What follows belongs to an exercise in optimizing a design on an open flow for small area, a short achievable clock period and few clock cycles per item; a production flow would make more cautious choices.
At most, simulation tests tie the RTL to the original design; equivalence was not proved.
Not every run is shown, and edits may drop behaviour that the tests do not exercise.
For runs 3 to 11, 14 and 15, only the layout was checked, not whether the RTL still works.

**flow/design.v**
```verilog
module sort (
    in_Aid_all, in_CNT_all,
    out_Aid_all,  out_CNT_all
);
input [47:0]  in_Aid_all;
input [47:0]  in_CNT_all;
output reg [47:0] out_Aid_all;
output reg [47:0] out_CNT_all;
reg [7:0] in_Aid  [5:0];
reg [7:0] in_CNT  [5:0];
reg [7:0] out_Aid [5:0];
reg [7:0] out_CNT [5:0];
always @(*) begin
    {in_Aid[5], in_Aid[4], in_Aid[3], in_Aid[2], in_Aid[1], in_Aid[0]} = in_Aid_all;
    {in_CNT[5], in_CNT[4], in_CNT[3], in_CNT[2], in_CNT[1], in_CNT[0]} = in_CNT_all;
end
wire f0_1 = (in_CNT[0] > in_CNT[1]) ? 1'd1 : 1'd0;
wire f0_2 = (in_CNT[0] > in_CNT[2]) ? 1'd1 : 1'd0;
wire f0_3 = (in_CNT[0] > in_CNT[3]) ? 1'd1 : 1'd0;
wire f0_4 = (in_CNT[0] > in_CNT[4]) ? 1'd1 : 1'd0;
wire f0_5 = (in_CNT[0] > in_CNT[5]) ? 1'd1 : 1'd0;
wire [2:0] addr_0 = f0_1 + f0_2 + f0_3 + f0_4 + f0_5;
wire f1_0 = ~f0_1;
wire f1_2 = (in_CNT[1] > in_CNT[2]) ? 1'd1 : 1'd0;
wire f1_3 = (in_CNT[1] > in_CNT[3]) ? 1'd1 : 1'd0;
wire f1_4 = (in_CNT[1] > in_CNT[4]) ? 1'd1 : 1'd0;
wire f1_5 = (in_CNT[1] > in_CNT[5]) ? 1'd1 : 1'd0;
wire [2:0] addr_1 = f1_0 + f1_2 + f1_3 + f1_4 + f1_5;
wire f2_0 = ~f0_2;
wire f2_1 = ~f1_2;
wire f2_3 = (in_CNT[2] > in_CNT[3]) ? 1'd1 : 1'd0;
wire f2_4 = (in_CNT[2] > in_CNT[4]) ? 1'd1 : 1'd0;
wire f2_5 = (in_CNT[2] > in_CNT[5]) ? 1'd1 : 1'd0;
wire [2:0] addr_2 = f2_0 + f2_1 + f2_3 + f2_4 + f2_5;
wire f3_0 = ~f0_3;
wire f3_1 = ~f1_3;
wire f3_2 = ~f2_3;
wire f3_4 = (in_CNT[3] > in_CNT[4]) ? 1'd1 : 1'd0;
wire f3_5 = (in_CNT[3] > in_CNT[5]) ? 1'd1 : 1'd0;
wire [2:0] addr_3 = f3_0 + f3_1 + f3_2 + f3_4 + f3_5;
wire f4_0 = ~f0_4;
wire f4_1 = ~f1_4;
wire f4_2 = ~f2_4;
wire f4_3 = ~f3_4;
wire f4_5 = (in_CNT[4] > in_CNT[5]) ? 1'd1 : 1'd0;
wire [2:0] addr_4 = f4_0 + f4_1 + f4_2 + f4_3 + f4_5;
wire f5_0 = ~f0_5;
wire f5_1 = ~f1_5;
wire f5_2 = ~f2_5;
wire f5_3 = ~f3_5;
wire f5_4 = ~f4_5;
wire [2:0] addr_5 = f5_0 + f5_1 + f5_2 + f5_3 + f5_4;
always @(*) begin
    out_Aid[0] = 0;
    out_Aid[1] = 0;
    out_Aid[2] = 0;
    out_Aid[3] = 0;
    out_Aid[4] = 0;
    out_Aid[5] = 0;
    out_Aid[addr_0] = in_Aid[0];
    out_Aid[addr_1] = in_Aid[1];
    out_Aid[addr_2] = in_Aid[2];
    out_Aid[addr_3] = in_Aid[3];
    out_Aid[addr_4] = in_Aid[4];
    out_Aid[addr_5] = in_Aid[5];
end
always @(*) begin
    out_CNT[0] = 0;
    out_CNT[1] = 0;
    out_CNT[2] = 0;
    out_CNT[3] = 0;
    out_CNT[4] = 0;
    out_CNT[5] = 0;
    out_CNT[addr_0] = in_CNT[0];
    out_CNT[addr_1] = in_CNT[1];
    out_CNT[addr_2] = in_CNT[2];
    out_CNT[addr_3] = in_CNT[3];
    out_CNT[addr_4] = in_CNT[4];
    out_CNT[addr_5] = in_CNT[5];
end
always @(*) begin
    out_Aid_all = {out_Aid[5], out_Aid[4], out_Aid[3], out_Aid[2], out_Aid[1], out_Aid[0]};
    out_CNT_all = {out_CNT[5], out_CNT[4], out_CNT[3], out_CNT[2], out_CNT[1], out_CNT[0]};
end
endmodule
`timescale 1ns/10ps
module huffman(
    clk,
    reset,
    gray_valid,
    gray_data,
    CNT_valid,
    CNT,
    code_valid,
    HC,
    M,
    in_Aid_all,
    in_CNT_all,
    out_Aid_all,
    out_CNT_all
);
input               clk;
input               reset;
input               gray_valid;
input       [7:0]   gray_data;
output reg          CNT_valid;
output reg  [47:0]  CNT;
output reg          code_valid;
output reg  [47:0]  HC;
output reg  [47:0]  M;
reg [2:0] state, next_state;     
reg [7:0] phase, next_phase;     
reg [7:0] mask [0:5];
reg [7:0] huff_code [0:5];
reg [3:0] ID [0:5];
localparam MAX = 8'd127;
localparam Aid_MAX = 8'd5;
output reg [47:0]   in_Aid_all;
output reg [47:0]   in_CNT_all;
input      [47:0]   out_Aid_all;
input      [47:0]   out_CNT_all;
reg [7:0] in_Aid [5:0];
reg [7:0] in_CNT [5:0];
reg [7:0] out_Aid [5:0];
reg [7:0] out_CNT [5:0];
always @(*) begin
    in_Aid_all = {in_Aid[0], in_Aid[1], in_Aid[2], in_Aid[3], in_Aid[4], in_Aid[5]};
    in_CNT_all = {in_CNT[0], in_CNT[1], in_CNT[2], in_CNT[3], in_CNT[4], in_CNT[5]};
end
always @(*) begin
    {out_Aid[0], out_Aid[1], out_Aid[2], out_Aid[3], out_Aid[4], out_Aid[5]} = out_Aid_all;
    {out_CNT[0], out_CNT[1], out_CNT[2], out_CNT[3], out_CNT[4], out_CNT[5]} = out_CNT_all;
end
always @(*) begin
    CNT = {in_CNT[0], in_CNT[1], in_CNT[2], in_CNT[3], in_CNT[4], in_CNT[5]};
end
localparam IDLE     = 2'd0;
localparam SORTING  = 2'd1;
localparam CODING = 2'd2;
localparam OUT      = 2'd3;
always @(posedge clk or posedge reset) begin
    if(reset)begin
        state <= IDLE;
        phase <= 'd0;
    end
    else begin
        state <= next_state;
        phase <= next_phase;
    end
end
always @(*) begin
    case(state)
        IDLE: begin
            if(gray_valid) begin
                next_state = SORTING;
            end
            else begin
                next_state = IDLE;
            end
            next_phase = 'd0;
        end
        SORTING: begin
            if(phase == 'd99) begin              
                next_state = CODING;
                next_phase = 'd0;
            end
            else begin
                next_state = SORTING;
                next_phase = phase + 'd1;
            end
        end
        CODING: begin
            if(phase == 'd3) begin
                next_state = OUT;
                next_phase = 'd0;
            end
            else begin
                next_state = CODING;
                next_phase = phase + 'd1;
            end
        end
        OUT: begin
            next_state = IDLE;
            next_phase = 'd0;
        end
        default: begin
            next_state = state;
            next_phase = phase;
        end
    endcase
end
always @(posedge clk or posedge reset) begin
    if(reset) begin
        in_CNT[0] <= 'd0;
        in_CNT[1] <= 'd0;
        in_CNT[2] <= 'd0;
        in_CNT[3] <= 'd0;
        in_CNT[4] <= 'd0;
        in_CNT[5] <= 'd0;
    end
    else if(next_state == SORTING) begin
        case(gray_data)
            'd1: in_CNT[0] <= in_CNT[0] + 'd1;
            'd2: in_CNT[1] <= in_CNT[1] + 'd1;
            'd3: in_CNT[2] <= in_CNT[2] + 'd1;
            'd4: in_CNT[3] <= in_CNT[3] + 'd1;
            'd5: in_CNT[4] <= in_CNT[4] + 'd1;
            'd6: in_CNT[5] <= in_CNT[5] + 'd1;
            default: ;
        endcase
    end
    else if(next_state == CODING || next_state == OUT) begin
        in_CNT[0] <= out_CNT[0];
        in_CNT[1] <= out_CNT[1];
        in_CNT[2] <= out_CNT[2];
        in_CNT[3] <= out_CNT[3];
        in_CNT[4] <= out_CNT[4] + out_CNT[5];
        in_CNT[5] <= MAX;
    end
    else if(state == OUT) begin
        in_CNT[0] <= 'd0;
        in_CNT[1] <= 'd0;
        in_CNT[2] <= 'd0;
        in_CNT[3] <= 'd0;
        in_CNT[4] <= 'd0;
        in_CNT[5] <= 'd0;
    end
    else begin
        in_CNT[0] <= in_CNT[0];
        in_CNT[1] <= in_CNT[1];
        in_CNT[2] <= in_CNT[2];
        in_CNT[3] <= in_CNT[3];
        in_CNT[4] <= in_CNT[4];
        in_CNT[5] <= in_CNT[5];
    end
end
always @(posedge clk or posedge reset) begin
    if(reset) begin
        in_Aid[0] <= 'd5;
        in_Aid[1] <= 'd4;
        in_Aid[2] <= 'd3;
        in_Aid[3] <= 'd2;
        in_Aid[4] <= 'd1;
        in_Aid[5] <= 'd0;
    end
    else if(state == OUT) begin
        in_Aid[0] <= 'd5;
        in_Aid[1] <= 'd4;
        in_Aid[2] <= 'd3;
        in_Aid[3] <= 'd2;
        in_Aid[4] <= 'd1;
        in_Aid[5] <= 'd0;
    end
    else if(next_state == CODING || next_state == OUT) begin
        in_Aid[0] <= out_Aid[0];
        in_Aid[1] <= out_Aid[1];
        in_Aid[2] <= out_Aid[2];
        in_Aid[3] <= out_Aid[3];
        in_Aid[4] <= Aid_MAX + next_phase + 1;
        in_Aid[5] <= MAX;
    end
end
reg [3:0] ID_MAX;
always @(posedge clk or posedge reset) begin
    if(reset) begin
        ID_MAX <= 'd6;
    end
    else if(next_state == CODING || next_state == OUT) begin
        if(ID_MAX == 'd10) begin
            ID_MAX <= 'd6;
        end
        else begin
            ID_MAX <= ID_MAX + 'd1;
        end
    end
    else begin
        ID_MAX <= ID_MAX;
    end
end
always @(posedge clk) begin
    if(next_state == CODING || next_state == OUT) begin
        if((ID[0] == out_Aid[5]) || (ID[0] == out_Aid[4])) ID[0] <= ID_MAX;
        else ID[0] <= ID[0];
        if((ID[1] == out_Aid[5]) || (ID[1] == out_Aid[4])) ID[1] <= ID_MAX;
        else ID[1] <= ID[1];
        if((ID[2] == out_Aid[5]) || (ID[2] == out_Aid[4])) ID[2] <= ID_MAX;
        else ID[2] <= ID[2];
        if((ID[3] == out_Aid[5]) || (ID[3] == out_Aid[4])) ID[3] <= ID_MAX;
        else ID[3] <= ID[3];
        if((ID[4] == out_Aid[5]) || (ID[4] == out_Aid[4])) ID[4] <= ID_MAX;
        else ID[4] <= ID[4];
        if((ID[5] == out_Aid[5]) || (ID[5] == out_Aid[4])) ID[5] <= ID_MAX;
        else ID[5] <= ID[5];
    end
    else begin
        ID[0] <= 'd5;
        ID[1] <= 'd4;
        ID[2] <= 'd3;
        ID[3] <= 'd2;
        ID[4] <= 'd1;
        ID[5] <= 'd0;
    end
end
always @(posedge clk) begin
    if(next_state == CODING || next_state == OUT) begin
        if((ID[0] == out_Aid[5]) || (ID[0] == out_Aid[4])) mask[0] <= (mask[0] << 1) + 'd1;
        else mask[0] <= mask[0];
        if((ID[1] == out_Aid[5]) || (ID[1] == out_Aid[4])) mask[1] <= (mask[1] << 1) + 'd1;
        else mask[1] <= mask[1];
        if((ID[2] == out_Aid[5]) || (ID[2] == out_Aid[4])) mask[2] <= (mask[2] << 1) + 'd1;
        else mask[2] <= mask[2];
        if((ID[3] == out_Aid[5]) || (ID[3] == out_Aid[4])) mask[3] <= (mask[3] << 1) + 'd1;
        else mask[3] <= mask[3];
        if((ID[4] == out_Aid[5]) || (ID[4] == out_Aid[4])) mask[4] <= (mask[4] << 1) + 'd1;
        else mask[4] <= mask[4];
        if((ID[5] == out_Aid[5]) || (ID[5] == out_Aid[4])) mask[5] <= (mask[5] << 1) + 'd1;
        else mask[5] <= mask[5];
    end
    else begin
        mask[0] <= 'd0;
        mask[1] <= 'd0;
        mask[2] <= 'd0;
        mask[3] <= 'd0;
        mask[4] <= 'd0;
        mask[5] <= 'd0;
    end
end
reg [2:0] pointer[0:5];
always @(posedge clk) begin
    if(next_state == CODING || next_state == OUT) begin
        if((ID[0] == out_Aid[5]) || (ID[0] == out_Aid[4])) pointer[0] <= pointer[0] + 1;
        else pointer[0] <= pointer[0];
        if((ID[1] == out_Aid[5]) || (ID[1] == out_Aid[4])) pointer[1] <= pointer[1] + 1;
        else pointer[1] <= pointer[1];
        if((ID[2] == out_Aid[5]) || (ID[2] == out_Aid[4])) pointer[2] <= pointer[2] + 1;
        else pointer[2] <= pointer[2];
        if((ID[3] == out_Aid[5]) || (ID[3] == out_Aid[4])) pointer[3] <= pointer[3] + 1;
        else pointer[3] <= pointer[3];
        if((ID[4] == out_Aid[5]) || (ID[4] == out_Aid[4])) pointer[4] <= pointer[4] + 1;
        else pointer[4] <= pointer[4];
        if((ID[5] == out_Aid[5]) || (ID[5] == out_Aid[4])) pointer[5] <= pointer[5] + 1;
        else pointer[5] <= pointer[5];
    end
    else begin
        pointer[0] <= 'd0;
        pointer[1] <= 'd0;
        pointer[2] <= 'd0;
        pointer[3] <= 'd0;
        pointer[4] <= 'd0;
        pointer[5] <= 'd0;
    end
end
always @(posedge clk) begin
    if(next_state == CODING || next_state == OUT) begin
        if(ID[0] == out_Aid[5]) huff_code[0] <= huff_code[0] + ('d1 << pointer[0]);
        else huff_code[0] <= huff_code[0];
        if(ID[1] == out_Aid[5]) huff_code[1] <= huff_code[1] + ('d1 << pointer[1]);
        else huff_code[1] <= huff_code[1];
        if(ID[2] == out_Aid[5]) huff_code[2] <= huff_code[2] + ('d1 << pointer[2]);
        else huff_code[2] <= huff_code[2];
        if(ID[3] == out_Aid[5]) huff_code[3] <= huff_code[3] + ('d1 << pointer[3]);
        else huff_code[3] <= huff_code[3];
        if(ID[4] == out_Aid[5]) huff_code[4] <= huff_code[4] + ('d1 << pointer[4]);
        else huff_code[4] <= huff_code[4];
        if(ID[5] == out_Aid[5]) huff_code[5] <= huff_code[5] + ('d1 << pointer[5]);
        else huff_code[5] <= huff_code[5];
    end
    else begin
        huff_code[0] <= 'd0;
        huff_code[1] <= 'd0;
        huff_code[2] <= 'd0;
        huff_code[3] <= 'd0;
        huff_code[4] <= 'd0;
        huff_code[5] <= 'd0;
    end
end
always @(*) begin
    if(state == SORTING) begin
        if(phase == 'd99) begin
            CNT_valid = 1;
        end
        else begin
            CNT_valid = 0;
        end
    end
    else begin
        CNT_valid = 0;
    end
end
always @(*) begin
    if(state == OUT) begin
        code_valid = 1;
        HC = {huff_code[0], huff_code[1], huff_code[2], huff_code[3], huff_code[4], huff_code[5]};
        M = {mask[0], mask[1], mask[2], mask[3], mask[4], mask[5]};
    end
    else begin
        code_valid = 0;
        HC = 'd0;
        M = 'd0;
    end
end
endmodule
module huffman_top (
    input         clk,
    input         reset,
    input         gray_valid,
    input  [7:0]  gray_data,
    output        CNT_valid,
    output [47:0] CNT,
    output        code_valid,
    output [47:0] HC,
    output [47:0] M
);
wire [47:0] in_Aid_all;
wire [47:0] in_CNT_all;
wire [47:0] out_Aid_all;
wire [47:0] out_CNT_all;
huffman u_huffman (
    .clk        (clk),
    .reset      (reset),
    .gray_valid (gray_valid),
    .gray_data  (gray_data),
    .CNT_valid  (CNT_valid),
    .CNT        (CNT),
    .code_valid (code_valid),
    .HC         (HC),
    .M          (M),
    .in_Aid_all (in_Aid_all),
    .in_CNT_all (in_CNT_all),
    .out_Aid_all(out_Aid_all),
    .out_CNT_all(out_CNT_all)
);
sort u_sort (
    .in_Aid_all (in_Aid_all),
    .in_CNT_all (in_CNT_all),
    .out_Aid_all(out_Aid_all),
    .out_CNT_all(out_CNT_all)
);
endmodule
```
**flow/run.sh**
```bash
#!/bin/bash
# synth_recipe.tcl (not shown) runs the flow's synth.tcl, then flattens the netlist and writes it again
# the make line also repeats each setting of config.mk as NAME=value (left out here)
make -C /OpenROAD-flow-scripts/flow DESIGN_CONFIG=/design/flow/config.mk WORK_HOME=/design/flow/orfs CLKGATE_MAP_FILE= SYNTH_SCRIPT=/design/flow/synth_recipe.tcl finish
```
**flow/config.mk**
```make
export PLATFORM = sky130hd
export DESIGN_NAME = huffman_top
export DESIGN_NICKNAME = huffman_top
export VERILOG_FILES = /design/flow/design.v
export SDC_FILE = /design/flow/constraint.sdc
export NUM_CORES = 4
export LEC_CHECK = 0
export CAP_MARGIN = 20
export CORE_MARGIN = 2
export CORE_UTILIZATION = 40
export SLEW_MARGIN = 20
```
**flow/constraint.sdc**
```tcl
create_clock -name core_clock -period 10.0 [get_ports {clk}]
set_input_delay 2.0000 -clock core_clock [delete_from_list [all_inputs] [get_ports {clk}]]
set_output_delay 2.0000 -clock core_clock [all_outputs]
set_load 0.01 [all_outputs]
```
### Power grid, run 1

Pins as bars on the die edge.
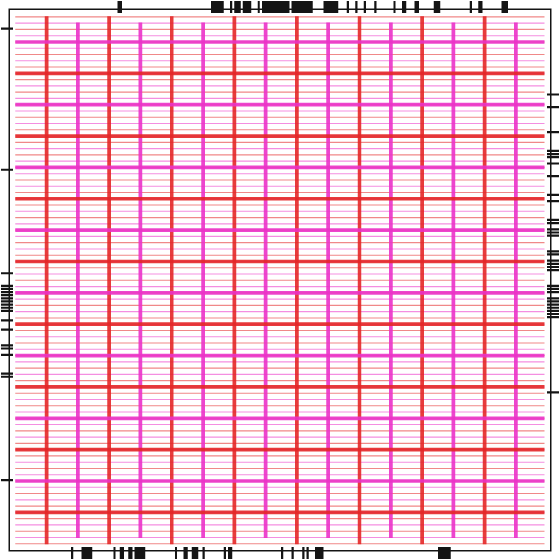
[VSS] red
[VDD] magenta
met5 straps: 16
signal pins: 157
met4 straps: 16
rows: 84
met1 rails: 85

### Cell classes on the final placement, run 1

Bar = 50 µm.
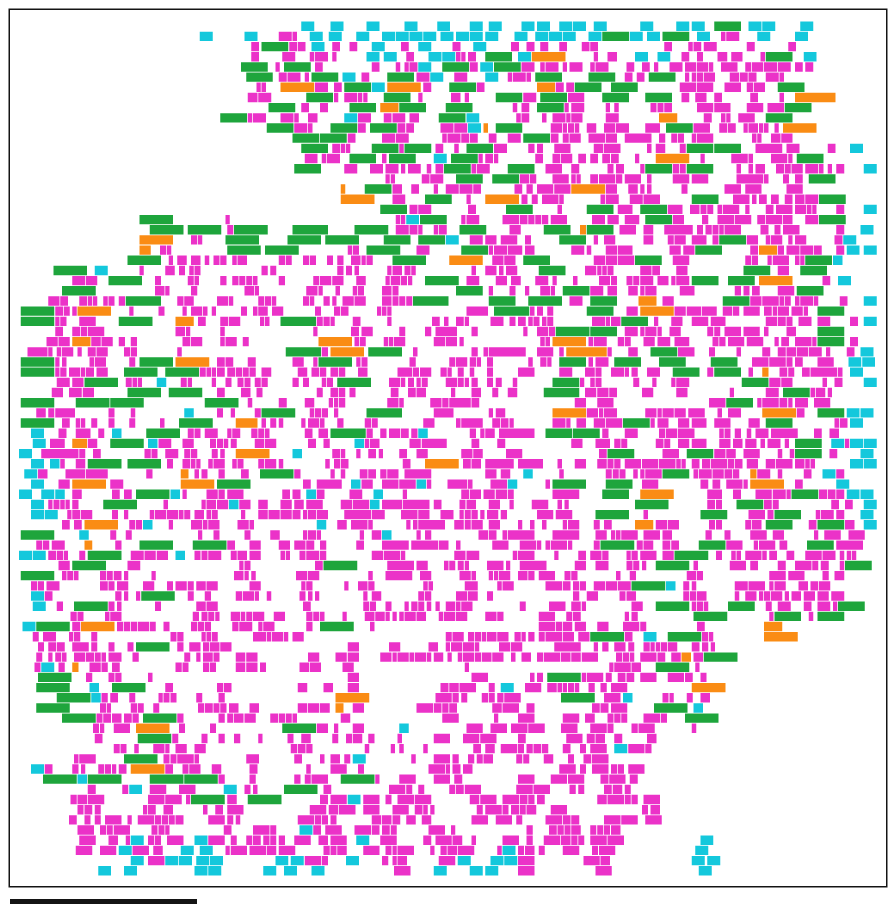
[other buffers and delay cells] cyan | cells: 187 | share of their area: 7.7%
[flip-flops] green | cells: 242 | share of their area: 23%
[clock drivers and dummy loads] orange | cells: 56 | share of their area: 4.6%
[all other logic] magenta | cells: 2176 | share of their area: 65%

### Routed clock nets over the placement, run 1

Bar = 50 µm.
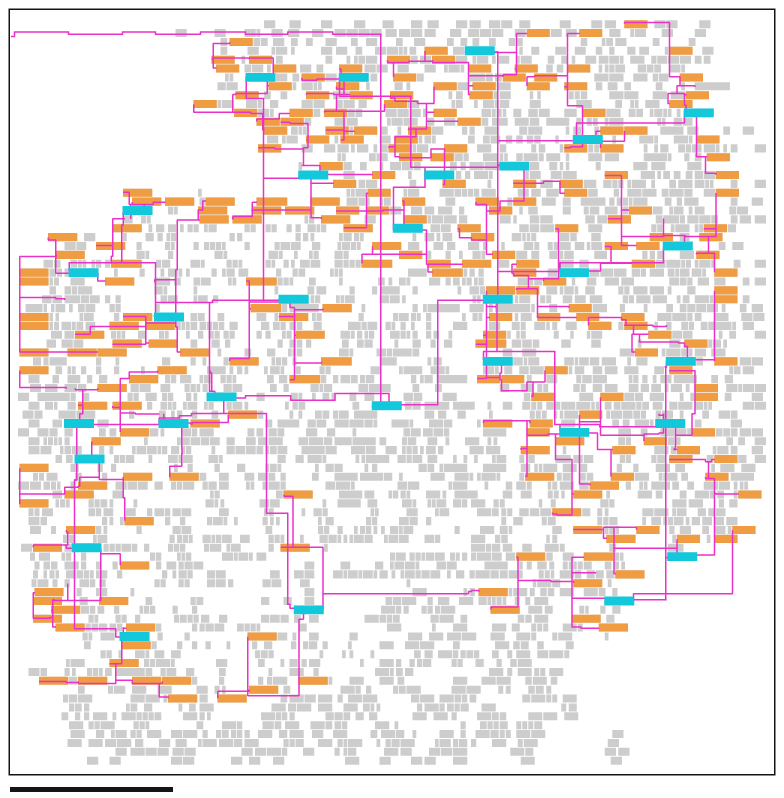
[clock wires] magenta | length: 3990 µm
[flip-flops] orange | count: 242
[cells driving clock nets] cyan | count: 30
flops lie: spread over the die

==> results.cfg, run 1 <==
[timing]
finalHoldWorstSlack_ps = 460
final.setup.tns_ps = 0
finClkSkew_ps = 19.1
maxClockFrequency_mhz = 130
hold_viol_final = 0

[drt]
post_detailed_route_wirelength_per_cell_um = 22.4
total_drc_errors_in_the_routed_layout = 0
maxUsedRoutingLayer = met4
initialDrtViolationCount = 1848

[yosys]
yosys-mux-area-fraction = 0.0492
top_cells_by_area_in_the_synthesized_netlist = sky130_fd_sc_hd__ha_1 (13%), sky130_fd_sc_hd__dfxtp_1 (13%), sky130_fd_sc_hd__dfrtp_1 (11%)
synth_top_cells_by_count = sky130_fd_sc_hd__ha_1 (227), sky130_fd_sc_hd__o21ai_0 (226), sky130_fd_sc_hd__nor2_1 (201)
syn_area_per_cell_um2 = 8.19
number_of_flops_mapped_to_enable_cells_by_yosys = 0
synth_simple_gate_area_frac = 0.215
synth-adder-area-share = 0.152
postSynthCellCount = 2589
synth_area_leader_cell = sky130_fd_sc_hd__ha_1
synth.top_cell.area_share = 0.134

[clock_network]
post_cts.repair.setup_buffers = 0
path_clk_slew_ps = 70
cts-hold-fix-buffers = 0
cts_tree = built
tritoncts.num_buffers = 30
clkSinkCount = 242

[setup_path]
timing.critical_path.to_type = register
crit_buf_inv = 3
rr_endpoint = u_huffman.in_CNT[4][5]$_DFFE_PP0P_
worstSetupPathDepth = 30
regToRegSetupSlack_ps = 2310
critical_path_peak_fanout = 17
critical_path_arrival_ps = 8160
worst_setup_path_endpoint = u_huffman.in_CNT[4][5]$_DFFE_PP0P_
cpMaxStageDelayCell = sky130_fd_sc_hd__nor3b_2
worst-r2r-cell-count = 30
critical_path.reg2reg.startpoint = u_huffman.in_CNT[4][1]$_DFFE_PP0P_

[finish]
multiInputGateArea_um2 = 14700
finalNetCount = 2894
layout.core_utilization = 0.462
clk_share = 0.0443
post_route_cells_drive_above_1_share = 0.0661
final-seq-area_um2 = 5380
nClkBuffers = 43
multi_input_area_share = 0.606

[hold_path]
hold_class = register to register
hold_path_startpoint = u_huffman.mask[3][7]$_SDFFE_PN0P_
hold_path_depth = 2

[global_routing]
global_route.usage.met1 = 0.366
grt_max_degree = 88
antenna_found_initial = 0

[outcome]
run_status = no timing/DRC/antenna violations

[place]
post-place-ws_ps = 2480
place.detailed.hpwl_um = 53200

[die]
top_level_ports = 157
Testbench counts for the RTL of run 1, summed over its fixed seeds: cycles 33,920, images 320.
==> run 2, diff against run 1 <==
==> flow/design.v (replaced) <==
module huffman_top (
    input         clk,
    input         reset,
    input         gray_valid,
    input  [7:0]  gray_data,
    output        CNT_valid,
    output [47:0] CNT,
    output        code_valid,
    output [47:0] HC,
    output [47:0] M
);
localparam [3:0] S_CLR  = 4'd0,   
                 S_IDLE = 4'd1,   
                 S_CNT  = 4'd2,   
                 S_S1   = 4'd3,   
                 S_S5   = 4'd7,
                 S_M1   = 4'd8,   
                 S_M5   = 4'd12,
                 S_DONE = 4'd13;  
reg  [3:0] st;
reg        cnt_v, code_v;
reg  [6:0] R [0:5];
reg  [2:0] p [0:5];
reg  [4:0] hc [0:5];
reg  [4:0] mk [0:5];
wire sort  = (st >= S_S1) && (st <= S_S5);
wire merge = (st >= S_M1) && (st <= S_M5);
wire clr   = (st == S_CLR) || (st == S_DONE);
always @(posedge clk or posedge reset) begin
    if (reset) begin
        st     <= S_CLR;
        cnt_v  <= 1'b0;
        code_v <= 1'b0;
    end else begin
        cnt_v  <= (st == S_CNT) && !gray_valid;
        code_v <= (st == S_M5);
        case (st)
            S_CLR:   st <= S_IDLE;
            S_IDLE:  st <= gray_valid ? S_CNT : S_IDLE;
            S_CNT:   st <= gray_valid ? S_CNT : S_S1;
            S_DONE:  st <= S_IDLE;
            default: st <= st + 4'd1;
        endcase
    end
end
wire [6:0] X = (clr ? 7'd0 : R[0]) + (merge ? R[1] : 7'd0);
reg  [7:0] b;
integer m;
always @(*) begin
    b = 8'd0;
    for (m = 1; m <= 5; m = m + 1)
        b[m] = (R[m] < X) || (sort && (m + st < S_S1 + 5));
    if (merge) b[1] = 1'b0;
end
reg  [2:0] q;
always @(*) begin
    q = 3'd0;
    for (m = 1; m <= 5; m = m + 1)
        if (b[m]) q = q + 3'd1;
end
wire [5:0] inc;
genvar g;
generate for (g = 0; g < 6; g = g + 1) begin : sym
    assign inc[g] = gray_valid && (gray_data[2:0] == ((g == 5) ? 3'd1 : g + 2));
end endgenerate
reg [6:0] Rn [0:5];
reg [6:0] r1, r2;
always @(*) begin
    for (m = 0; m < 6; m = m + 1) begin
        r1 = (m < 5) ? R[m + 1] : 7'd127;
        r2 = (m < 4) ? R[m + 2] : 7'd127;
        if (clr)
            Rn[m] = X;
        else if (sort)
            Rn[m] = b[m + 1] ? r1 : (b[m] || m == 0) ? X : R[m];
        else if (merge)
            Rn[m] = b[m + 2] ? r2 : (b[m + 1] || m == 0) ? X : r1;
        else
            Rn[m] = R[m] + inc[m];
    end
end
always @(posedge clk)
    for (m = 0; m < 6; m = m + 1) R[m] <= Rn[m];
integer k;
always @(posedge clk) begin
    for (k = 0; k < 6; k = k + 1) begin
        if (sort)
            p[k] <= (p[k] == 3'd0) ? q : b[p[k]] ? p[k] - 3'd1 : p[k];
        else if (merge)
            p[k] <= (p[k] < 3'd2) ? q : b[p[k]] ? p[k] - 3'd2 : p[k] - 3'd1;
        else
            p[k] <= (k == 0) ? 3'd5 : k - 1;
        if (merge && p[k] < 3'd2) begin
            mk[k] <= {mk[k][3:0], 1'b1};
            hc[k] <= hc[k] | ((p[k] == 3'd0) ? ({mk[k][3:0], 1'b1} & ~mk[k]) : 5'd0);
        end else if (!merge) begin
            mk[k] <= 5'd0;
            hc[k] <= 5'd0;
        end
    end
end
assign CNT_valid  = cnt_v;
assign code_valid = code_v;
assign CNT = {1'b0, R[5], 1'b0, R[0], 1'b0, R[1], 1'b0, R[2], 1'b0, R[3], 1'b0, R[4]};
assign HC  = {3'b0, hc[0], 3'b0, hc[1], 3'b0, hc[2], 3'b0, hc[3], 3'b0, hc[4], 3'b0, hc[5]};
assign M   = {3'b0, mk[0], 3'b0, mk[1], 3'b0, mk[2], 3'b0, mk[3], 3'b0, mk[4], 3'b0, mk[5]};
endmodule
### Cell classes on the final placement, run 2

Bar = 50 µm.
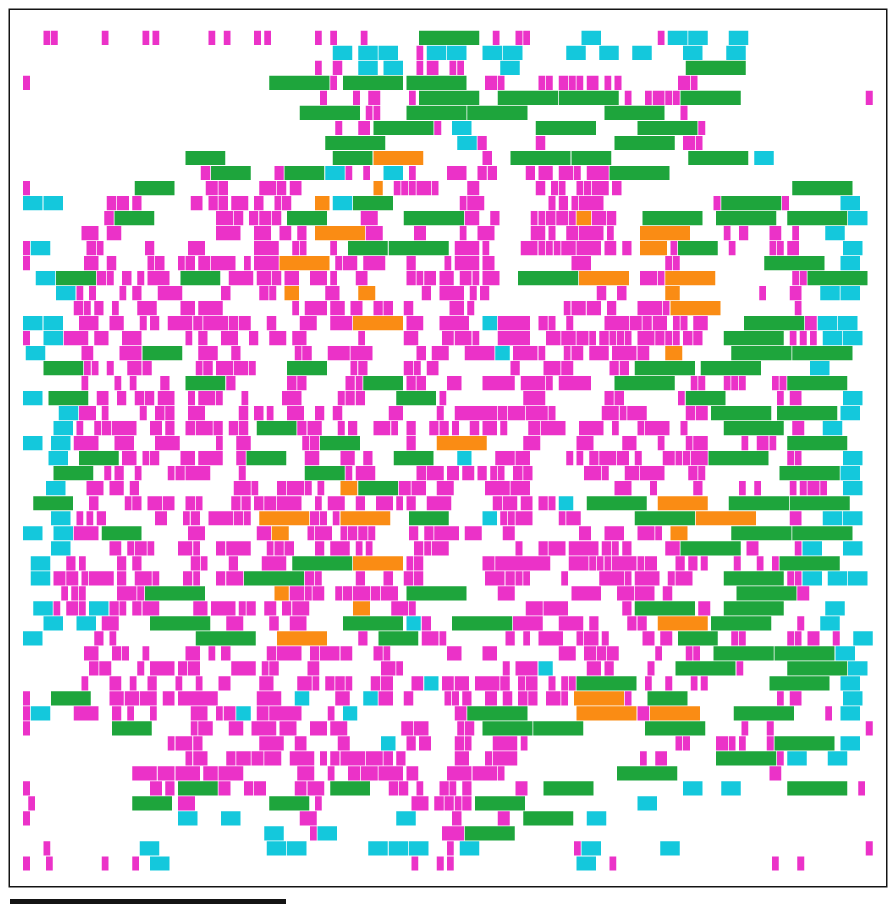
[other buffers and delay cells] cyan | cells: 122 | share of their area: 11%
[flip-flops] green | cells: 126 | share of their area: 31%
[clock drivers and dummy loads] orange | cells: 32 | share of their area: 5.4%
[all other logic] magenta | cells: 963 | share of their area: 53%

==> results.cfg, run 2 <==
[clock_network]
cts-hold-fix-buffers = 0
post_cts.repair.setup_buffers = 0
clkSinkCount = 126
path_clk_slew_ps = 60
tritoncts.num_buffers = 17
cts_tree = built

[die]
top_level_ports = 157

[yosys]
postSynthCellCount = 1151
number_of_flops_mapped_to_enable_cells_by_yosys = 79
top_cells_by_area_in_the_synthesized_netlist = sky130_fd_sc_hd__edfxtp_1 (25%), sky130_fd_sc_hd__dfxtp_1 (8.6%), sky130_fd_sc_hd__ha_1 (8.1%)
syn_area_per_cell_um2 = 8.32
synth_area_leader_cell = sky130_fd_sc_hd__edfxtp_1
synth_top_cells_by_count = sky130_fd_sc_hd__nor2_1 (152), sky130_fd_sc_hd__nand2_1 (109), sky130_fd_sc_hd__a21oi_1 (98)
yosys-mux-area-fraction = 0.0255

[setup_path]
worstSetupPathDepth = 27
worst_setup_path_endpoint = p[4][2]$_DFFE_PP_
critical_path.reg2reg.startpoint = st[0]$_DFF_PP0_
critical_path_peak_fanout = 12
regToRegSetupSlack_ps = 2630
critical_path_arrival_ps = 7510
crit_buf_inv = 4
worst-r2r-cell-count = 27

[hold_path]
hold_class = register to register
hold_path_depth = 2
hold_path_startpoint = mk[2][0]$_SDFFE_PP1P_

[outcome]
run_status = no timing/DRC/antenna violations

[finish]
layout.core_utilization = 0.483
multiInputGateArea_um2 = 5570
nClkBuffers = 18
finalNetCount = 1304
final-seq-area_um2 = 3340
post_route_cells_drive_above_1_share = 0.0684

[drt]
post_detailed_route_wirelength_per_cell_um = 16.9
initialDrtViolationCount = 536
total_drc_errors_in_the_routed_layout = 0

[timing]
final.setup.tns_ps = 0
hold_viol_final = 0
finClkSkew_ps = 12.7

[place]
place.detailed.hpwl_um = 18300
Testbench counts for the RTL of run 2, summed over its fixed seeds: cycles 35,840, images 320.
### Metal layers overlaid, run 2

Bar = 50 µm.
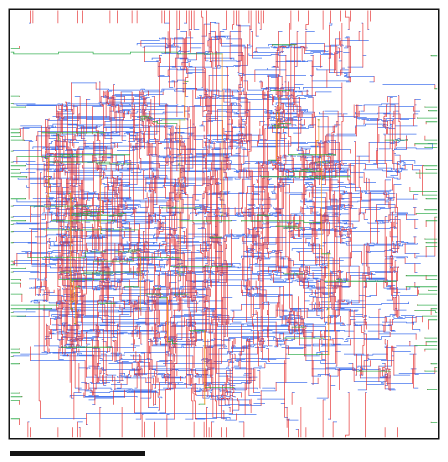
[met2] red | wire length: 12600 µm
[met3] green | wire length: 1200 µm
[met1] blue | wire length: 12200 µm
[met4] orange | wire length: 410 µm

==> run 3, diff against run 2 <==
==> flow/design.v (replaced) <==
module huffman_top (
    input         clk,
    input         reset,
    input         gray_valid,
    input  [7:0]  gray_data,
    output        CNT_valid,
    output [47:0] CNT,
    output        code_valid,
    output [47:0] HC,
    output [47:0] M
);
reg        vld, srt, mrg, clr, cnt_v, code_v, srt_d, mrg_d;
reg  [4:1] F;
always @(posedge clk or posedge reset) begin
    if (reset) begin
        vld <= 1'b0; srt <= 1'b0; mrg <= 1'b0; clr <= 1'b1;
        F <= 4'b0; cnt_v <= 1'b0; code_v <= 1'b0;
        srt_d <= 1'b0; mrg_d <= 1'b0;
    end else begin
        vld    <= gray_valid;
        cnt_v  <= vld && !gray_valid;
        code_v <= mrg && !F[1];
        clr    <= mrg && !F[1];
        srt_d  <= srt;
        mrg_d  <= mrg;
        if (vld && !gray_valid) begin
            srt <= 1'b1;
            F   <= 4'b1111;
        end else if (srt || mrg) begin
            if (!F[1]) begin
                srt <= 1'b0;
                mrg <= srt;
                F   <= {4{srt}};
            end else
                F <= {1'b0, F[4:2]};
        end
    end
end
reg  [6:0] R [0:5];
reg  [2:0] p [0:5];
reg  [4:0] hc [0:5];
reg  [4:0] mk [0:5];
reg  [5:1] bq;
wire [6:0] sum = R[0] + R[1];
wire [6:0] X = ({7{srt}} & R[0]) | ({7{mrg}} & sum);
wire [7:0] b;
assign b[0] = 1'b0;
assign b[1] = srt && (F[1] || R[1] < X);
assign b[2] = (srt && F[2]) || R[2] < X;
assign b[3] = (srt && F[3]) || R[3] < X;
assign b[4] = (srt && F[4]) || R[4] < X;
assign b[5] = R[5] < X;
assign b[6] = 1'b0;
assign b[7] = 1'b0;
wire [5:0] inc;
genvar g;
generate for (g = 0; g < 6; g = g + 1) begin : sym
    assign inc[g] = gray_valid && (gray_data[2:0] == ((g == 5) ? 3'd1 : g + 2));
end endgenerate
integer m;
reg [6:0] r1, r2, ra, rb;
reg       s1, s0;
always @(posedge clk) begin
    for (m = 0; m < 6; m = m + 1) begin
        r1 = (m < 5) ? R[m + 1] : 7'd127;
        r2 = (m < 4) ? R[m + 2] : 7'd127;
        ra = srt ? r1 : r2;
        rb = mrg ? r1 : R[m] + inc[m];
        s1 = (srt && b[m + 1]) || (mrg && b[m + 2]);
        s0 = (srt && b[m]) || (mrg && b[m + 1]) || ((srt || mrg) && m == 0) || clr;
        R[m] <= s1 ? ra : s0 ? X : rb;
    end
    bq <= b[5:1];
end
wire [5:1] t = srt_d ? bq[5:1] : {1'b0, bq[5:2]};
wire [2:0] q = {t[4], t[2] & !t[4], (t[1] & !t[2]) | (t[3] & !t[4]) | t[5]};
integer k;
reg [2:0] pc;
reg       bp;
always @(posedge clk) begin
    for (k = 0; k < 6; k = k + 1) begin
        bp = (p[k] == 3'd0) ? 1'b0 : bq[p[k]];
        if (srt_d)
            pc = (p[k] == 3'd0) ? q : bp ? p[k] - 3'd1 : p[k];
        else if (mrg_d)
            pc = (p[k] < 3'd2) ? q : bp ? p[k] - 3'd2 : p[k] - 3'd1;
        else
            pc = p[k];
        if (srt || mrg)
            p[k] <= pc;
        else
            p[k] <= (k == 0) ? 3'd5 : k - 1;
        if (mrg && pc < 3'd2) begin
            mk[k] <= {mk[k][3:0], 1'b1};
            hc[k] <= hc[k] | ((pc == 3'd0) ? ({mk[k][3:0], 1'b1} & ~mk[k]) : 5'd0);
        end else if (!mrg) begin
            mk[k] <= 5'd0;
            hc[k] <= 5'd0;
        end
    end
end
assign CNT_valid  = cnt_v;
assign code_valid = code_v;
assign CNT = {1'b0, R[5], 1'b0, R[0], 1'b0, R[1], 1'b0, R[2], 1'b0, R[3], 1'b0, R[4]};
assign HC  = {3'b0, hc[0], 3'b0, hc[1], 3'b0, hc[2], 3'b0, hc[3], 3'b0, hc[4], 3'b0, hc[5]};
assign M   = {3'b0, mk[0], 3'b0, mk[1], 3'b0, mk[2], 3'b0, mk[3], 3'b0, mk[4], 3'b0, mk[5]};
endmodule
### Cell classes on the final placement, run 3

Bar = 50 µm.
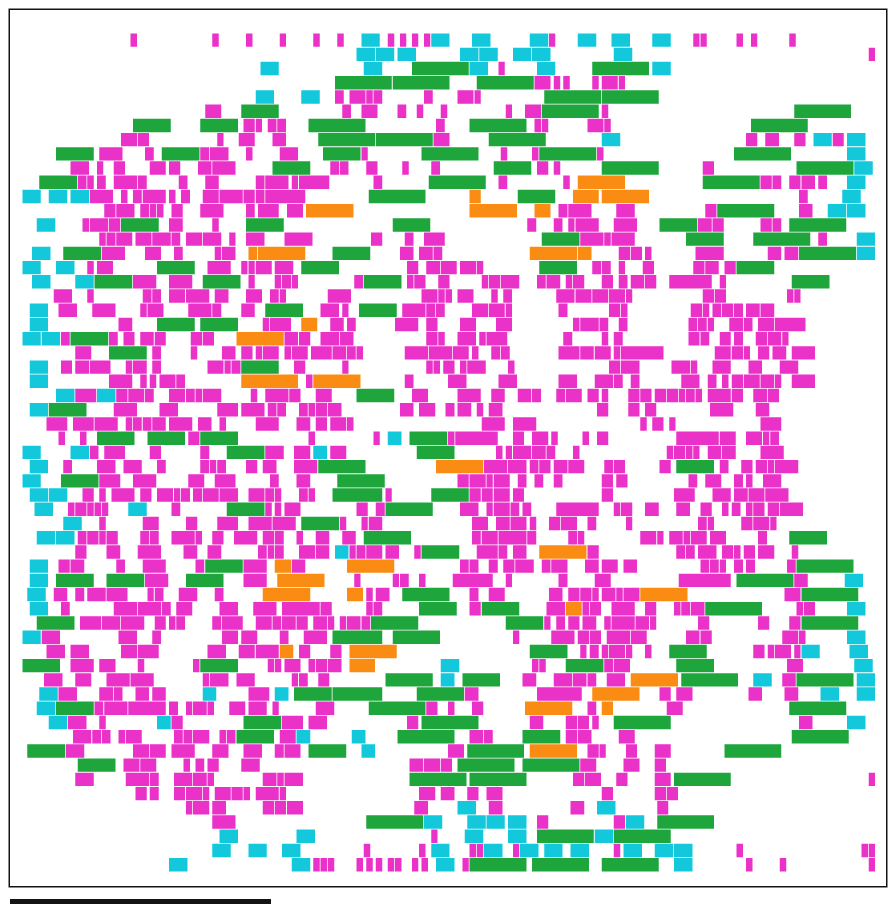
[flip-flops] green | cells: 137 | share of their area: 28%
[all other logic] magenta | cells: 996 | share of their area: 57%
[other buffers and delay cells] cyan | cells: 119 | share of their area: 9.7%
[clock drivers and dummy loads] orange | cells: 32 | share of their area: 5.1%

==> results.cfg, run 3 <==
[global_routing]
global_route.usage.met1 = 0.278
antenna_found_initial = 0

[setup_path]
worst_setup_path_endpoint = R[4][5]$_DFF_P_
rr_endpoint = R[4][5]$_DFF_P_
worstSetupPathDepth = 14
cpMaxStageDelayCell = sky130_fd_sc_hd__a31oi_4
worst-r2r-cell-count = 14

[place]
place.detailed.hpwl_um = 20600
post-place-ws_ps = 5580

[finish]
clk_share = 0.0490
multiInputGateArea_um2 = 6650

[die]
top_level_ports = 157

[yosys]
synth_area_leader_cell = sky130_fd_sc_hd__edfxtp_1
synth_simple_gate_area_frac = 0.181
syn_area_per_cell_um2 = 8.89
synth-adder-area-share = 0.0860
top_cells_by_area_in_the_synthesized_netlist = sky130_fd_sc_hd__edfxtp_1 (15%), sky130_fd_sc_hd__dfxtp_1 (13%), sky130_fd_sc_hd__ha_1 (8.4%)

[clock_network]
path_clk_slew_ps = 70
post_cts.repair.setup_buffers = 0

[hold_path]
hold_path_depth = 2

[timing]
finalHoldWorstSlack_ps = 527

[outcome]
run_status = no timing/DRC/antenna violations

[drt]
post_detailed_route_wirelength_per_cell_um = 18.2
maxUsedRoutingLayer = met4
### Clock tree branches, run 3

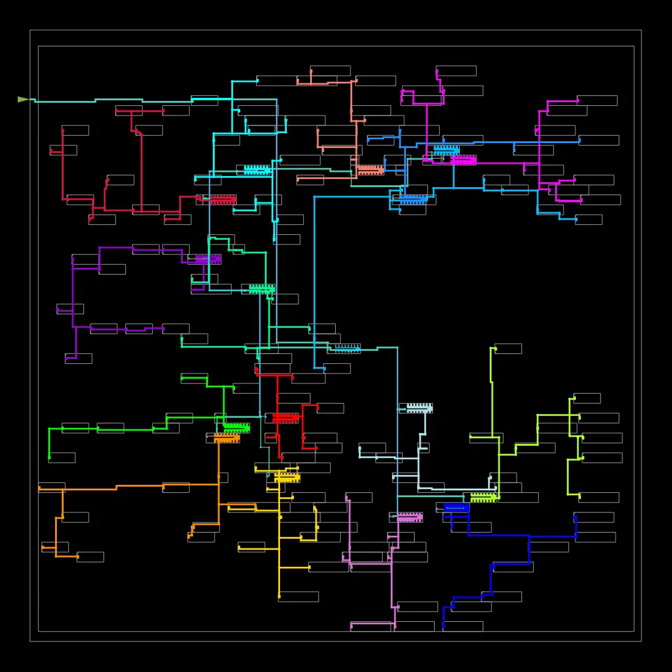
H-tree depth: 4
final sequential cell count: 137
Clock Sink Count: 137
CTS buffer count: 17
root buffer cell: sky130_fd_sc_hd__clkbuf_16

==> run 4, diff against run 3 <==
==> flow/flow/run.sh (new file) <==
#!/bin/bash
set -euo pipefail
export BUFFER_PORTS_ARGS="-buffer_cell sky130_fd_sc_hd__buf_1"
bash standard.sh finish > flow.log 2>&1
==> flow/standard.sh (new file) <==
#!/bin/bash
# synth_recipe.tcl (not shown) runs the flow's synth.tcl, then flattens the netlist and writes it again
# the make line also repeats each setting of config.mk as NAME=value (left out here)
make -C /OpenROAD-flow-scripts/flow DESIGN_CONFIG=/design/flow/config.mk WORK_HOME=/design/flow/orfs CLKGATE_MAP_FILE= SYNTH_SCRIPT=/design/flow/synth_recipe.tcl "${@:-finish}"
removed: flow/run.sh
### Routed clock nets over the placement, run 4

Bar = 50 µm.
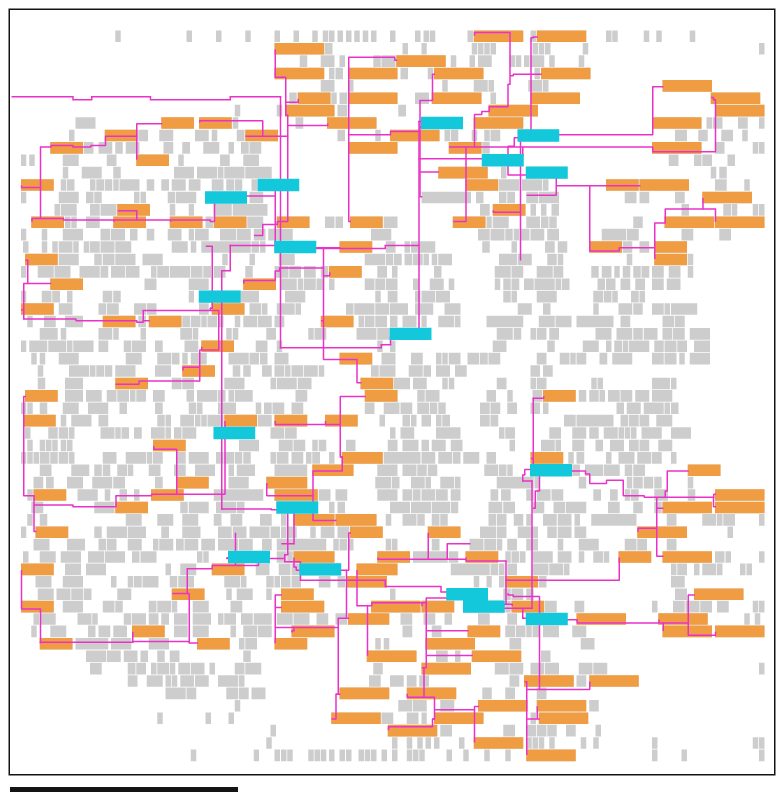
[clock wires] magenta | length: 2180 µm
[flip-flops] orange | count: 137
[cells driving clock nets] cyan | count: 17
flops lie: spread over the die
routed clock nets: 18

==> results.cfg, run 4 <==
[yosys]
top_cells_by_area_in_the_synthesized_netlist = sky130_fd_sc_hd__edfxtp_1 (15%), sky130_fd_sc_hd__dfxtp_1 (13%), sky130_fd_sc_hd__ha_1 (8.4%)
postSynthCellCount = 1204
synth_top_cells_by_count = sky130_fd_sc_hd__ha_1 (72), sky130_fd_sc_hd__dfxtp_1 (71), sky130_fd_sc_hd__nor2_1 (71)
yosys-mux-area-fraction = 0.0729
number_of_flops_mapped_to_enable_cells_by_yosys = 54
syn_area_per_cell_um2 = 8.89
synth.top_cell.area_share = 0.151

[timing]
hold_viol_final = 0
finalHoldWorstSlack_ps = 521
finClkSkew_ps = 12.9
final.setup.tns_ps = 0
maxClockFrequency_mhz = 229

[place]
post-place-ws_ps = 5650

[clock_network]
htreeDepth = 4
post_cts.repair.setup_buffers = 0
path_clk_slew_ps = 70
clock-root-buffer = sky130_fd_sc_hd__clkbuf_16
cts_tree = built
tritoncts.num_buffers = 17

[drt]
total_drc_errors_in_the_routed_layout = 0
initialDrtViolationCount = 721
post_detailed_route_wirelength_per_cell_um = 17.9

[setup_path]
regToRegSetupSlack_ps = 5620
timing.critical_path.to_type = register
worstSetupPathDepth = 13
rr_endpoint = R[3][1]$_DFF_P_

[global_routing]
global_route.usage.met1 = 0.269
grt_max_degree = 59
antenna_found_initial = 0

[die]
top_level_ports = 157

[finish]
clk_share = 0.0529
finalNetCount = 1355
post_route_cells_drive_above_1_share = 0.0818

[outcome]
run_status = no timing/DRC/antenna violations

[hold_path]
hold_path_startpoint = mk[5][0]$_SDFFE_PP1N_
### Cell classes on the final placement, run 4

Bar = 50 µm.
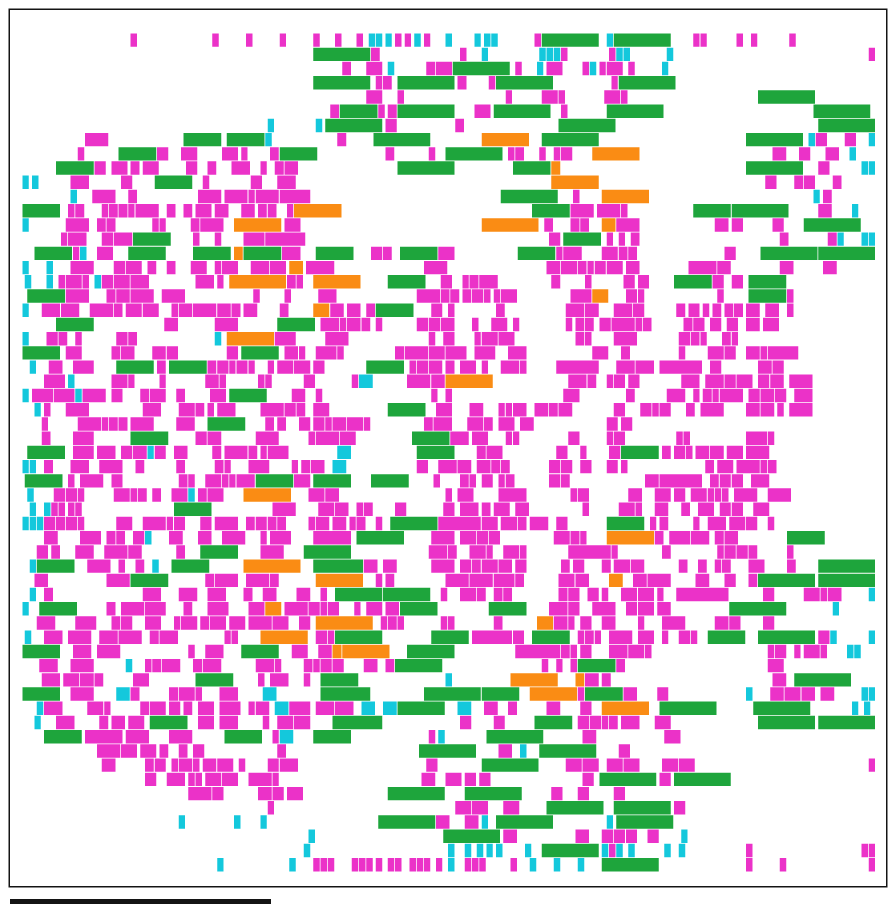
[all other logic] magenta | cells: 996 | share of their area: 61%
[other buffers and delay cells] cyan | cells: 119 | share of their area: 4.3%
[clock drivers and dummy loads] orange | cells: 32 | share of their area: 5.5%
[flip-flops] green | cells: 137 | share of their area: 29%

==> run 5, diff against run 4 <==
==> flow/flow/run.sh (replaced) <==
#!/bin/bash
set -euo pipefail
export BUFFER_PORTS_ARGS="-buffer_cell sky130_fd_sc_hd__buf_1"
export SETUP_SLACK_MARGIN=5
bash standard.sh finish > flow.log 2>&1
### Metal layers overlaid, run 5

Bar = 50 µm.
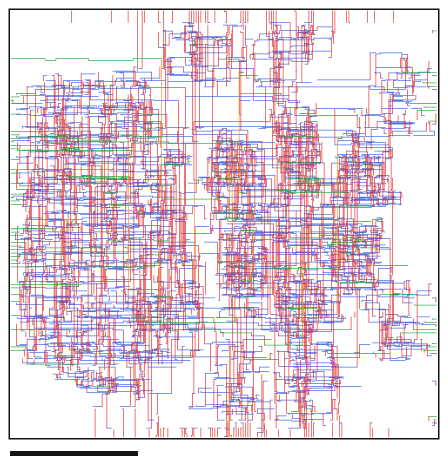
[met4] orange | wire length: 437 µm
[met1] blue | wire length: 13000 µm
[met3] green | wire length: 1490 µm
[met2] red | wire length: 14000 µm

==> results.cfg, run 5 <==
[hold_path]
hold_class = register to register

[yosys]
yosys-mux-area-fraction = 0.0729
postSynthCellCount = 1204
synth_simple_gate_area_frac = 0.181
synth.top_cell.area_share = 0.151

[setup_path]
worst_setup_path_endpoint = R[3][1]$_DFF_P_
crit_buf_inv = 1
timing.critical_path.to_type = register
worstSetupPathDepth = 13
critical_path_peak_fanout = 19
critical_path_arrival_ps = 4680

[timing]
finalHoldWorstSlack_ps = 521
finClkSkew_ps = 12.9

[global_routing]
antenna_found_initial = 0
global_route.usage.met1 = 0.269
grt_max_degree = 59

[clock_network]
clock-root-buffer = sky130_fd_sc_hd__clkbuf_16
cts-hold-fix-buffers = 0
path_clk_slew_ps = 70

[drt]
maxUsedRoutingLayer = met4

[place]
place.detailed.hpwl_um = 20300
post-place-ws_ps = 5650

[outcome]
run_status = no timing/DRC/antenna violations

[finish]
final-seq-area_um2 = 3350
clk_share = 0.0529
### Power grid, run 5

Pins as bars on the die edge.
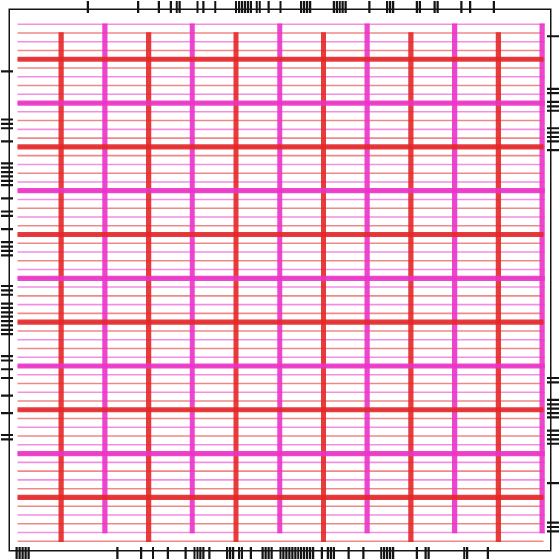
[VDD] magenta
[VSS] red
met1 rails: 60
rows: 59
signal pins: 157
met4 straps: 12
met5 straps: 11

==> run 6, diff against run 5 <==
==> flow/flow/run.sh (replaced) <==
#!/bin/bash
set -euo pipefail
export BUFFER_PORTS_ARGS="-buffer_cell sky130_fd_sc_hd__buf_1"
export SETUP_SLACK_MARGIN=6.5
bash standard.sh finish > flow.log 2>&1
### Clock tree branches, run 6

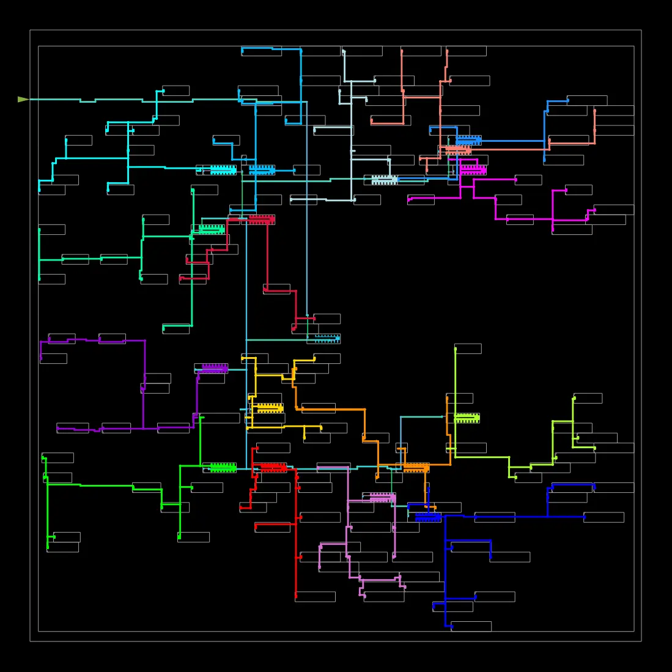

==> results.cfg, run 6 <==
[drt]
maxUsedRoutingLayer = met4
total_drc_errors_in_the_routed_layout = 0
post_detailed_route_wirelength_per_cell_um = 18.7

[setup_path]
worstSetupPathDepth = 17
critical_path.reg2reg.startpoint = R[1][0]$_DFF_P_
critical_path_peak_fanout = 10
crit_buf_inv = 4
rr_endpoint = R[1][1]$_DFF_P_
regToRegSetupSlack_ps = 6330

[yosys]
synth_top_cells_by_count = sky130_fd_sc_hd__ha_1 (72), sky130_fd_sc_hd__dfxtp_1 (71), sky130_fd_sc_hd__nor2_1 (71)
top_cells_by_area_in_the_synthesized_netlist = sky130_fd_sc_hd__edfxtp_1 (15%), sky130_fd_sc_hd__dfxtp_1 (13%), sky130_fd_sc_hd__ha_1 (8.4%)
postSynthCellCount = 1204
synth.top_cell.area_share = 0.151
synth_simple_gate_area_frac = 0.181
synth-adder-area-share = 0.0860

[timing]
finalHoldWorstSlack_ps = 527
hold_viol_final = 0
finClkSkew_ps = 9.08
maxClockFrequency_mhz = 272

[finish]
layout.core_utilization = 0.494
multiInputGateArea_um2 = 7250
multi_input_area_share = 0.560
post_route_cells_drive_above_1_share = 0.180
seq_cell_count = 137
nClkBuffers = 20
clk_share = 0.0515

[clock_network]
htreeDepth = 4
cts_tree = built
path_clk_slew_ps = 60
tritoncts.num_buffers = 17
post_cts.repair.setup_buffers = 34
clock-root-buffer = sky130_fd_sc_hd__clkbuf_16

[hold_path]
hold_path_startpoint = mk[4][0]$_SDFFE_PP1N_
hold_class = register to register

[outcome]
run_status = no timing/DRC/antenna violations

[place]
place.detailed.hpwl_um = 20700

[global_routing]
antenna_found_initial = 0
### Cell classes on the final placement, run 6

Bar = 50 µm.
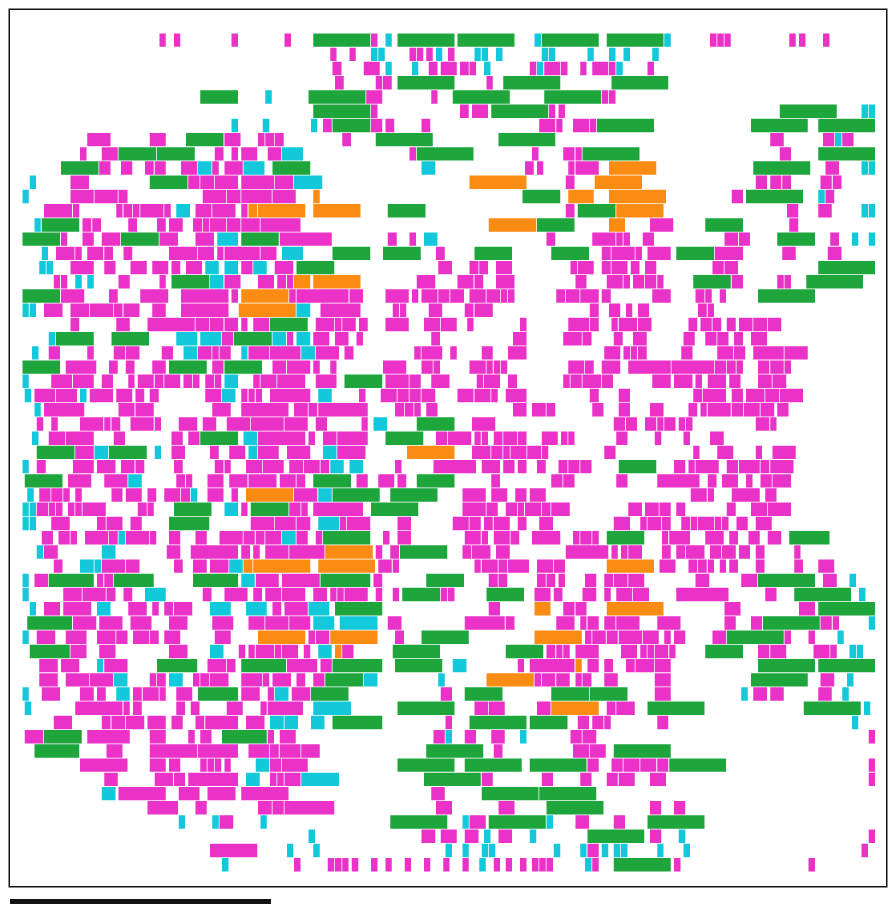
[all other logic] magenta | cells: 997 | share of their area: 60%
[other buffers and delay cells] cyan | cells: 171 | share of their area: 7.7%
[clock drivers and dummy loads] orange | cells: 32 | share of their area: 5.3%
[flip-flops] green | cells: 137 | share of their area: 27%

==> run 7, diff against run 6 <==
--- a/flow/design.v
+++ b/flow/design.v
@@ -9,20 +9,17 @@
     output [47:0] HC,
     output [47:0] M
 );
-reg        vld, srt, mrg, clr, cnt_v, code_v, srt_d, mrg_d;
+reg        vld, srt, mrg, clr, cnt_v, code_v;
 reg  [4:1] F;
 always @(posedge clk or posedge reset) begin
     if (reset) begin
         vld <= 1'b0; srt <= 1'b0; mrg <= 1'b0; clr <= 1'b1;
         F <= 4'b0; cnt_v <= 1'b0; code_v <= 1'b0;
-        srt_d <= 1'b0; mrg_d <= 1'b0;
     end else begin
         vld    <= gray_valid;
         cnt_v  <= vld && !gray_valid;
         code_v <= mrg && !F[1];
         clr    <= mrg && !F[1];
-        srt_d  <= srt;
-        mrg_d  <= mrg;
         if (vld && !gray_valid) begin
             srt <= 1'b1;
             F   <= 4'b1111;
@@ -40,7 +37,6 @@
 reg  [2:0] p [0:5];
 reg  [4:0] hc [0:5];
 reg  [4:0] mk [0:5];
-reg  [5:1] bq;
 wire [6:0] sum = R[0] + R[1];
 wire [6:0] X = ({7{srt}} & R[0]) | ({7{mrg}} & sum);
 wire [7:0] b;
@@ -70,29 +66,36 @@
         s0 = (srt && b[m]) || (mrg && b[m + 1]) || ((srt || mrg) && m == 0) || clr;
         R[m] <= s1 ? ra : s0 ? X : rb;
     end
-    bq <= b[5:1];
 end
-wire [5:1] t = srt_d ? bq[5:1] : {1'b0, bq[5:2]};
-wire [2:0] q = {t[4], t[2] & !t[4], (t[1] & !t[2]) | (t[3] & !t[4]) | t[5]};
+wire [5:1] t = srt ? b[5:1] : {1'b0, b[5:2]};
+wire [2:0] q = {t[3], t[2] & !t[5], t[1] & !t[4]};
+function [2:0] jdec1(input [2:0] j);    
+    jdec1 = {!j[0], j[2], j[1]};
+endfunction
+function [2:0] jdec2(input [2:0] j);    
+    jdec2 = {!j[1], !j[0], j[2]};
+endfunction
+function [5:0] jhot(input [2:0] j);     
+    jhot = {j[2] & !j[1], j[1] & !j[0], j[2] & j[0], !j[2] & j[1], !j[1] & j[0], !j[2] & !j[0]};
+endfunction
+localparam [17:0] PINIT = {3'b110, 3'b111, 3'b011, 3'b001, 3'b000, 3'b100};
 integer k;
-reg [2:0] pc;
-reg       bp;
+reg [5:0] h;
+reg       bp, first2;
 always @(posedge clk) begin
     for (k = 0; k < 6; k = k + 1) begin
-        bp = (p[k] == 3'd0) ? 1'b0 : bq[p[k]];
-        if (srt_d)
-            pc = (p[k] == 3'd0) ? q : bp ? p[k] - 3'd1 : p[k];
-        else if (mrg_d)
-            pc = (p[k] < 3'd2) ? q : bp ? p[k] - 3'd2 : p[k] - 3'd1;
+        h = jhot(p[k]);
+        bp = |(h[5:1] & b[5:1]);
+        first2 = h[0] | h[1];
+        if (srt)
+            p[k] <= h[0] ? q : bp ? jdec1(p[k]) : p[k];
+        else if (mrg)
+            p[k] <= first2 ? q : bp ? jdec2(p[k]) : jdec1(p[k]);
         else
-            pc = p[k];
-        if (srt || mrg)
-            p[k] <= pc;
-        else
-            p[k] <= (k == 0) ? 3'd5 : k - 1;
-        if (mrg && pc < 3'd2) begin
+            p[k] <= PINIT[3 * k +: 3];
+        if (mrg && first2) begin
             mk[k] <= {mk[k][3:0], 1'b1};
-            hc[k] <= hc[k] | ((pc == 3'd0) ? ({mk[k][3:0], 1'b1} & ~mk[k]) : 5'd0);
+            hc[k] <= hc[k] | (h[0] ? ({mk[k][3:0], 1'b1} & ~mk[k]) : 5'd0);
         end else if (!mrg) begin
             mk[k] <= 5'd0;
             hc[k] <= 5'd0;
==> flow/flow/run.sh (replaced) <==
#!/bin/bash
set -euo pipefail
export BUFFER_PORTS_ARGS="-buffer_cell sky130_fd_sc_hd__buf_1"
bash standard.sh finish > flow.log 2>&1
### Metal layers overlaid, run 7

Bar = 50 µm.
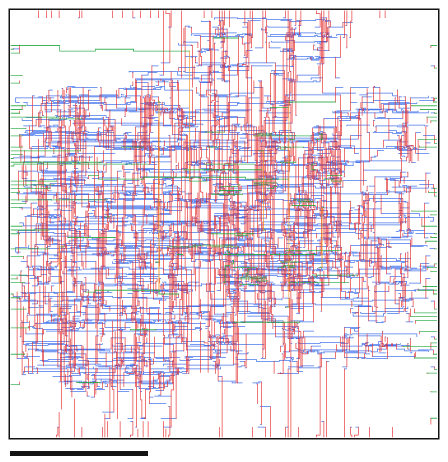
[met1] blue | wire length: 11100 µm
[met2] red | wire length: 11900 µm
[met3] green | wire length: 1190 µm
[met4] orange | wire length: 265 µm

==> results.cfg, run 7 <==
[setup_path]
worst-r2r-cell-count = 14
rr_endpoint = R[4][4]$_DFF_P_
timing.critical_path.to_type = register
crit_buf_inv = 1
cpMaxStageDelayCell = sky130_fd_sc_hd__a22oi_2
worst_setup_path_endpoint = R[4][4]$_DFF_P_
critical_path.reg2reg.startpoint = R[1][0]$_DFF_P_
regToRegSetupSlack_ps = 5250
critical_path_peak_fanout = 11
critical_path_arrival_ps = 5010

[place]
post-place-ws_ps = 5290
place.detailed.hpwl_um = 17100

[die]
die_width_um = 155
top_level_ports = 157

[clock_network]
post_cts.repair.setup_buffers = 0
tritoncts.num_buffers = 17
cts_tree = built
htreeDepth = 4
clock-root-buffer = sky130_fd_sc_hd__clkbuf_16
path_clk_slew_ps = 60

[finish]
final-seq-area_um2 = 3380
seq_share = 0.332
clk_share = 0.0617
multi_input_area_share = 0.506
layout.comb_gates.multi_input = 780
layout.core_utilization = 0.453
finalNetCount = 1158
post_route_cells_drive_above_1_share = 0.0774
fillCellCount = 2240
multiInputGateArea_um2 = 5140
nClkBuffers = 19

[timing]
hold_viol_final = 0
finalHoldWorstSlack_ps = 503
maxClockFrequency_mhz = 211
final.setup.tns_ps = 0
finClkSkew_ps = 9.70

[yosys]
synth.top_cell.area_share = 0.238
number_of_flops_mapped_to_enable_cells_by_yosys = 72
syn_area_per_cell_um2 = 8.96
postSynthCellCount = 1013
synth_top_cells_by_count = sky130_fd_sc_hd__nor2_1 (121), sky130_fd_sc_hd__nand2_1 (76), sky130_fd_sc_hd__edfxtp_1 (72)
synth_area_leader_cell = sky130_fd_sc_hd__edfxtp_1
top_cells_by_area_in_the_synthesized_netlist = sky130_fd_sc_hd__edfxtp_1 (24%), sky130_fd_sc_hd__dfxtp_1 (11%), sky130_fd_sc_hd__ha_1 (6.6%)
synth-adder-area-share = 0.0684

[drt]
initialDrtViolationCount = 579
maxUsedRoutingLayer = met4
total_drc_errors_in_the_routed_layout = 0
post_detailed_route_wirelength_per_cell_um = 17.5

[global_routing]
global_route.usage.met1 = 0.268
antenna_found_initial = 0

[hold_path]
hold_class = register to register
hold_path_depth = 2

[outcome]
run_status = no timing/DRC/antenna violations
### Clock tree branches, run 7

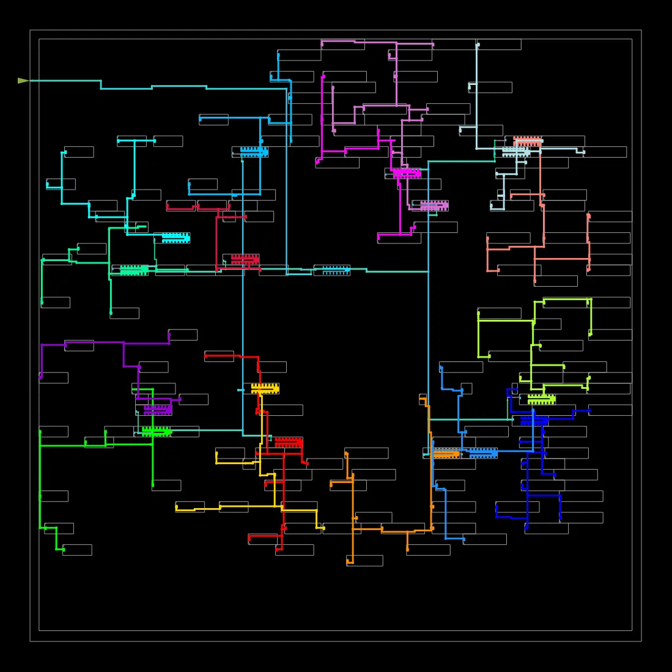
Clock Sink Count: 130
final sequential cell count: 130

==> run 8, diff against run 7 <==
--- a/flow/design.v
+++ b/flow/design.v
@@ -37,15 +37,26 @@
 reg  [2:0] p [0:5];
 reg  [4:0] hc [0:5];
 reg  [4:0] mk [0:5];
-wire [6:0] sum = R[0] + R[1];
-wire [6:0] X = ({7{srt}} & R[0]) | ({7{mrg}} & sum);
+wire [6:0] r0g = clr ? 7'd0 : R[0];
+wire [6:0] r1g = mrg ? R[1] : 7'd0;
+wire [6:0] X = r0g + r1g;
+function lt3(input [6:0] a, input [6:0] c, input [6:0] r);
+    reg [6:0] s, k;
+    reg [7:0] t;
+    begin
+        s = a ^ c ^ ~r;
+        k = (a & c) | (a & ~r) | (c & ~r);
+        t = {1'b0, s} + {k[5:0], 1'b0};
+        lt3 = k[6] | t[7];
+    end
+endfunction
 wire [7:0] b;
 assign b[0] = 1'b0;
-assign b[1] = srt && (F[1] || R[1] < X);
-assign b[2] = (srt && F[2]) || R[2] < X;
-assign b[3] = (srt && F[3]) || R[3] < X;
-assign b[4] = (srt && F[4]) || R[4] < X;
-assign b[5] = R[5] < X;
+assign b[1] = srt && (F[1] || R[1] < R[0]);
+assign b[2] = (srt && F[2]) || lt3(r0g, r1g, R[2]);
+assign b[3] = (srt && F[3]) || lt3(r0g, r1g, R[3]);
+assign b[4] = (srt && F[4]) || lt3(r0g, r1g, R[4]);
+assign b[5] = lt3(r0g, r1g, R[5]);
 assign b[6] = 1'b0;
 assign b[7] = 1'b0;
 wire [5:0] inc;
--- a/flow/config.mk
+++ b/flow/config.mk
@@ -8,4 +8,5 @@
 export CAP_MARGIN = 20
 export CORE_MARGIN = 2
 export CORE_UTILIZATION = 40
+export CTS_BUF_LIST = sky130_fd_sc_hd__clkbuf_8
 export SLEW_MARGIN = 20
### Placement view, run 8

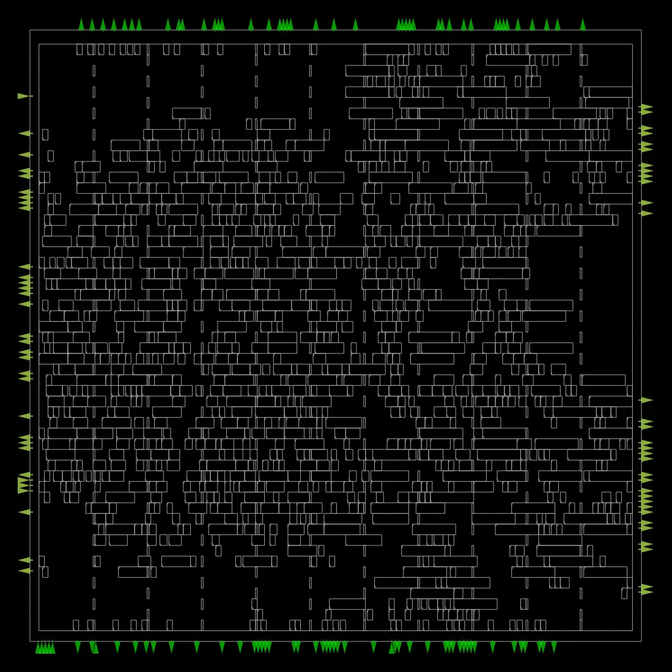
tap cell count: 285
final core occ: 0.443
number of fill cells: 2255

==> results.cfg, run 8 <==
[outcome]
run_status = no timing/DRC/antenna violations

[yosys]
top_cells_by_area_in_the_synthesized_netlist = sky130_fd_sc_hd__edfxtp_1 (23%), sky130_fd_sc_hd__dfxtp_1 (10%), sky130_fd_sc_hd__ha_1 (6.1%)
postSynthCellCount = 1031
number_of_flops_mapped_to_enable_cells_by_yosys = 72
synth-adder-area-share = 0.107
synth_area_leader_cell = sky130_fd_sc_hd__edfxtp_1
syn_area_per_cell_um2 = 8.96

[clock_network]
post_cts.repair.setup_buffers = 0
clock-root-buffer = sky130_fd_sc_hd__clkbuf_8
clkSinkCount = 130
htreeDepth = 4
cts_tree = built
tritoncts.num_buffers = 17

[drt]
initialDrtViolationCount = 628
maxUsedRoutingLayer = met4

[hold_path]
hold_class = register to register
hold_path_startpoint = vld$_DFF_PP0_

[timing]
maxClockFrequency_mhz = 186
final.setup.tns_ps = 0
finalHoldWorstSlack_ps = 513

[global_routing]
antenna_found_initial = 0

[setup_path]
rr_endpoint = p[3][1]$_DFFE_PP_
worst-r2r-cell-count = 13
critical_path.reg2reg.startpoint = mrg$_DFFE_PP0P_
crit_buf_inv = 3
critical_path_peak_fanout = 57

[finish]
post_route_cells_drive_above_1_share = 0.0669
nClkBuffers = 17
final-seq-area_um2 = 3380
seq_share = 0.337

[place]
place.detailed.hpwl_um = 17800
### Power grid, run 8

Pins as bars on the die edge.
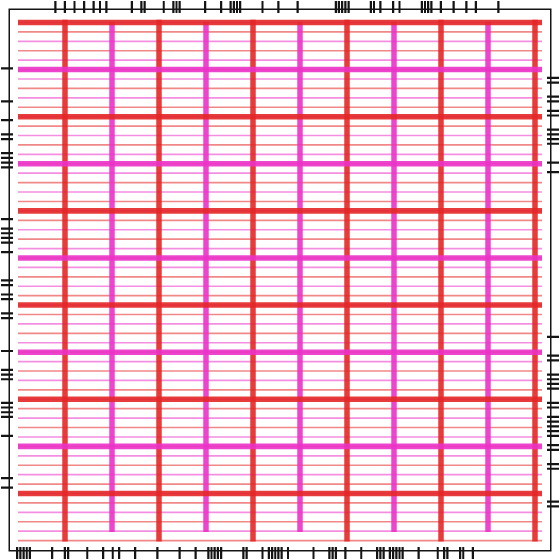
[VDD] magenta
[VSS] red
rows: 55
met5 straps: 11
signal pins: 157
met4 straps: 11

==> run 9, diff against run 8 <==
--- a/flow/config.mk
+++ b/flow/config.mk
@@ -8,5 +8,5 @@
 export CAP_MARGIN = 20
 export CORE_MARGIN = 2
 export CORE_UTILIZATION = 40
-export CTS_BUF_LIST = sky130_fd_sc_hd__clkbuf_8
+export CTS_BUF_LIST = sky130_fd_sc_hd__clkbuf_2 sky130_fd_sc_hd__clkbuf_4 sky130_fd_sc_hd__clkbuf_8
 export SLEW_MARGIN = 20
### Clock tree branches, run 9

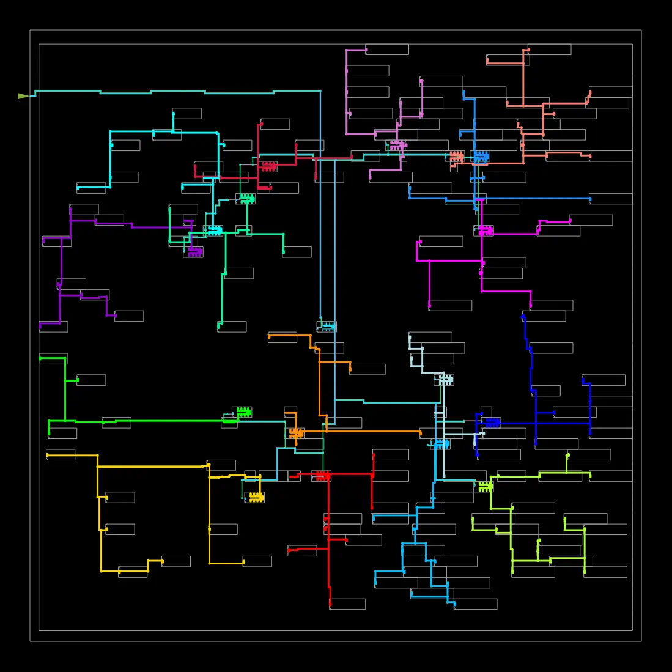
root buffer cell: sky130_fd_sc_hd__clkbuf_8

==> results.cfg, run 9 <==
[clock_network]
post_cts.repair.setup_buffers = 0
tritoncts.num_buffers = 17
cts_tree = built
cts-hold-fix-buffers = 0
htreeDepth = 4
path_clk_slew_ps = 80

[global_routing]
grt_max_degree = 58
global_route.usage.met1 = 0.266

[drt]
initialDrtViolationCount = 628
total_drc_errors_in_the_routed_layout = 0
post_detailed_route_wirelength_per_cell_um = 17.3
maxUsedRoutingLayer = met4

[setup_path]
critical_path_arrival_ps = 5500
cpMaxStageDelayCell = sky130_fd_sc_hd__nor2_1
critical_path.reg2reg.startpoint = mrg$_DFFE_PP0P_
critical_path_peak_fanout = 57
crit_buf_inv = 3
timing.critical_path.to_type = register
worst-r2r-cell-count = 13
rr_endpoint = p[3][1]$_DFFE_PP_
worst_setup_path_endpoint = p[3][1]$_DFFE_PP_
regToRegSetupSlack_ps = 4610
worstSetupPathDepth = 13

[yosys]
synth.top_cell.area_share = 0.234
synth-adder-area-share = 0.107
synth_area_leader_cell = sky130_fd_sc_hd__edfxtp_1
yosys-mux-area-fraction = 0.0606
synth_simple_gate_area_frac = 0.147
top_cells_by_area_in_the_synthesized_netlist = sky130_fd_sc_hd__edfxtp_1 (23%), sky130_fd_sc_hd__dfxtp_1 (10%), sky130_fd_sc_hd__ha_1 (6.1%)
syn_area_per_cell_um2 = 8.96
number_of_flops_mapped_to_enable_cells_by_yosys = 72
postSynthCellCount = 1031
synth_top_cells_by_count = sky130_fd_sc_hd__nor2_1 (126), sky130_fd_sc_hd__inv_1 (83), sky130_fd_sc_hd__edfxtp_1 (72)

[finish]
seq_share = 0.337
multiInputGateArea_um2 = 5150
post_route_cells_drive_above_1_share = 0.0669
clk_share = 0.0379
finalNetCount = 1185
multi_input_area_share = 0.514
seq_cell_count = 130

[timing]
maxClockFrequency_mhz = 186
final.setup.tns_ps = 0
finalHoldWorstSlack_ps = 513
finClkSkew_ps = 20.2

[outcome]
run_status = no timing/DRC/antenna violations

[place]
post-place-ws_ps = 4710

[die]
die_width_um = 156

[hold_path]
hold_class = register to register
hold_path_startpoint = vld$_DFF_PP0_
hold_path_depth = 2
### Routed clock nets over the placement, run 9

Bar = 50 µm.
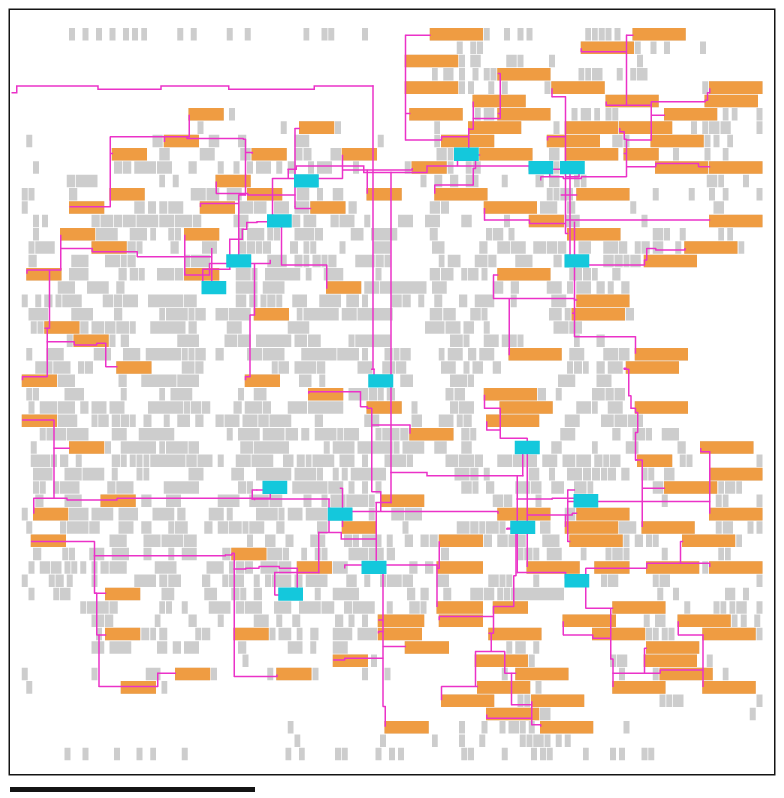
[clock wires] magenta | length: 2040 µm
[flip-flops] orange | count: 130
[cells driving clock nets] cyan | count: 17
flops lie: spread over the die

==> run 10, diff against run 9 <==
--- a/flow/design.v
+++ b/flow/design.v
@@ -65,14 +65,15 @@
     assign inc[g] = gray_valid && (gray_data[2:0] == ((g == 5) ? 3'd1 : g + 2));
 end endgenerate
 integer m;
-reg [6:0] r1, r2, ra, rb;
+reg [6:0] r1, r2, ra, rb, ones;
 reg       s1, s0;
 always @(posedge clk) begin
     for (m = 0; m < 6; m = m + 1) begin
         r1 = (m < 5) ? R[m + 1] : 7'd127;
         r2 = (m < 4) ? R[m + 2] : 7'd127;
         ra = srt ? r1 : r2;
-        rb = mrg ? r1 : R[m] + inc[m];
+        ones = {&R[m][5:0], &R[m][4:0], &R[m][3:0], &R[m][2:0], &R[m][1:0], R[m][0], 1'b1};
+        rb = mrg ? r1 : R[m] ^ (ones & {7{inc[m]}});
         s1 = (srt && b[m + 1]) || (mrg && b[m + 2]);
         s0 = (srt && b[m]) || (mrg && b[m + 1]) || ((srt || mrg) && m == 0) || clr;
         R[m] <= s1 ? ra : s0 ? X : rb;
==> flow/flow/run.sh (replaced) <==
#!/bin/bash
set -euo pipefail
export BUFFER_PORTS_ARGS="-buffer_cell sky130_fd_sc_hd__buf_1"
export SETUP_SLACK_MARGIN=7
bash standard.sh finish > flow.log 2>&1
--- a/flow/config.mk
+++ b/flow/config.mk
@@ -8,5 +8,5 @@
 export CAP_MARGIN = 20
 export CORE_MARGIN = 2
 export CORE_UTILIZATION = 40
-export CTS_BUF_LIST = sky130_fd_sc_hd__clkbuf_2 sky130_fd_sc_hd__clkbuf_4 sky130_fd_sc_hd__clkbuf_8
+export CTS_BUF_LIST = sky130_fd_sc_hd__clkbuf_8
 export SLEW_MARGIN = 20
### Cell classes on the final placement, run 10

Bar = 50 µm.
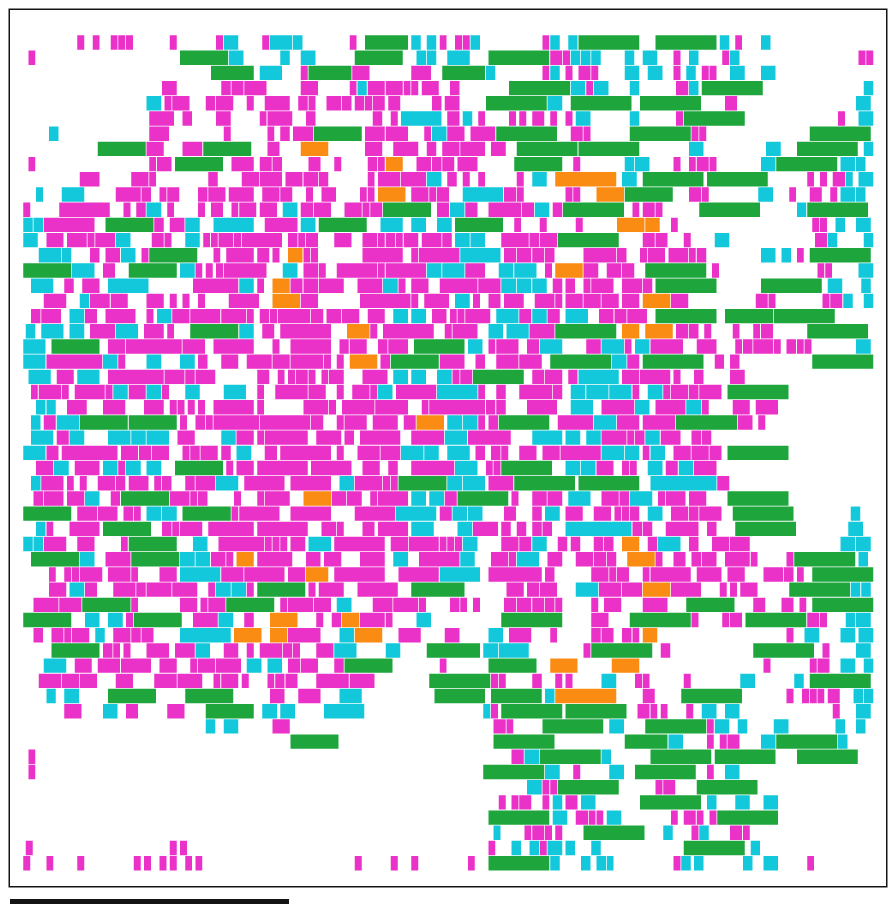
[other buffers and delay cells] cyan | cells: 326 | share of their area: 20%
[flip-flops] green | cells: 130 | share of their area: 27%
[all other logic] magenta | cells: 885 | share of their area: 50%
[clock drivers and dummy loads] orange | cells: 32 | share of their area: 3.1%

==> results.cfg, run 10 <==
[yosys]
top_cells_by_area_in_the_synthesized_netlist = sky130_fd_sc_hd__edfxtp_1 (23%), sky130_fd_sc_hd__dfxtp_1 (10%), sky130_fd_sc_hd__nor2_1 (5.6%)
synth.top_cell.area_share = 0.232
postSynthCellCount = 1075
syn_area_per_cell_um2 = 8.69
yosys-mux-area-fraction = 0.0440
synth_area_leader_cell = sky130_fd_sc_hd__edfxtp_1

[setup_path]
critical_path_peak_fanout = 4
crit_buf_inv = 3
regToRegSetupSlack_ps = 6430
worst_setup_path_endpoint = R[2][4]$_DFF_P_
worst-r2r-cell-count = 12
cpMaxStageDelayCell = sky130_fd_sc_hd__dfstp_4
critical_path.reg2reg.startpoint = clr$_DFF_PP1_

[hold_path]
hold_path_startpoint = mk[4][0]$_SDFFE_PP1N_
hold_path_depth = 2

[clock_network]
path_clk_slew_ps = 90
cts-hold-fix-buffers = 0
tritoncts.num_buffers = 17
htreeDepth = 4
clock-root-buffer = sky130_fd_sc_hd__clkbuf_8

[global_routing]
global_route.usage.met1 = 0.311
antenna_found_initial = 0
grt_max_degree = 63

[timing]
maxClockFrequency_mhz = 280
final.setup.tns_ps = 0
finalHoldWorstSlack_ps = 512
finClkSkew_ps = 16.2

[finish]
nClkBuffers = 18
finalNetCount = 1431
multiInputGateArea_um2 = 6290
seq_cell_count = 130
post_route_cells_drive_above_1_share = 0.428

[die]
top_level_ports = 157
die_width_um = 157

[drt]
initialDrtViolationCount = 743
post_detailed_route_wirelength_per_cell_um = 18.8

[outcome]
run_status = no timing/DRC/antenna violations
### Placement view, run 10

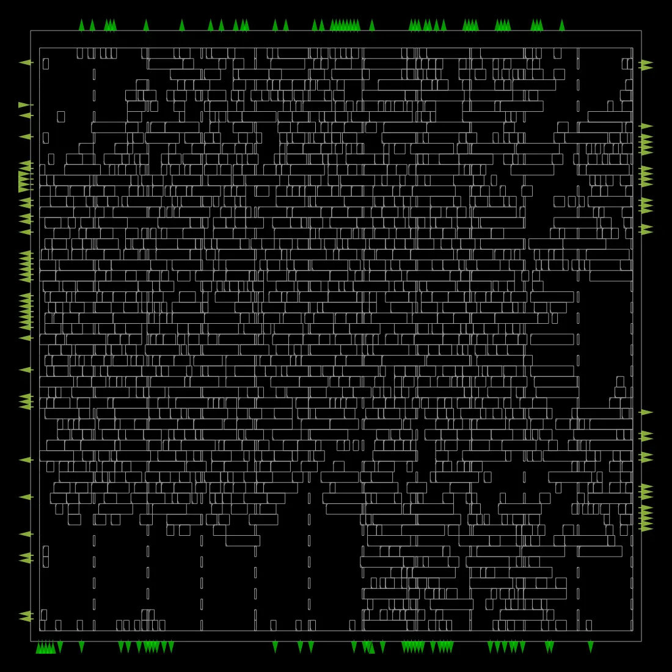
final core occ: 0.596
number of fill cells: 1920

==> run 11, diff against run 10 <==
==> flow/flow/run.sh (replaced) <==
#!/bin/bash
set -euo pipefail
export BUFFER_PORTS_ARGS="-buffer_cell sky130_fd_sc_hd__buf_1"
export SETUP_SLACK_MARGIN=6.5
bash standard.sh finish > flow.log 2>&1
### Cell classes on the final placement, run 11

Bar = 50 µm.
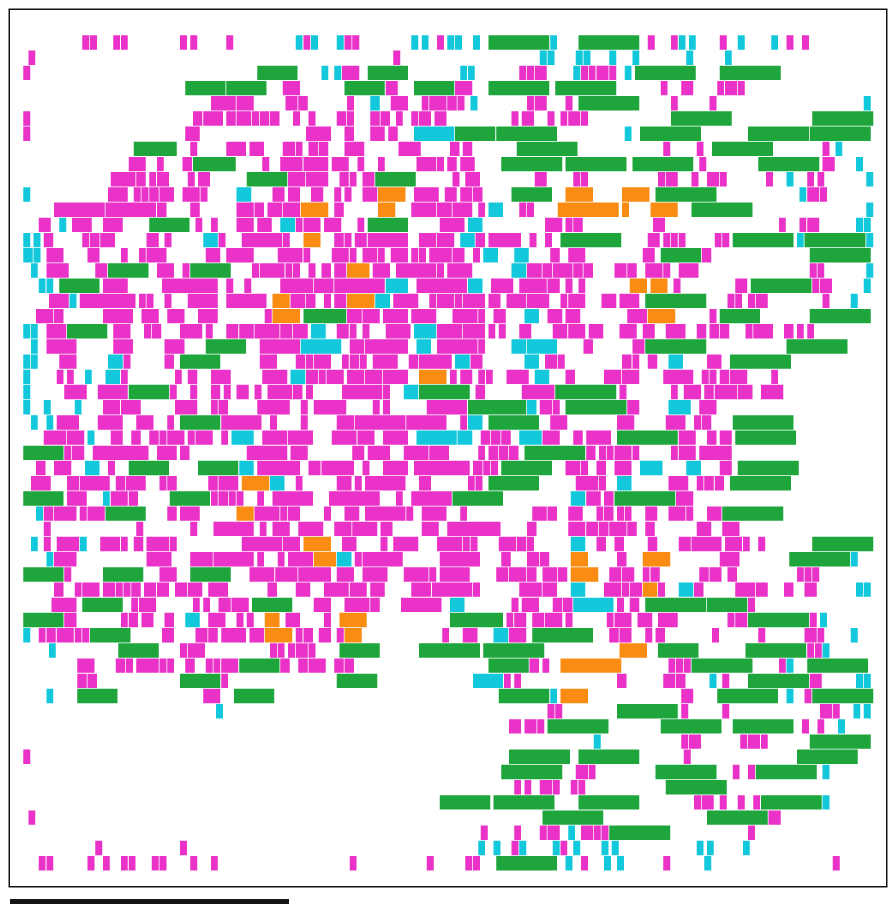
[flip-flops] green | cells: 130 | share of their area: 31%
[clock drivers and dummy loads] orange | cells: 32 | share of their area: 3.8%
[all other logic] magenta | cells: 885 | share of their area: 57%
[other buffers and delay cells] cyan | cells: 161 | share of their area: 8.2%

==> results.cfg, run 11 <==
[setup_path]
worst_setup_path_endpoint = p[0][0]$_DFFE_PP_
critical_path_peak_fanout = 10
worst-r2r-cell-count = 11
crit_buf_inv = 3
critical_path_arrival_ps = 3790
worstSetupPathDepth = 11
cpMaxStageDelayCell = sky130_fd_sc_hd__dfstp_4
timing.critical_path.to_type = register
regToRegSetupSlack_ps = 6420

[hold_path]
hold_class = register to register
hold_path_startpoint = F[4]$_DFFE_PP0P_

[global_routing]
antenna_found_initial = 0
grt_max_degree = 86

[yosys]
yosys-mux-area-fraction = 0.0440
top_cells_by_area_in_the_synthesized_netlist = sky130_fd_sc_hd__edfxtp_1 (23%), sky130_fd_sc_hd__dfxtp_1 (10%), sky130_fd_sc_hd__nor2_1 (5.6%)
postSynthCellCount = 1075
synth-adder-area-share = 0.0973
number_of_flops_mapped_to_enable_cells_by_yosys = 72
synth_top_cells_by_count = sky130_fd_sc_hd__nor2_1 (140), sky130_fd_sc_hd__nand2_1 (90), sky130_fd_sc_hd__inv_1 (82)

[outcome]
run_status = no timing/DRC/antenna violations

[clock_network]
cts_tree = built
clkSinkCount = 130
tritoncts.num_buffers = 17
path_clk_slew_ps = 90
post_cts.repair.setup_buffers = 31
htreeDepth = 4
cts-hold-fix-buffers = 0

[finish]
nClkBuffers = 17
seq_cell_count = 130
final-seq-area_um2 = 3390
clk_share = 0.0363
multiInputGateArea_um2 = 5780

[die]
die_width_um = 157
tapcell.inserted = 313

[place]
post-place-ws_ps = 5440
place.detailed.hpwl_um = 18400

[drt]
initialDrtViolationCount = 735
post_detailed_route_wirelength_per_cell_um = 18.1

[timing]
final.setup.tns_ps = 0
finClkSkew_ps = 10.4
hold_viol_final = 0
finalHoldWorstSlack_ps = 524
### Placement view, run 11

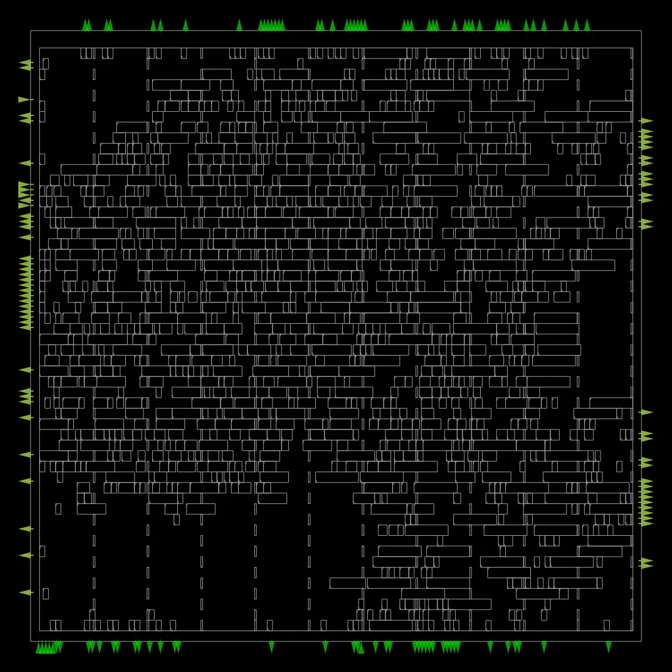
sequential cell area share: 0.303
area of the core: 22800 µm²
final core occ: 0.490
number of fill cells: 2214

==> run 12, diff against run 11 <==
--- a/flow/design.v
+++ b/flow/design.v
@@ -9,12 +9,12 @@
     output [47:0] HC,
     output [47:0] M
 );
-reg        vld, srt, mrg, clr, cnt_v, code_v;
+reg        vld, srt, mrg, clr, cnt_v, code_v, nsrt;
 reg  [4:1] F;
 always @(posedge clk or posedge reset) begin
     if (reset) begin
         vld <= 1'b0; srt <= 1'b0; mrg <= 1'b0; clr <= 1'b1;
-        F <= 4'b0; cnt_v <= 1'b0; code_v <= 1'b0;
+        F <= 4'b0; cnt_v <= 1'b0; code_v <= 1'b0; nsrt <= 1'b1;
     end else begin
         vld    <= gray_valid;
         cnt_v  <= vld && !gray_valid;
@@ -22,10 +22,12 @@
         clr    <= mrg && !F[1];
         if (vld && !gray_valid) begin
             srt <= 1'b1;
+            nsrt <= 1'b0;
             F   <= 4'b1111;
         end else if (srt || mrg) begin
             if (!F[1]) begin
                 srt <= 1'b0;
+                nsrt <= 1'b1;
                 mrg <= srt;
                 F   <= {4{srt}};
             end else
@@ -37,9 +39,8 @@
 reg  [2:0] p [0:5];
 reg  [4:0] hc [0:5];
 reg  [4:0] mk [0:5];
-wire [6:0] r0g = clr ? 7'd0 : R[0];
-wire [6:0] r1g = mrg ? R[1] : 7'd0;
-wire [6:0] X = r0g + r1g;
+wire [6:0] X = (clr ? 7'd0 : R[0]) + (mrg ? R[1] : 7'd0);
+wire [6:0] r1c = nsrt ? R[1] : 7'd0;
 function lt3(input [6:0] a, input [6:0] c, input [6:0] r);
     reg [6:0] s, k;
     reg [7:0] t;
@@ -53,10 +54,10 @@
 wire [7:0] b;
 assign b[0] = 1'b0;
 assign b[1] = srt && (F[1] || R[1] < R[0]);
-assign b[2] = (srt && F[2]) || lt3(r0g, r1g, R[2]);
-assign b[3] = (srt && F[3]) || lt3(r0g, r1g, R[3]);
-assign b[4] = (srt && F[4]) || lt3(r0g, r1g, R[4]);
-assign b[5] = lt3(r0g, r1g, R[5]);
+assign b[2] = (srt && F[2]) || lt3(R[0], r1c, R[2]);
+assign b[3] = (srt && F[3]) || lt3(R[0], r1c, R[3]);
+assign b[4] = (srt && F[4]) || lt3(R[0], r1c, R[4]);
+assign b[5] = lt3(R[0], r1c, R[5]);
 assign b[6] = 1'b0;
 assign b[7] = 1'b0;
 wire [5:0] inc;
==> flow/flow/run.sh (replaced) <==
#!/bin/bash
set -euo pipefail
export BUFFER_PORTS_ARGS="-buffer_cell sky130_fd_sc_hd__buf_1"
export SETUP_SLACK_MARGIN=6.8
bash standard.sh finish > flow.log 2>&1
### Routed clock nets over the placement, run 12

Bar = 50 µm.
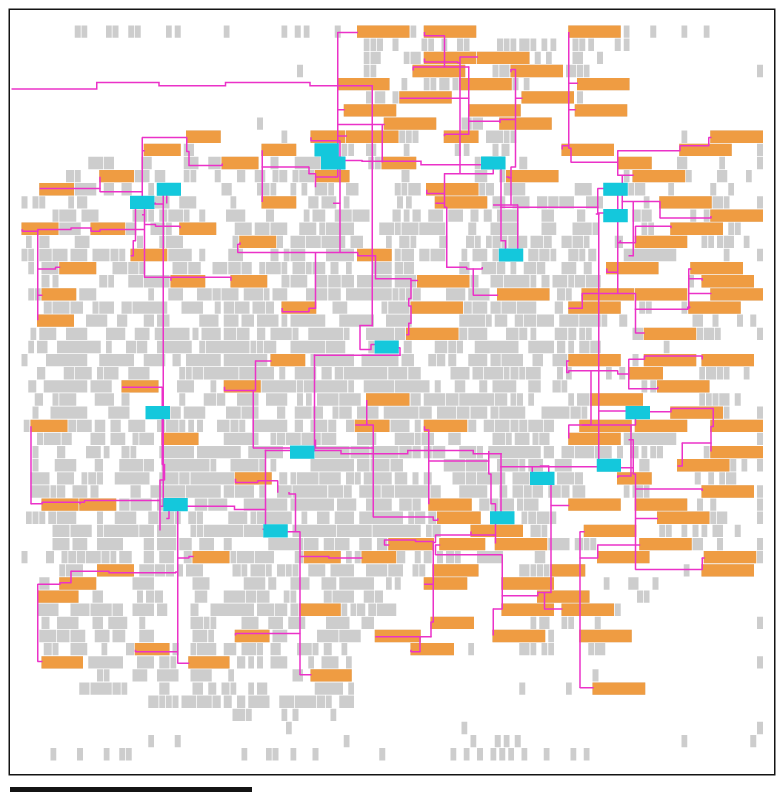
[clock wires] magenta | length: 2150 µm
[cells driving clock nets] cyan | count: 17
[flip-flops] orange | count: 131
routed clock nets: 18

==> results.cfg, run 12 <==
[finish]
clk_share = 0.0359
multi_input_area_share = 0.516
layout.core_utilization = 0.510
nClkBuffers = 17
final-seq-area_um2 = 3450
layout.comb_gates.multi_input = 817
seq_share = 0.289

[clock_network]
path_clk_slew_ps = 90
clock-root-buffer = sky130_fd_sc_hd__clkbuf_8
htreeDepth = 4
cts_tree = built
clkSinkCount = 131
cts-hold-fix-buffers = 0

[drt]
initialDrtViolationCount = 703
maxUsedRoutingLayer = met4
total_drc_errors_in_the_routed_layout = 0
post_detailed_route_wirelength_per_cell_um = 17.8

[yosys]
synth_top_cells_by_count = sky130_fd_sc_hd__nor2_1 (129), sky130_fd_sc_hd__nand2_1 (94), sky130_fd_sc_hd__inv_1 (80)
top_cells_by_area_in_the_synthesized_netlist = sky130_fd_sc_hd__edfxtp_1 (23%), sky130_fd_sc_hd__dfxtp_1 (10%), sky130_fd_sc_hd__fa_1 (5.3%)
synth_simple_gate_area_frac = 0.179
synth-adder-area-share = 0.103
synth.top_cell.area_share = 0.227
number_of_flops_mapped_to_enable_cells_by_yosys = 72

[setup_path]
critical_path.reg2reg.startpoint = nsrt$_DFFE_PP1P_
worstSetupPathDepth = 14
critical_path_arrival_ps = 3810
worst-r2r-cell-count = 14
cpMaxStageDelayCell = sky130_fd_sc_hd__dfstp_2
crit_buf_inv = 4

[timing]
hold_viol_final = 0
finalHoldWorstSlack_ps = 495
maxClockFrequency_mhz = 290

[die]
die_width_um = 158

[global_routing]
global_route.usage.met1 = 0.279

[outcome]
run_status = no timing/DRC/antenna violations

[place]
post-place-ws_ps = 5790

[hold_path]
hold_class = register to register
Testbench counts for the RTL of run 12, summed over its fixed seeds: cycles 35,840, images 320.
### Cell classes on the final placement, run 12

Bar = 50 µm.
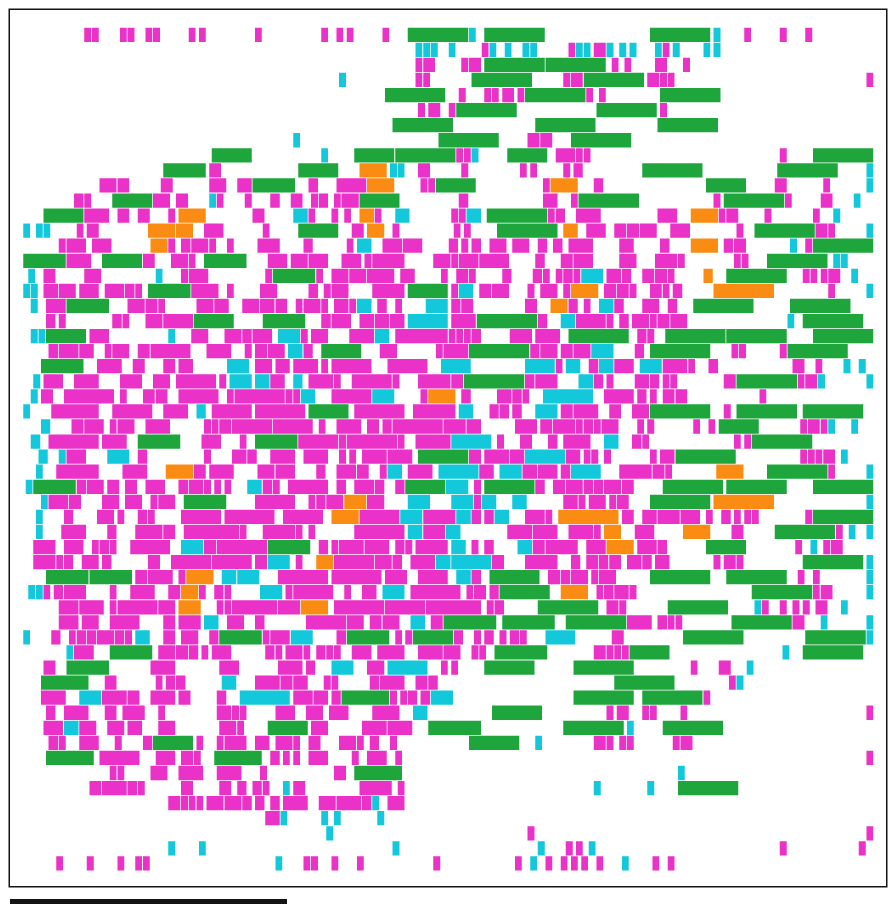
[clock drivers and dummy loads] orange | cells: 32 | share of their area: 3.7%
[all other logic] magenta | cells: 898 | share of their area: 56%
[flip-flops] green | cells: 131 | share of their area: 30%
[other buffers and delay cells] cyan | cells: 181 | share of their area: 10%

==> run 13, diff against run 12 <==
==> flow/flow/run.sh (replaced) <==
#!/bin/bash
set -euo pipefail
export BUFFER_PORTS_ARGS="-buffer_cell sky130_fd_sc_hd__buf_1"
export SETUP_SLACK_MARGIN=6.5
bash standard.sh finish > flow.log 2>&1
### Routed clock nets over the placement, run 13

Bar = 50 µm.
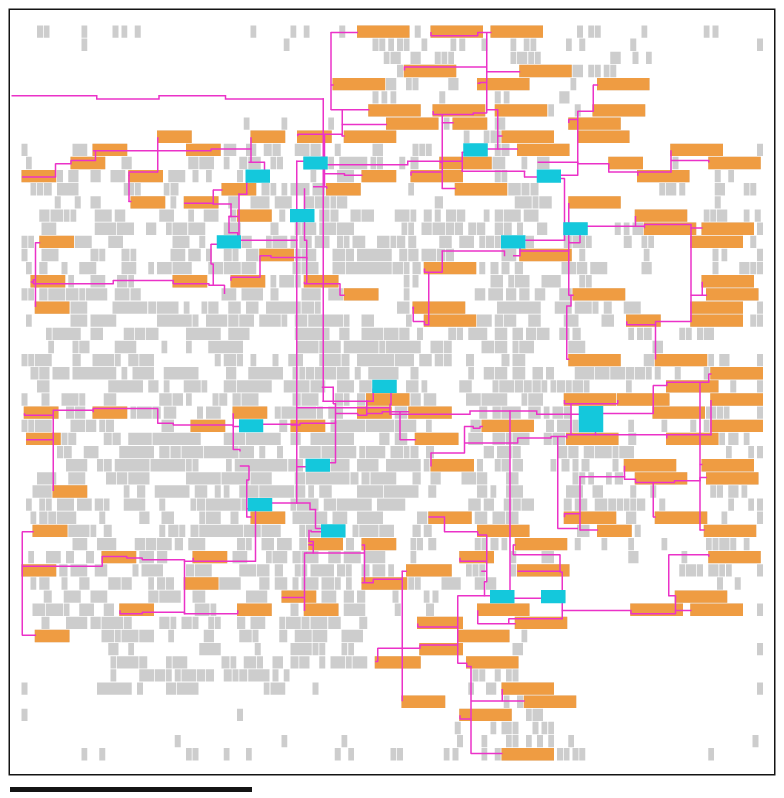
[clock wires] magenta | length: 2020 µm
[cells driving clock nets] cyan | count: 17
[flip-flops] orange | count: 131
flops lie: spread over the die
routed clock nets: 18

==> results.cfg, run 13 <==
[global_routing]
global_route.usage.met1 = 0.273
antenna_found_initial = 0
grt_max_degree = 80

[die]
core_area_um2 = 23400
tapcell.inserted = 319
die_width_um = 158
top_level_ports = 157

[finish]
seq_share = 0.311
seq_cell_count = 131
multi_input_area_share = 0.520
clk_share = 0.0337
multiInputGateArea_um2 = 5690
layout.core_utilization = 0.468
final-seq-area_um2 = 3400
nClkBuffers = 17
post_route_cells_drive_above_1_share = 0.116

[setup_path]
regToRegSetupSlack_ps = 6580
worstSetupPathDepth = 11
critical_path.reg2reg.startpoint = nsrt$_DFFE_PP1P_
worst-r2r-cell-count = 11
critical_path_peak_fanout = 10
worst_setup_path_endpoint = p[5][1]$_DFFE_PP_

[yosys]
synth.top_cell.area_share = 0.227
postSynthCellCount = 1081
yosys-mux-area-fraction = 0.0492
synth_top_cells_by_count = sky130_fd_sc_hd__nor2_1 (129), sky130_fd_sc_hd__nand2_1 (94), sky130_fd_sc_hd__inv_1 (80)
syn_area_per_cell_um2 = 8.79
synth-adder-area-share = 0.103
synth_simple_gate_area_frac = 0.179
synth_area_leader_cell = sky130_fd_sc_hd__edfxtp_1
number_of_flops_mapped_to_enable_cells_by_yosys = 72

[hold_path]
hold_path_depth = 1
hold_path_startpoint = F[4]$_DFFE_PP0P_

[timing]
hold_viol_final = 0
final.setup.tns_ps = 0
finalHoldWorstSlack_ps = 488
maxClockFrequency_mhz = 292

[clock_network]
post_cts.repair.setup_buffers = 14
cts_tree = built
path_clk_slew_ps = 90
cts-hold-fix-buffers = 0
clkSinkCount = 131

[drt]
post_detailed_route_wirelength_per_cell_um = 17.1
maxUsedRoutingLayer = met4
initialDrtViolationCount = 631

[outcome]
run_status = no timing/DRC/antenna violations

[place]
post-place-ws_ps = 5600
place.detailed.hpwl_um = 17900
### Power grid, run 13

Pins as bars on the die edge.
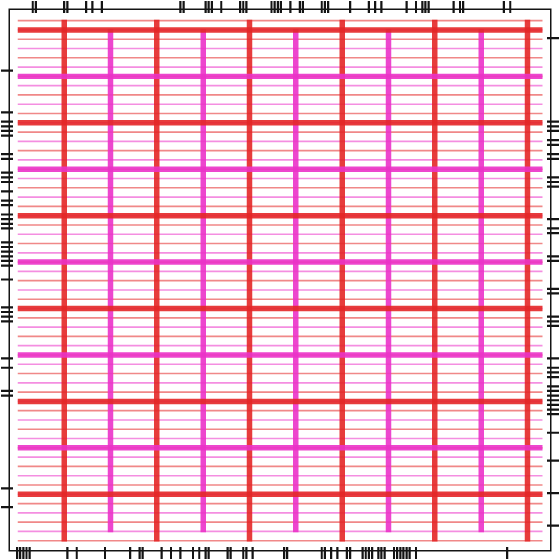
[VSS] red
[VDD] magenta
signal pins: 157
met1 rails: 57

==> run 14, diff against run 13 <==
--- a/flow/design.v
+++ b/flow/design.v
@@ -9,12 +9,12 @@
     output [47:0] HC,
     output [47:0] M
 );
-reg        vld, srt, mrg, clr, cnt_v, code_v, nsrt;
+reg        vld, srt, mrg, clr, cnt_v, code_v, gm;
 reg  [4:1] F;
 always @(posedge clk or posedge reset) begin
     if (reset) begin
         vld <= 1'b0; srt <= 1'b0; mrg <= 1'b0; clr <= 1'b1;
-        F <= 4'b0; cnt_v <= 1'b0; code_v <= 1'b0; nsrt <= 1'b1;
+        F <= 4'b0; cnt_v <= 1'b0; code_v <= 1'b0; gm <= 1'b0;
     end else begin
         vld    <= gray_valid;
         cnt_v  <= vld && !gray_valid;
@@ -22,12 +22,12 @@
         clr    <= mrg && !F[1];
         if (vld && !gray_valid) begin
             srt <= 1'b1;
-            nsrt <= 1'b0;
+            gm  <= 1'b0;
             F   <= 4'b1111;
         end else if (srt || mrg) begin
             if (!F[1]) begin
                 srt <= 1'b0;
-                nsrt <= 1'b1;
+                if (srt) gm <= 1'b1;
                 mrg <= srt;
                 F   <= {4{srt}};
             end else
@@ -40,7 +40,7 @@
 reg  [4:0] hc [0:5];
 reg  [4:0] mk [0:5];
 wire [6:0] X = (clr ? 7'd0 : R[0]) + (mrg ? R[1] : 7'd0);
-wire [6:0] r1c = nsrt ? R[1] : 7'd0;
+wire [6:0] r1c = gm ? R[1] : 7'd0;
 function lt3(input [6:0] a, input [6:0] c, input [6:0] r);
     reg [6:0] s, k;
     reg [7:0] t;
@@ -94,25 +94,21 @@
 localparam [17:0] PINIT = {3'b110, 3'b111, 3'b011, 3'b001, 3'b000, 3'b100};
 integer k;
 reg [5:0] h;
-reg       bp, first2;
+reg       bp, first2, inv, one;
 always @(posedge clk) begin
     for (k = 0; k < 6; k = k + 1) begin
         h = jhot(p[k]);
         bp = |(h[5:1] & b[5:1]);
         first2 = h[0] | h[1];
-        if (srt)
-            p[k] <= h[0] ? q : bp ? jdec1(p[k]) : p[k];
-        else if (mrg)
-            p[k] <= first2 ? q : bp ? jdec2(p[k]) : jdec1(p[k]);
-        else
-            p[k] <= PINIT[3 * k +: 3];
-        if (mrg && first2) begin
-            mk[k] <= {mk[k][3:0], 1'b1};
-            hc[k] <= hc[k] | (h[0] ? ({mk[k][3:0], 1'b1} & ~mk[k]) : 5'd0);
-        end else if (!mrg) begin
-            mk[k] <= 5'd0;
-            hc[k] <= 5'd0;
-        end
+        p[k] <= ({3{srt & h[0]}} & q) | ({3{srt & !h[0] & bp}} & jdec1(p[k]))
+              | ({3{srt & !h[0] & !bp}} & p[k])
+              | ({3{mrg & first2}} & q) | ({3{mrg & !first2 & bp}} & jdec2(p[k]))
+              | ({3{mrg & !first2 & !bp}} & jdec1(p[k]))
+              | ({3{!srt & !mrg}} & PINIT[3 * k +: 3]);
+        inv = mrg && first2;
+        one = mrg && h[0];
+        mk[k] <= ({5{mrg}} & mk[k]) | ({5{inv}} & {mk[k][3:0], 1'b1});
+        hc[k] <= ({5{mrg}} & hc[k]) | ({5{one}} & {mk[k][3:0], 1'b1} & ~mk[k]);
     end
 end
 assign CNT_valid  = cnt_v;
### Routed clock nets over the placement, run 14

Bar = 50 µm.
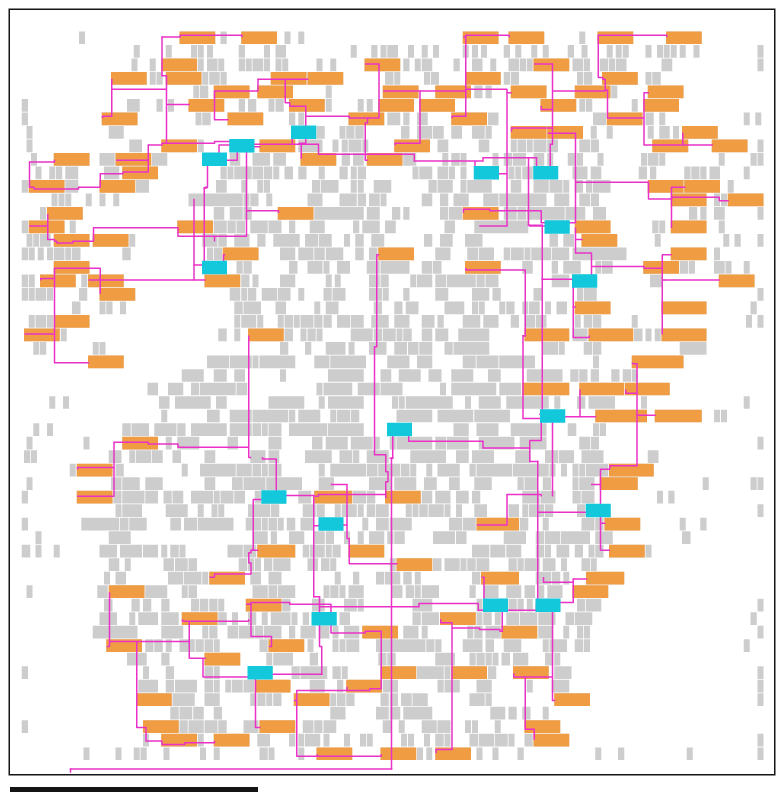
[cells driving clock nets] cyan | count: 17
[clock wires] magenta | length: 2040 µm
[flip-flops] orange | count: 131
routed clock nets: 18
flops lie: spread over the die

==> results.cfg, run 14 <==
[yosys]
synth_simple_gate_area_frac = 0.185
postSynthCellCount = 1131
top_cells_by_area_in_the_synthesized_netlist = sky130_fd_sc_hd__dfxtp_1 (27%), sky130_fd_sc_hd__o21ai_0 (5.9%), sky130_fd_sc_hd__fa_1 (5.6%)
yosys-mux-area-fraction = 0.0464
synth_area_leader_cell = sky130_fd_sc_hd__dfxtp_1
number_of_flops_mapped_to_enable_cells_by_yosys = 0
synth-adder-area-share = 0.109
synth_top_cells_by_count = sky130_fd_sc_hd__dfxtp_1 (120), sky130_fd_sc_hd__nor2_1 (115), sky130_fd_sc_hd__nand2_1 (108)

[clock_network]
post_cts.repair.setup_buffers = 10
tritoncts.num_buffers = 17
clkSinkCount = 131
path_clk_slew_ps = 80
htreeDepth = 4
clock-root-buffer = sky130_fd_sc_hd__clkbuf_8
cts-hold-fix-buffers = 0

[setup_path]
cpMaxStageDelayCell = sky130_fd_sc_hd__dfrtp_2
crit_buf_inv = 2
worstSetupPathDepth = 13
worst_setup_path_endpoint = p[0][0]$_DFF_P_
critical_path_arrival_ps = 3790
worst-r2r-cell-count = 13
critical_path_peak_fanout = 7
critical_path.reg2reg.startpoint = gm$_DFFE_PP0P_

[drt]
post_detailed_route_wirelength_per_cell_um = 16.6
maxUsedRoutingLayer = met4
initialDrtViolationCount = 658

[finish]
finalNetCount = 1295
nClkBuffers = 18
seq_share = 0.263
final-seq-area_um2 = 2700
multi_input_area_share = 0.567
seq_cell_count = 131
clk_share = 0.0410
fillCellCount = 2169
layout.comb_gates.multi_input = 852

[timing]
final.setup.tns_ps = 0
hold_viol_final = 0
finalHoldWorstSlack_ps = 470
maxClockFrequency_mhz = 291
finClkSkew_ps = 17.6

[die]
top_level_ports = 157
die_width_um = 154

[place]
post-place-ws_ps = 5760
place.detailed.hpwl_um = 17700

[hold_path]
hold_path_startpoint = hc[2][3]$_DFF_P_
hold_path_depth = 2
hold_class = register to register

[outcome]
run_status = no timing/DRC/antenna violations

[global_routing]
grt_max_degree = 71
global_route.usage.met1 = 0.299
antenna_found_initial = 0
### Placement view, run 14

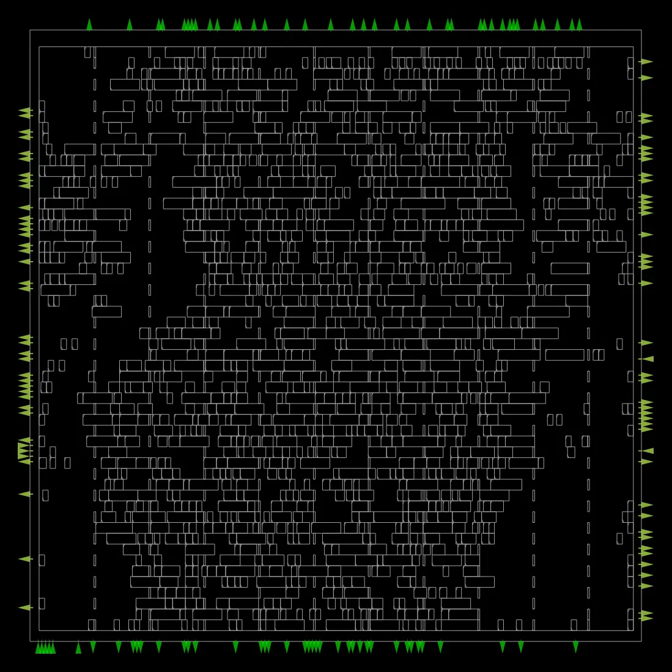
tap cell count: 280
number of standard-cell rows in the floorplan: 54
final core occ: 0.467
area of the core: 22000 µm²

==> run 15, diff against run 14 <==
--- a/flow/config.mk
+++ b/flow/config.mk
@@ -9,4 +9,6 @@
 export CORE_MARGIN = 2
 export CORE_UTILIZATION = 40
 export CTS_BUF_LIST = sky130_fd_sc_hd__clkbuf_8
+export CTS_CLUSTER_DIAMETER = 100
+export CTS_CLUSTER_SIZE = 30
 export SLEW_MARGIN = 20
### Clock tree branches, run 15

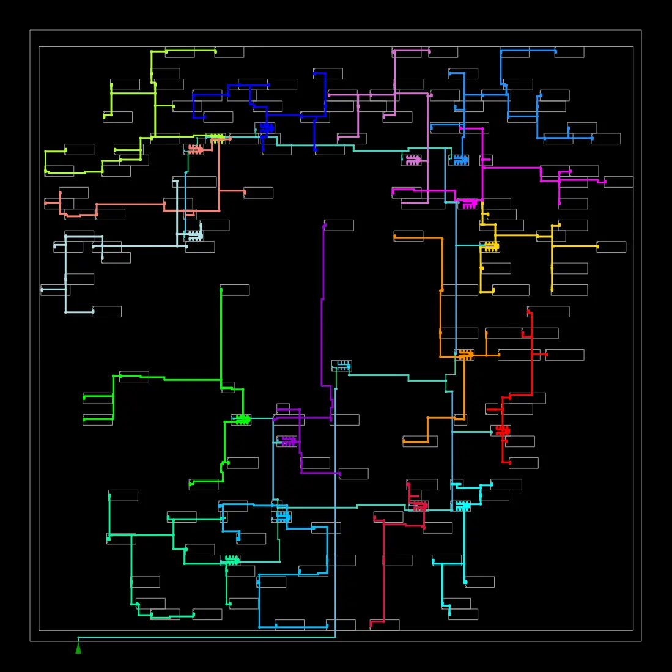
final sequential cell count: 131
Clock Sink Count: 131

==> results.cfg, run 15 <==
[outcome]
run_status = no timing/DRC/antenna violations

[hold_path]
hold_path_startpoint = hc[2][3]$_DFF_P_
hold_path_depth = 2

[yosys]
synth.top_cell.area_share = 0.268
top_cells_by_area_in_the_synthesized_netlist = sky130_fd_sc_hd__dfxtp_1 (27%), sky130_fd_sc_hd__o21ai_0 (5.9%), sky130_fd_sc_hd__fa_1 (5.6%)
synth_area_leader_cell = sky130_fd_sc_hd__dfxtp_1
postSynthCellCount = 1131
syn_area_per_cell_um2 = 7.94
synth_simple_gate_area_frac = 0.185
yosys-mux-area-fraction = 0.0464

[timing]
final.setup.tns_ps = 0
finClkSkew_ps = 17.6
maxClockFrequency_mhz = 291
finalHoldWorstSlack_ps = 470
hold_viol_final = 0

[drt]
routed-wl-met2_um = 11200
maxUsedRoutingLayer = met4
post_detailed_route_wirelength_per_cell_um = 16.6
initialDrtViolationCount = 658

[setup_path]
regToRegSetupSlack_ps = 6570
worst_setup_path_endpoint = p[0][0]$_DFF_P_
timing.critical_path.to_type = register
cpMaxStageDelayCell = sky130_fd_sc_hd__dfrtp_2
critical_path.reg2reg.startpoint = gm$_DFFE_PP0P_
worstSetupPathDepth = 13
critical_path_peak_fanout = 7
rr_endpoint = p[0][0]$_DFF_P_
crit_buf_inv = 2

[finish]
layout.core_utilization = 0.467
fillCellCount = 2169
clk_share = 0.0410
layout.comb_gates.multi_input = 852
final-seq-area_um2 = 2700
multi_input_area_share = 0.567
seq_share = 0.263
post_route_cells_drive_above_1_share = 0.116

[die]
tapcell.inserted = 280
die_width_um = 154
fp-row-count = 54

[place]
post-place-ws_ps = 5760
place.detailed.hpwl_um = 17700

[global_routing]
global_route.usage.met1 = 0.299
grt_max_degree = 71
antenna_found_initial = 0

[clock_network]
clock-root-buffer = sky130_fd_sc_hd__clkbuf_8
tritoncts.num_buffers = 17
cts-hold-fix-buffers = 0
htreeDepth = 4
cts_tree = built
### Power grid, run 15

Pins as bars on the die edge.
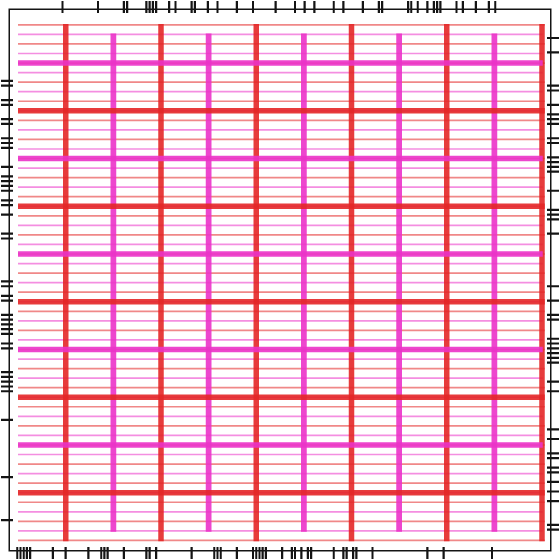
[VDD] magenta
[VSS] red
met4 straps: 11
signal pins: 157
met5 straps: 10
rows: 54

==> run 16, diff against run 15 <==
--- a/flow/design.v
+++ b/flow/design.v
@@ -38,7 +38,7 @@
 reg  [6:0] R [0:5];
 reg  [2:0] p [0:5];
 reg  [4:0] hc [0:5];
-reg  [4:0] mk [0:5];
+reg  [2:0] ln [0:5];    
 wire [6:0] X = (clr ? 7'd0 : R[0]) + (mrg ? R[1] : 7'd0);
 wire [6:0] r1c = gm ? R[1] : 7'd0;
 function lt3(input [6:0] a, input [6:0] c, input [6:0] r);
@@ -93,7 +93,7 @@
 endfunction
 localparam [17:0] PINIT = {3'b110, 3'b111, 3'b011, 3'b001, 3'b000, 3'b100};
 integer k;
-reg [5:0] h;
+reg [5:0] h, lh;
 reg       bp, first2, inv, one;
 always @(posedge clk) begin
     for (k = 0; k < 6; k = k + 1) begin
@@ -107,13 +107,17 @@
               | ({3{!srt & !mrg}} & PINIT[3 * k +: 3]);
         inv = mrg && first2;
         one = mrg && h[0];
-        mk[k] <= ({5{mrg}} & mk[k]) | ({5{inv}} & {mk[k][3:0], 1'b1});
-        hc[k] <= ({5{mrg}} & hc[k]) | ({5{one}} & {mk[k][3:0], 1'b1} & ~mk[k]);
+        ln[k] <= ({3{mrg & !first2}} & ln[k]) | ({3{inv}} & {ln[k][1:0], !ln[k][2]});
+        lh = jhot(ln[k]);
+        hc[k] <= ({5{mrg}} & hc[k]) | ({5{one}} & lh[4:0]);
     end
 end
 assign CNT_valid  = cnt_v;
 assign code_valid = code_v;
 assign CNT = {1'b0, R[5], 1'b0, R[0], 1'b0, R[1], 1'b0, R[2], 1'b0, R[3], 1'b0, R[4]};
 assign HC  = {3'b0, hc[0], 3'b0, hc[1], 3'b0, hc[2], 3'b0, hc[3], 3'b0, hc[4], 3'b0, hc[5]};
-assign M   = {3'b0, mk[0], 3'b0, mk[1], 3'b0, mk[2], 3'b0, mk[3], 3'b0, mk[4], 3'b0, mk[5]};
+function [7:0] mask(input [2:0] j);
+    mask = {3'b0, j[2] & !j[1], j[2] & !j[0], j[2], j[2] | j[1], 1'b1};
+endfunction
+assign M   = {mask(ln[0]), mask(ln[1]), mask(ln[2]), mask(ln[3]), mask(ln[4]), mask(ln[5])};
 endmodule
==> flow/flow/run.sh (replaced) <==
#!/bin/bash
set -euo pipefail
export BUFFER_PORTS_ARGS="-buffer_cell sky130_fd_sc_hd__buf_1"
export SETUP_SLACK_MARGIN=6.5
export TNS_END_PERCENT=0
bash standard.sh finish > flow.log 2>&1
--- a/flow/config.mk
+++ b/flow/config.mk
@@ -9,6 +9,4 @@
 export CORE_MARGIN = 2
 export CORE_UTILIZATION = 40
 export CTS_BUF_LIST = sky130_fd_sc_hd__clkbuf_8
-export CTS_CLUSTER_DIAMETER = 100
-export CTS_CLUSTER_SIZE = 30
 export SLEW_MARGIN = 20
### Placement view, run 16

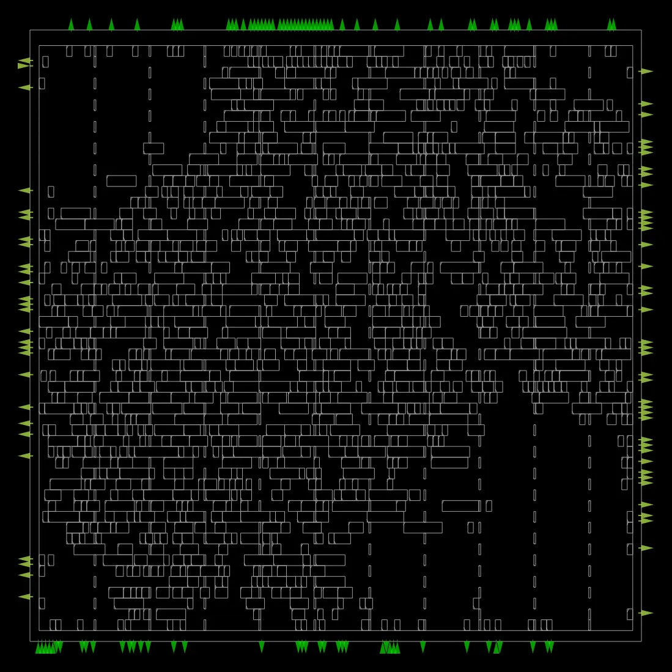
area of the core: 21900 µm²
final core occ: 0.451
number of fill cells: 2226
non-filler instance count after layout: 1472
sequential cell area share: 0.248

==> results.cfg, run 16 <==
[setup_path]
worstSetupPathDepth = 13
critical_path_peak_fanout = 7
regToRegSetupSlack_ps = 6550
crit_buf_inv = 3
worst-r2r-cell-count = 13
critical_path_arrival_ps = 3810
cpMaxStageDelayCell = sky130_fd_sc_hd__fa_1
worst_setup_path_endpoint = p[2][1]$_DFF_P_
timing.critical_path.to_type = register

[die]
tapcell.inserted = 280
fp-row-count = 54
die_width_um = 154

[yosys]
syn_area_per_cell_um2 = 8.08
synth_simple_gate_area_frac = 0.191
synth.top_cell.area_share = 0.242
synth-adder-area-share = 0.109
yosys-mux-area-fraction = 0.0639
top_cells_by_area_in_the_synthesized_netlist = sky130_fd_sc_hd__dfxtp_1 (24%), sky130_fd_sc_hd__fa_1 (5.6%), sky130_fd_sc_hd__nor2_1 (5.3%)
synth_area_leader_cell = sky130_fd_sc_hd__dfxtp_1

[clock_network]
cts-hold-fix-buffers = 0
clkSinkCount = 119
clock-root-buffer = sky130_fd_sc_hd__clkbuf_8
tritoncts.num_buffers = 17

[drt]
initialDrtViolationCount = 542
routed-wl-met2_um = 11600
maxUsedRoutingLayer = met4
post_detailed_route_wirelength_per_cell_um = 16.5
total_drc_errors_in_the_routed_layout = 0

[global_routing]
antenna_found_initial = 0
grt_max_degree = 70
global_route.usage.met1 = 0.274

[place]
post-place-ws_ps = 5600
place.detailed.hpwl_um = 17200

[timing]
hold_viol_final = 0
final.setup.tns_ps = 0
finClkSkew_ps = 14.1
finalHoldWorstSlack_ps = 468

[finish]
post_route_cells_drive_above_1_share = 0.112
multiInputGateArea_um2 = 5880
layout.comb_gates.multi_input = 854
multi_input_area_share = 0.596

[outcome]
run_status = no timing/DRC/antenna violations
Testbench counts for the RTL of run 16, summed over its fixed seeds: cycles 35,840, images 320.
### Metal layers overlaid, run 16

Bar = 50 µm.
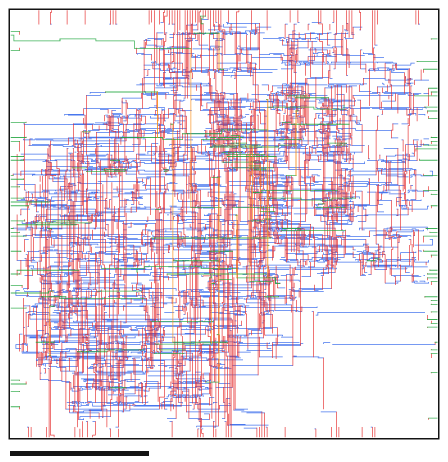
[met3] green | wire length: 1290 µm
[met4] orange | wire length: 483 µm
[met1] blue | wire length: 11000 µm
[met2] red | wire length: 11600 µm

-- afterwards: timing with drivers on the ports --
Ports are ideal in the flow. The routed layouts listed here were re-timed in OpenROAD. Step 1 (the two cells are an assumption about what drives the block):
set clk [get_ports {clk}]
set_driving_cell -lib_cell sky130_fd_sc_hd__clkbuf_16 $clk
set_driving_cell -lib_cell sky130_fd_sc_hd__buf_2 [delete_from_list [all_inputs] $clk]
Step 2, shift: input delay + t, output delay - t, t = (earliest + latest rising clock arrival at the registers) / 2. This alone moves slack from input paths to output paths. Three values: ideal, step 1, step 2; two values: the first two.
run	t, ns	setup WS [ns]	cell pins on the clock port's net
run 1	0.641	2.312 / 2.312 / 2.312	1
run 2	0.466	2.627 / 2.627 / 2.627	1
run 3	0.467	5.733 / 5.733 / 5.733	1
run 4	0.470	5.625 / 5.625 / 5.625	1
run 5	0.470	5.625 / 5.625 / 5.625	1
run 6	0.465	6.328 / 6.328 / 6.148	1
run 7	0.463	5.251 / 5.251 / 5.251	1
run 8	0.500	4.612 / 4.612 / 4.612	1
run 9	0.500	4.612 / 4.612 / 4.612	1
run 10	0.511	6.426 / 6.426 / 6.298	1
run 11	0.508	6.423 / 6.423 / 6.199	1
run 12	0.518	6.552 / 6.552 / 6.287	1
run 13	0.500	6.576 / 6.576 / 6.208	1
run 14	0.498	6.568 / 6.568 / 6.150	1
run 15	0.498	6.568 / 6.568 / 6.150	1
run 16	0.498	6.547 / 6.547 / 6.086	1
After both steps setup and hold are still met in every run listed. For run 16, which loses most, drivers alone change the setup slack by 0.000 ns; drivers and shift together by -0.461 ns.
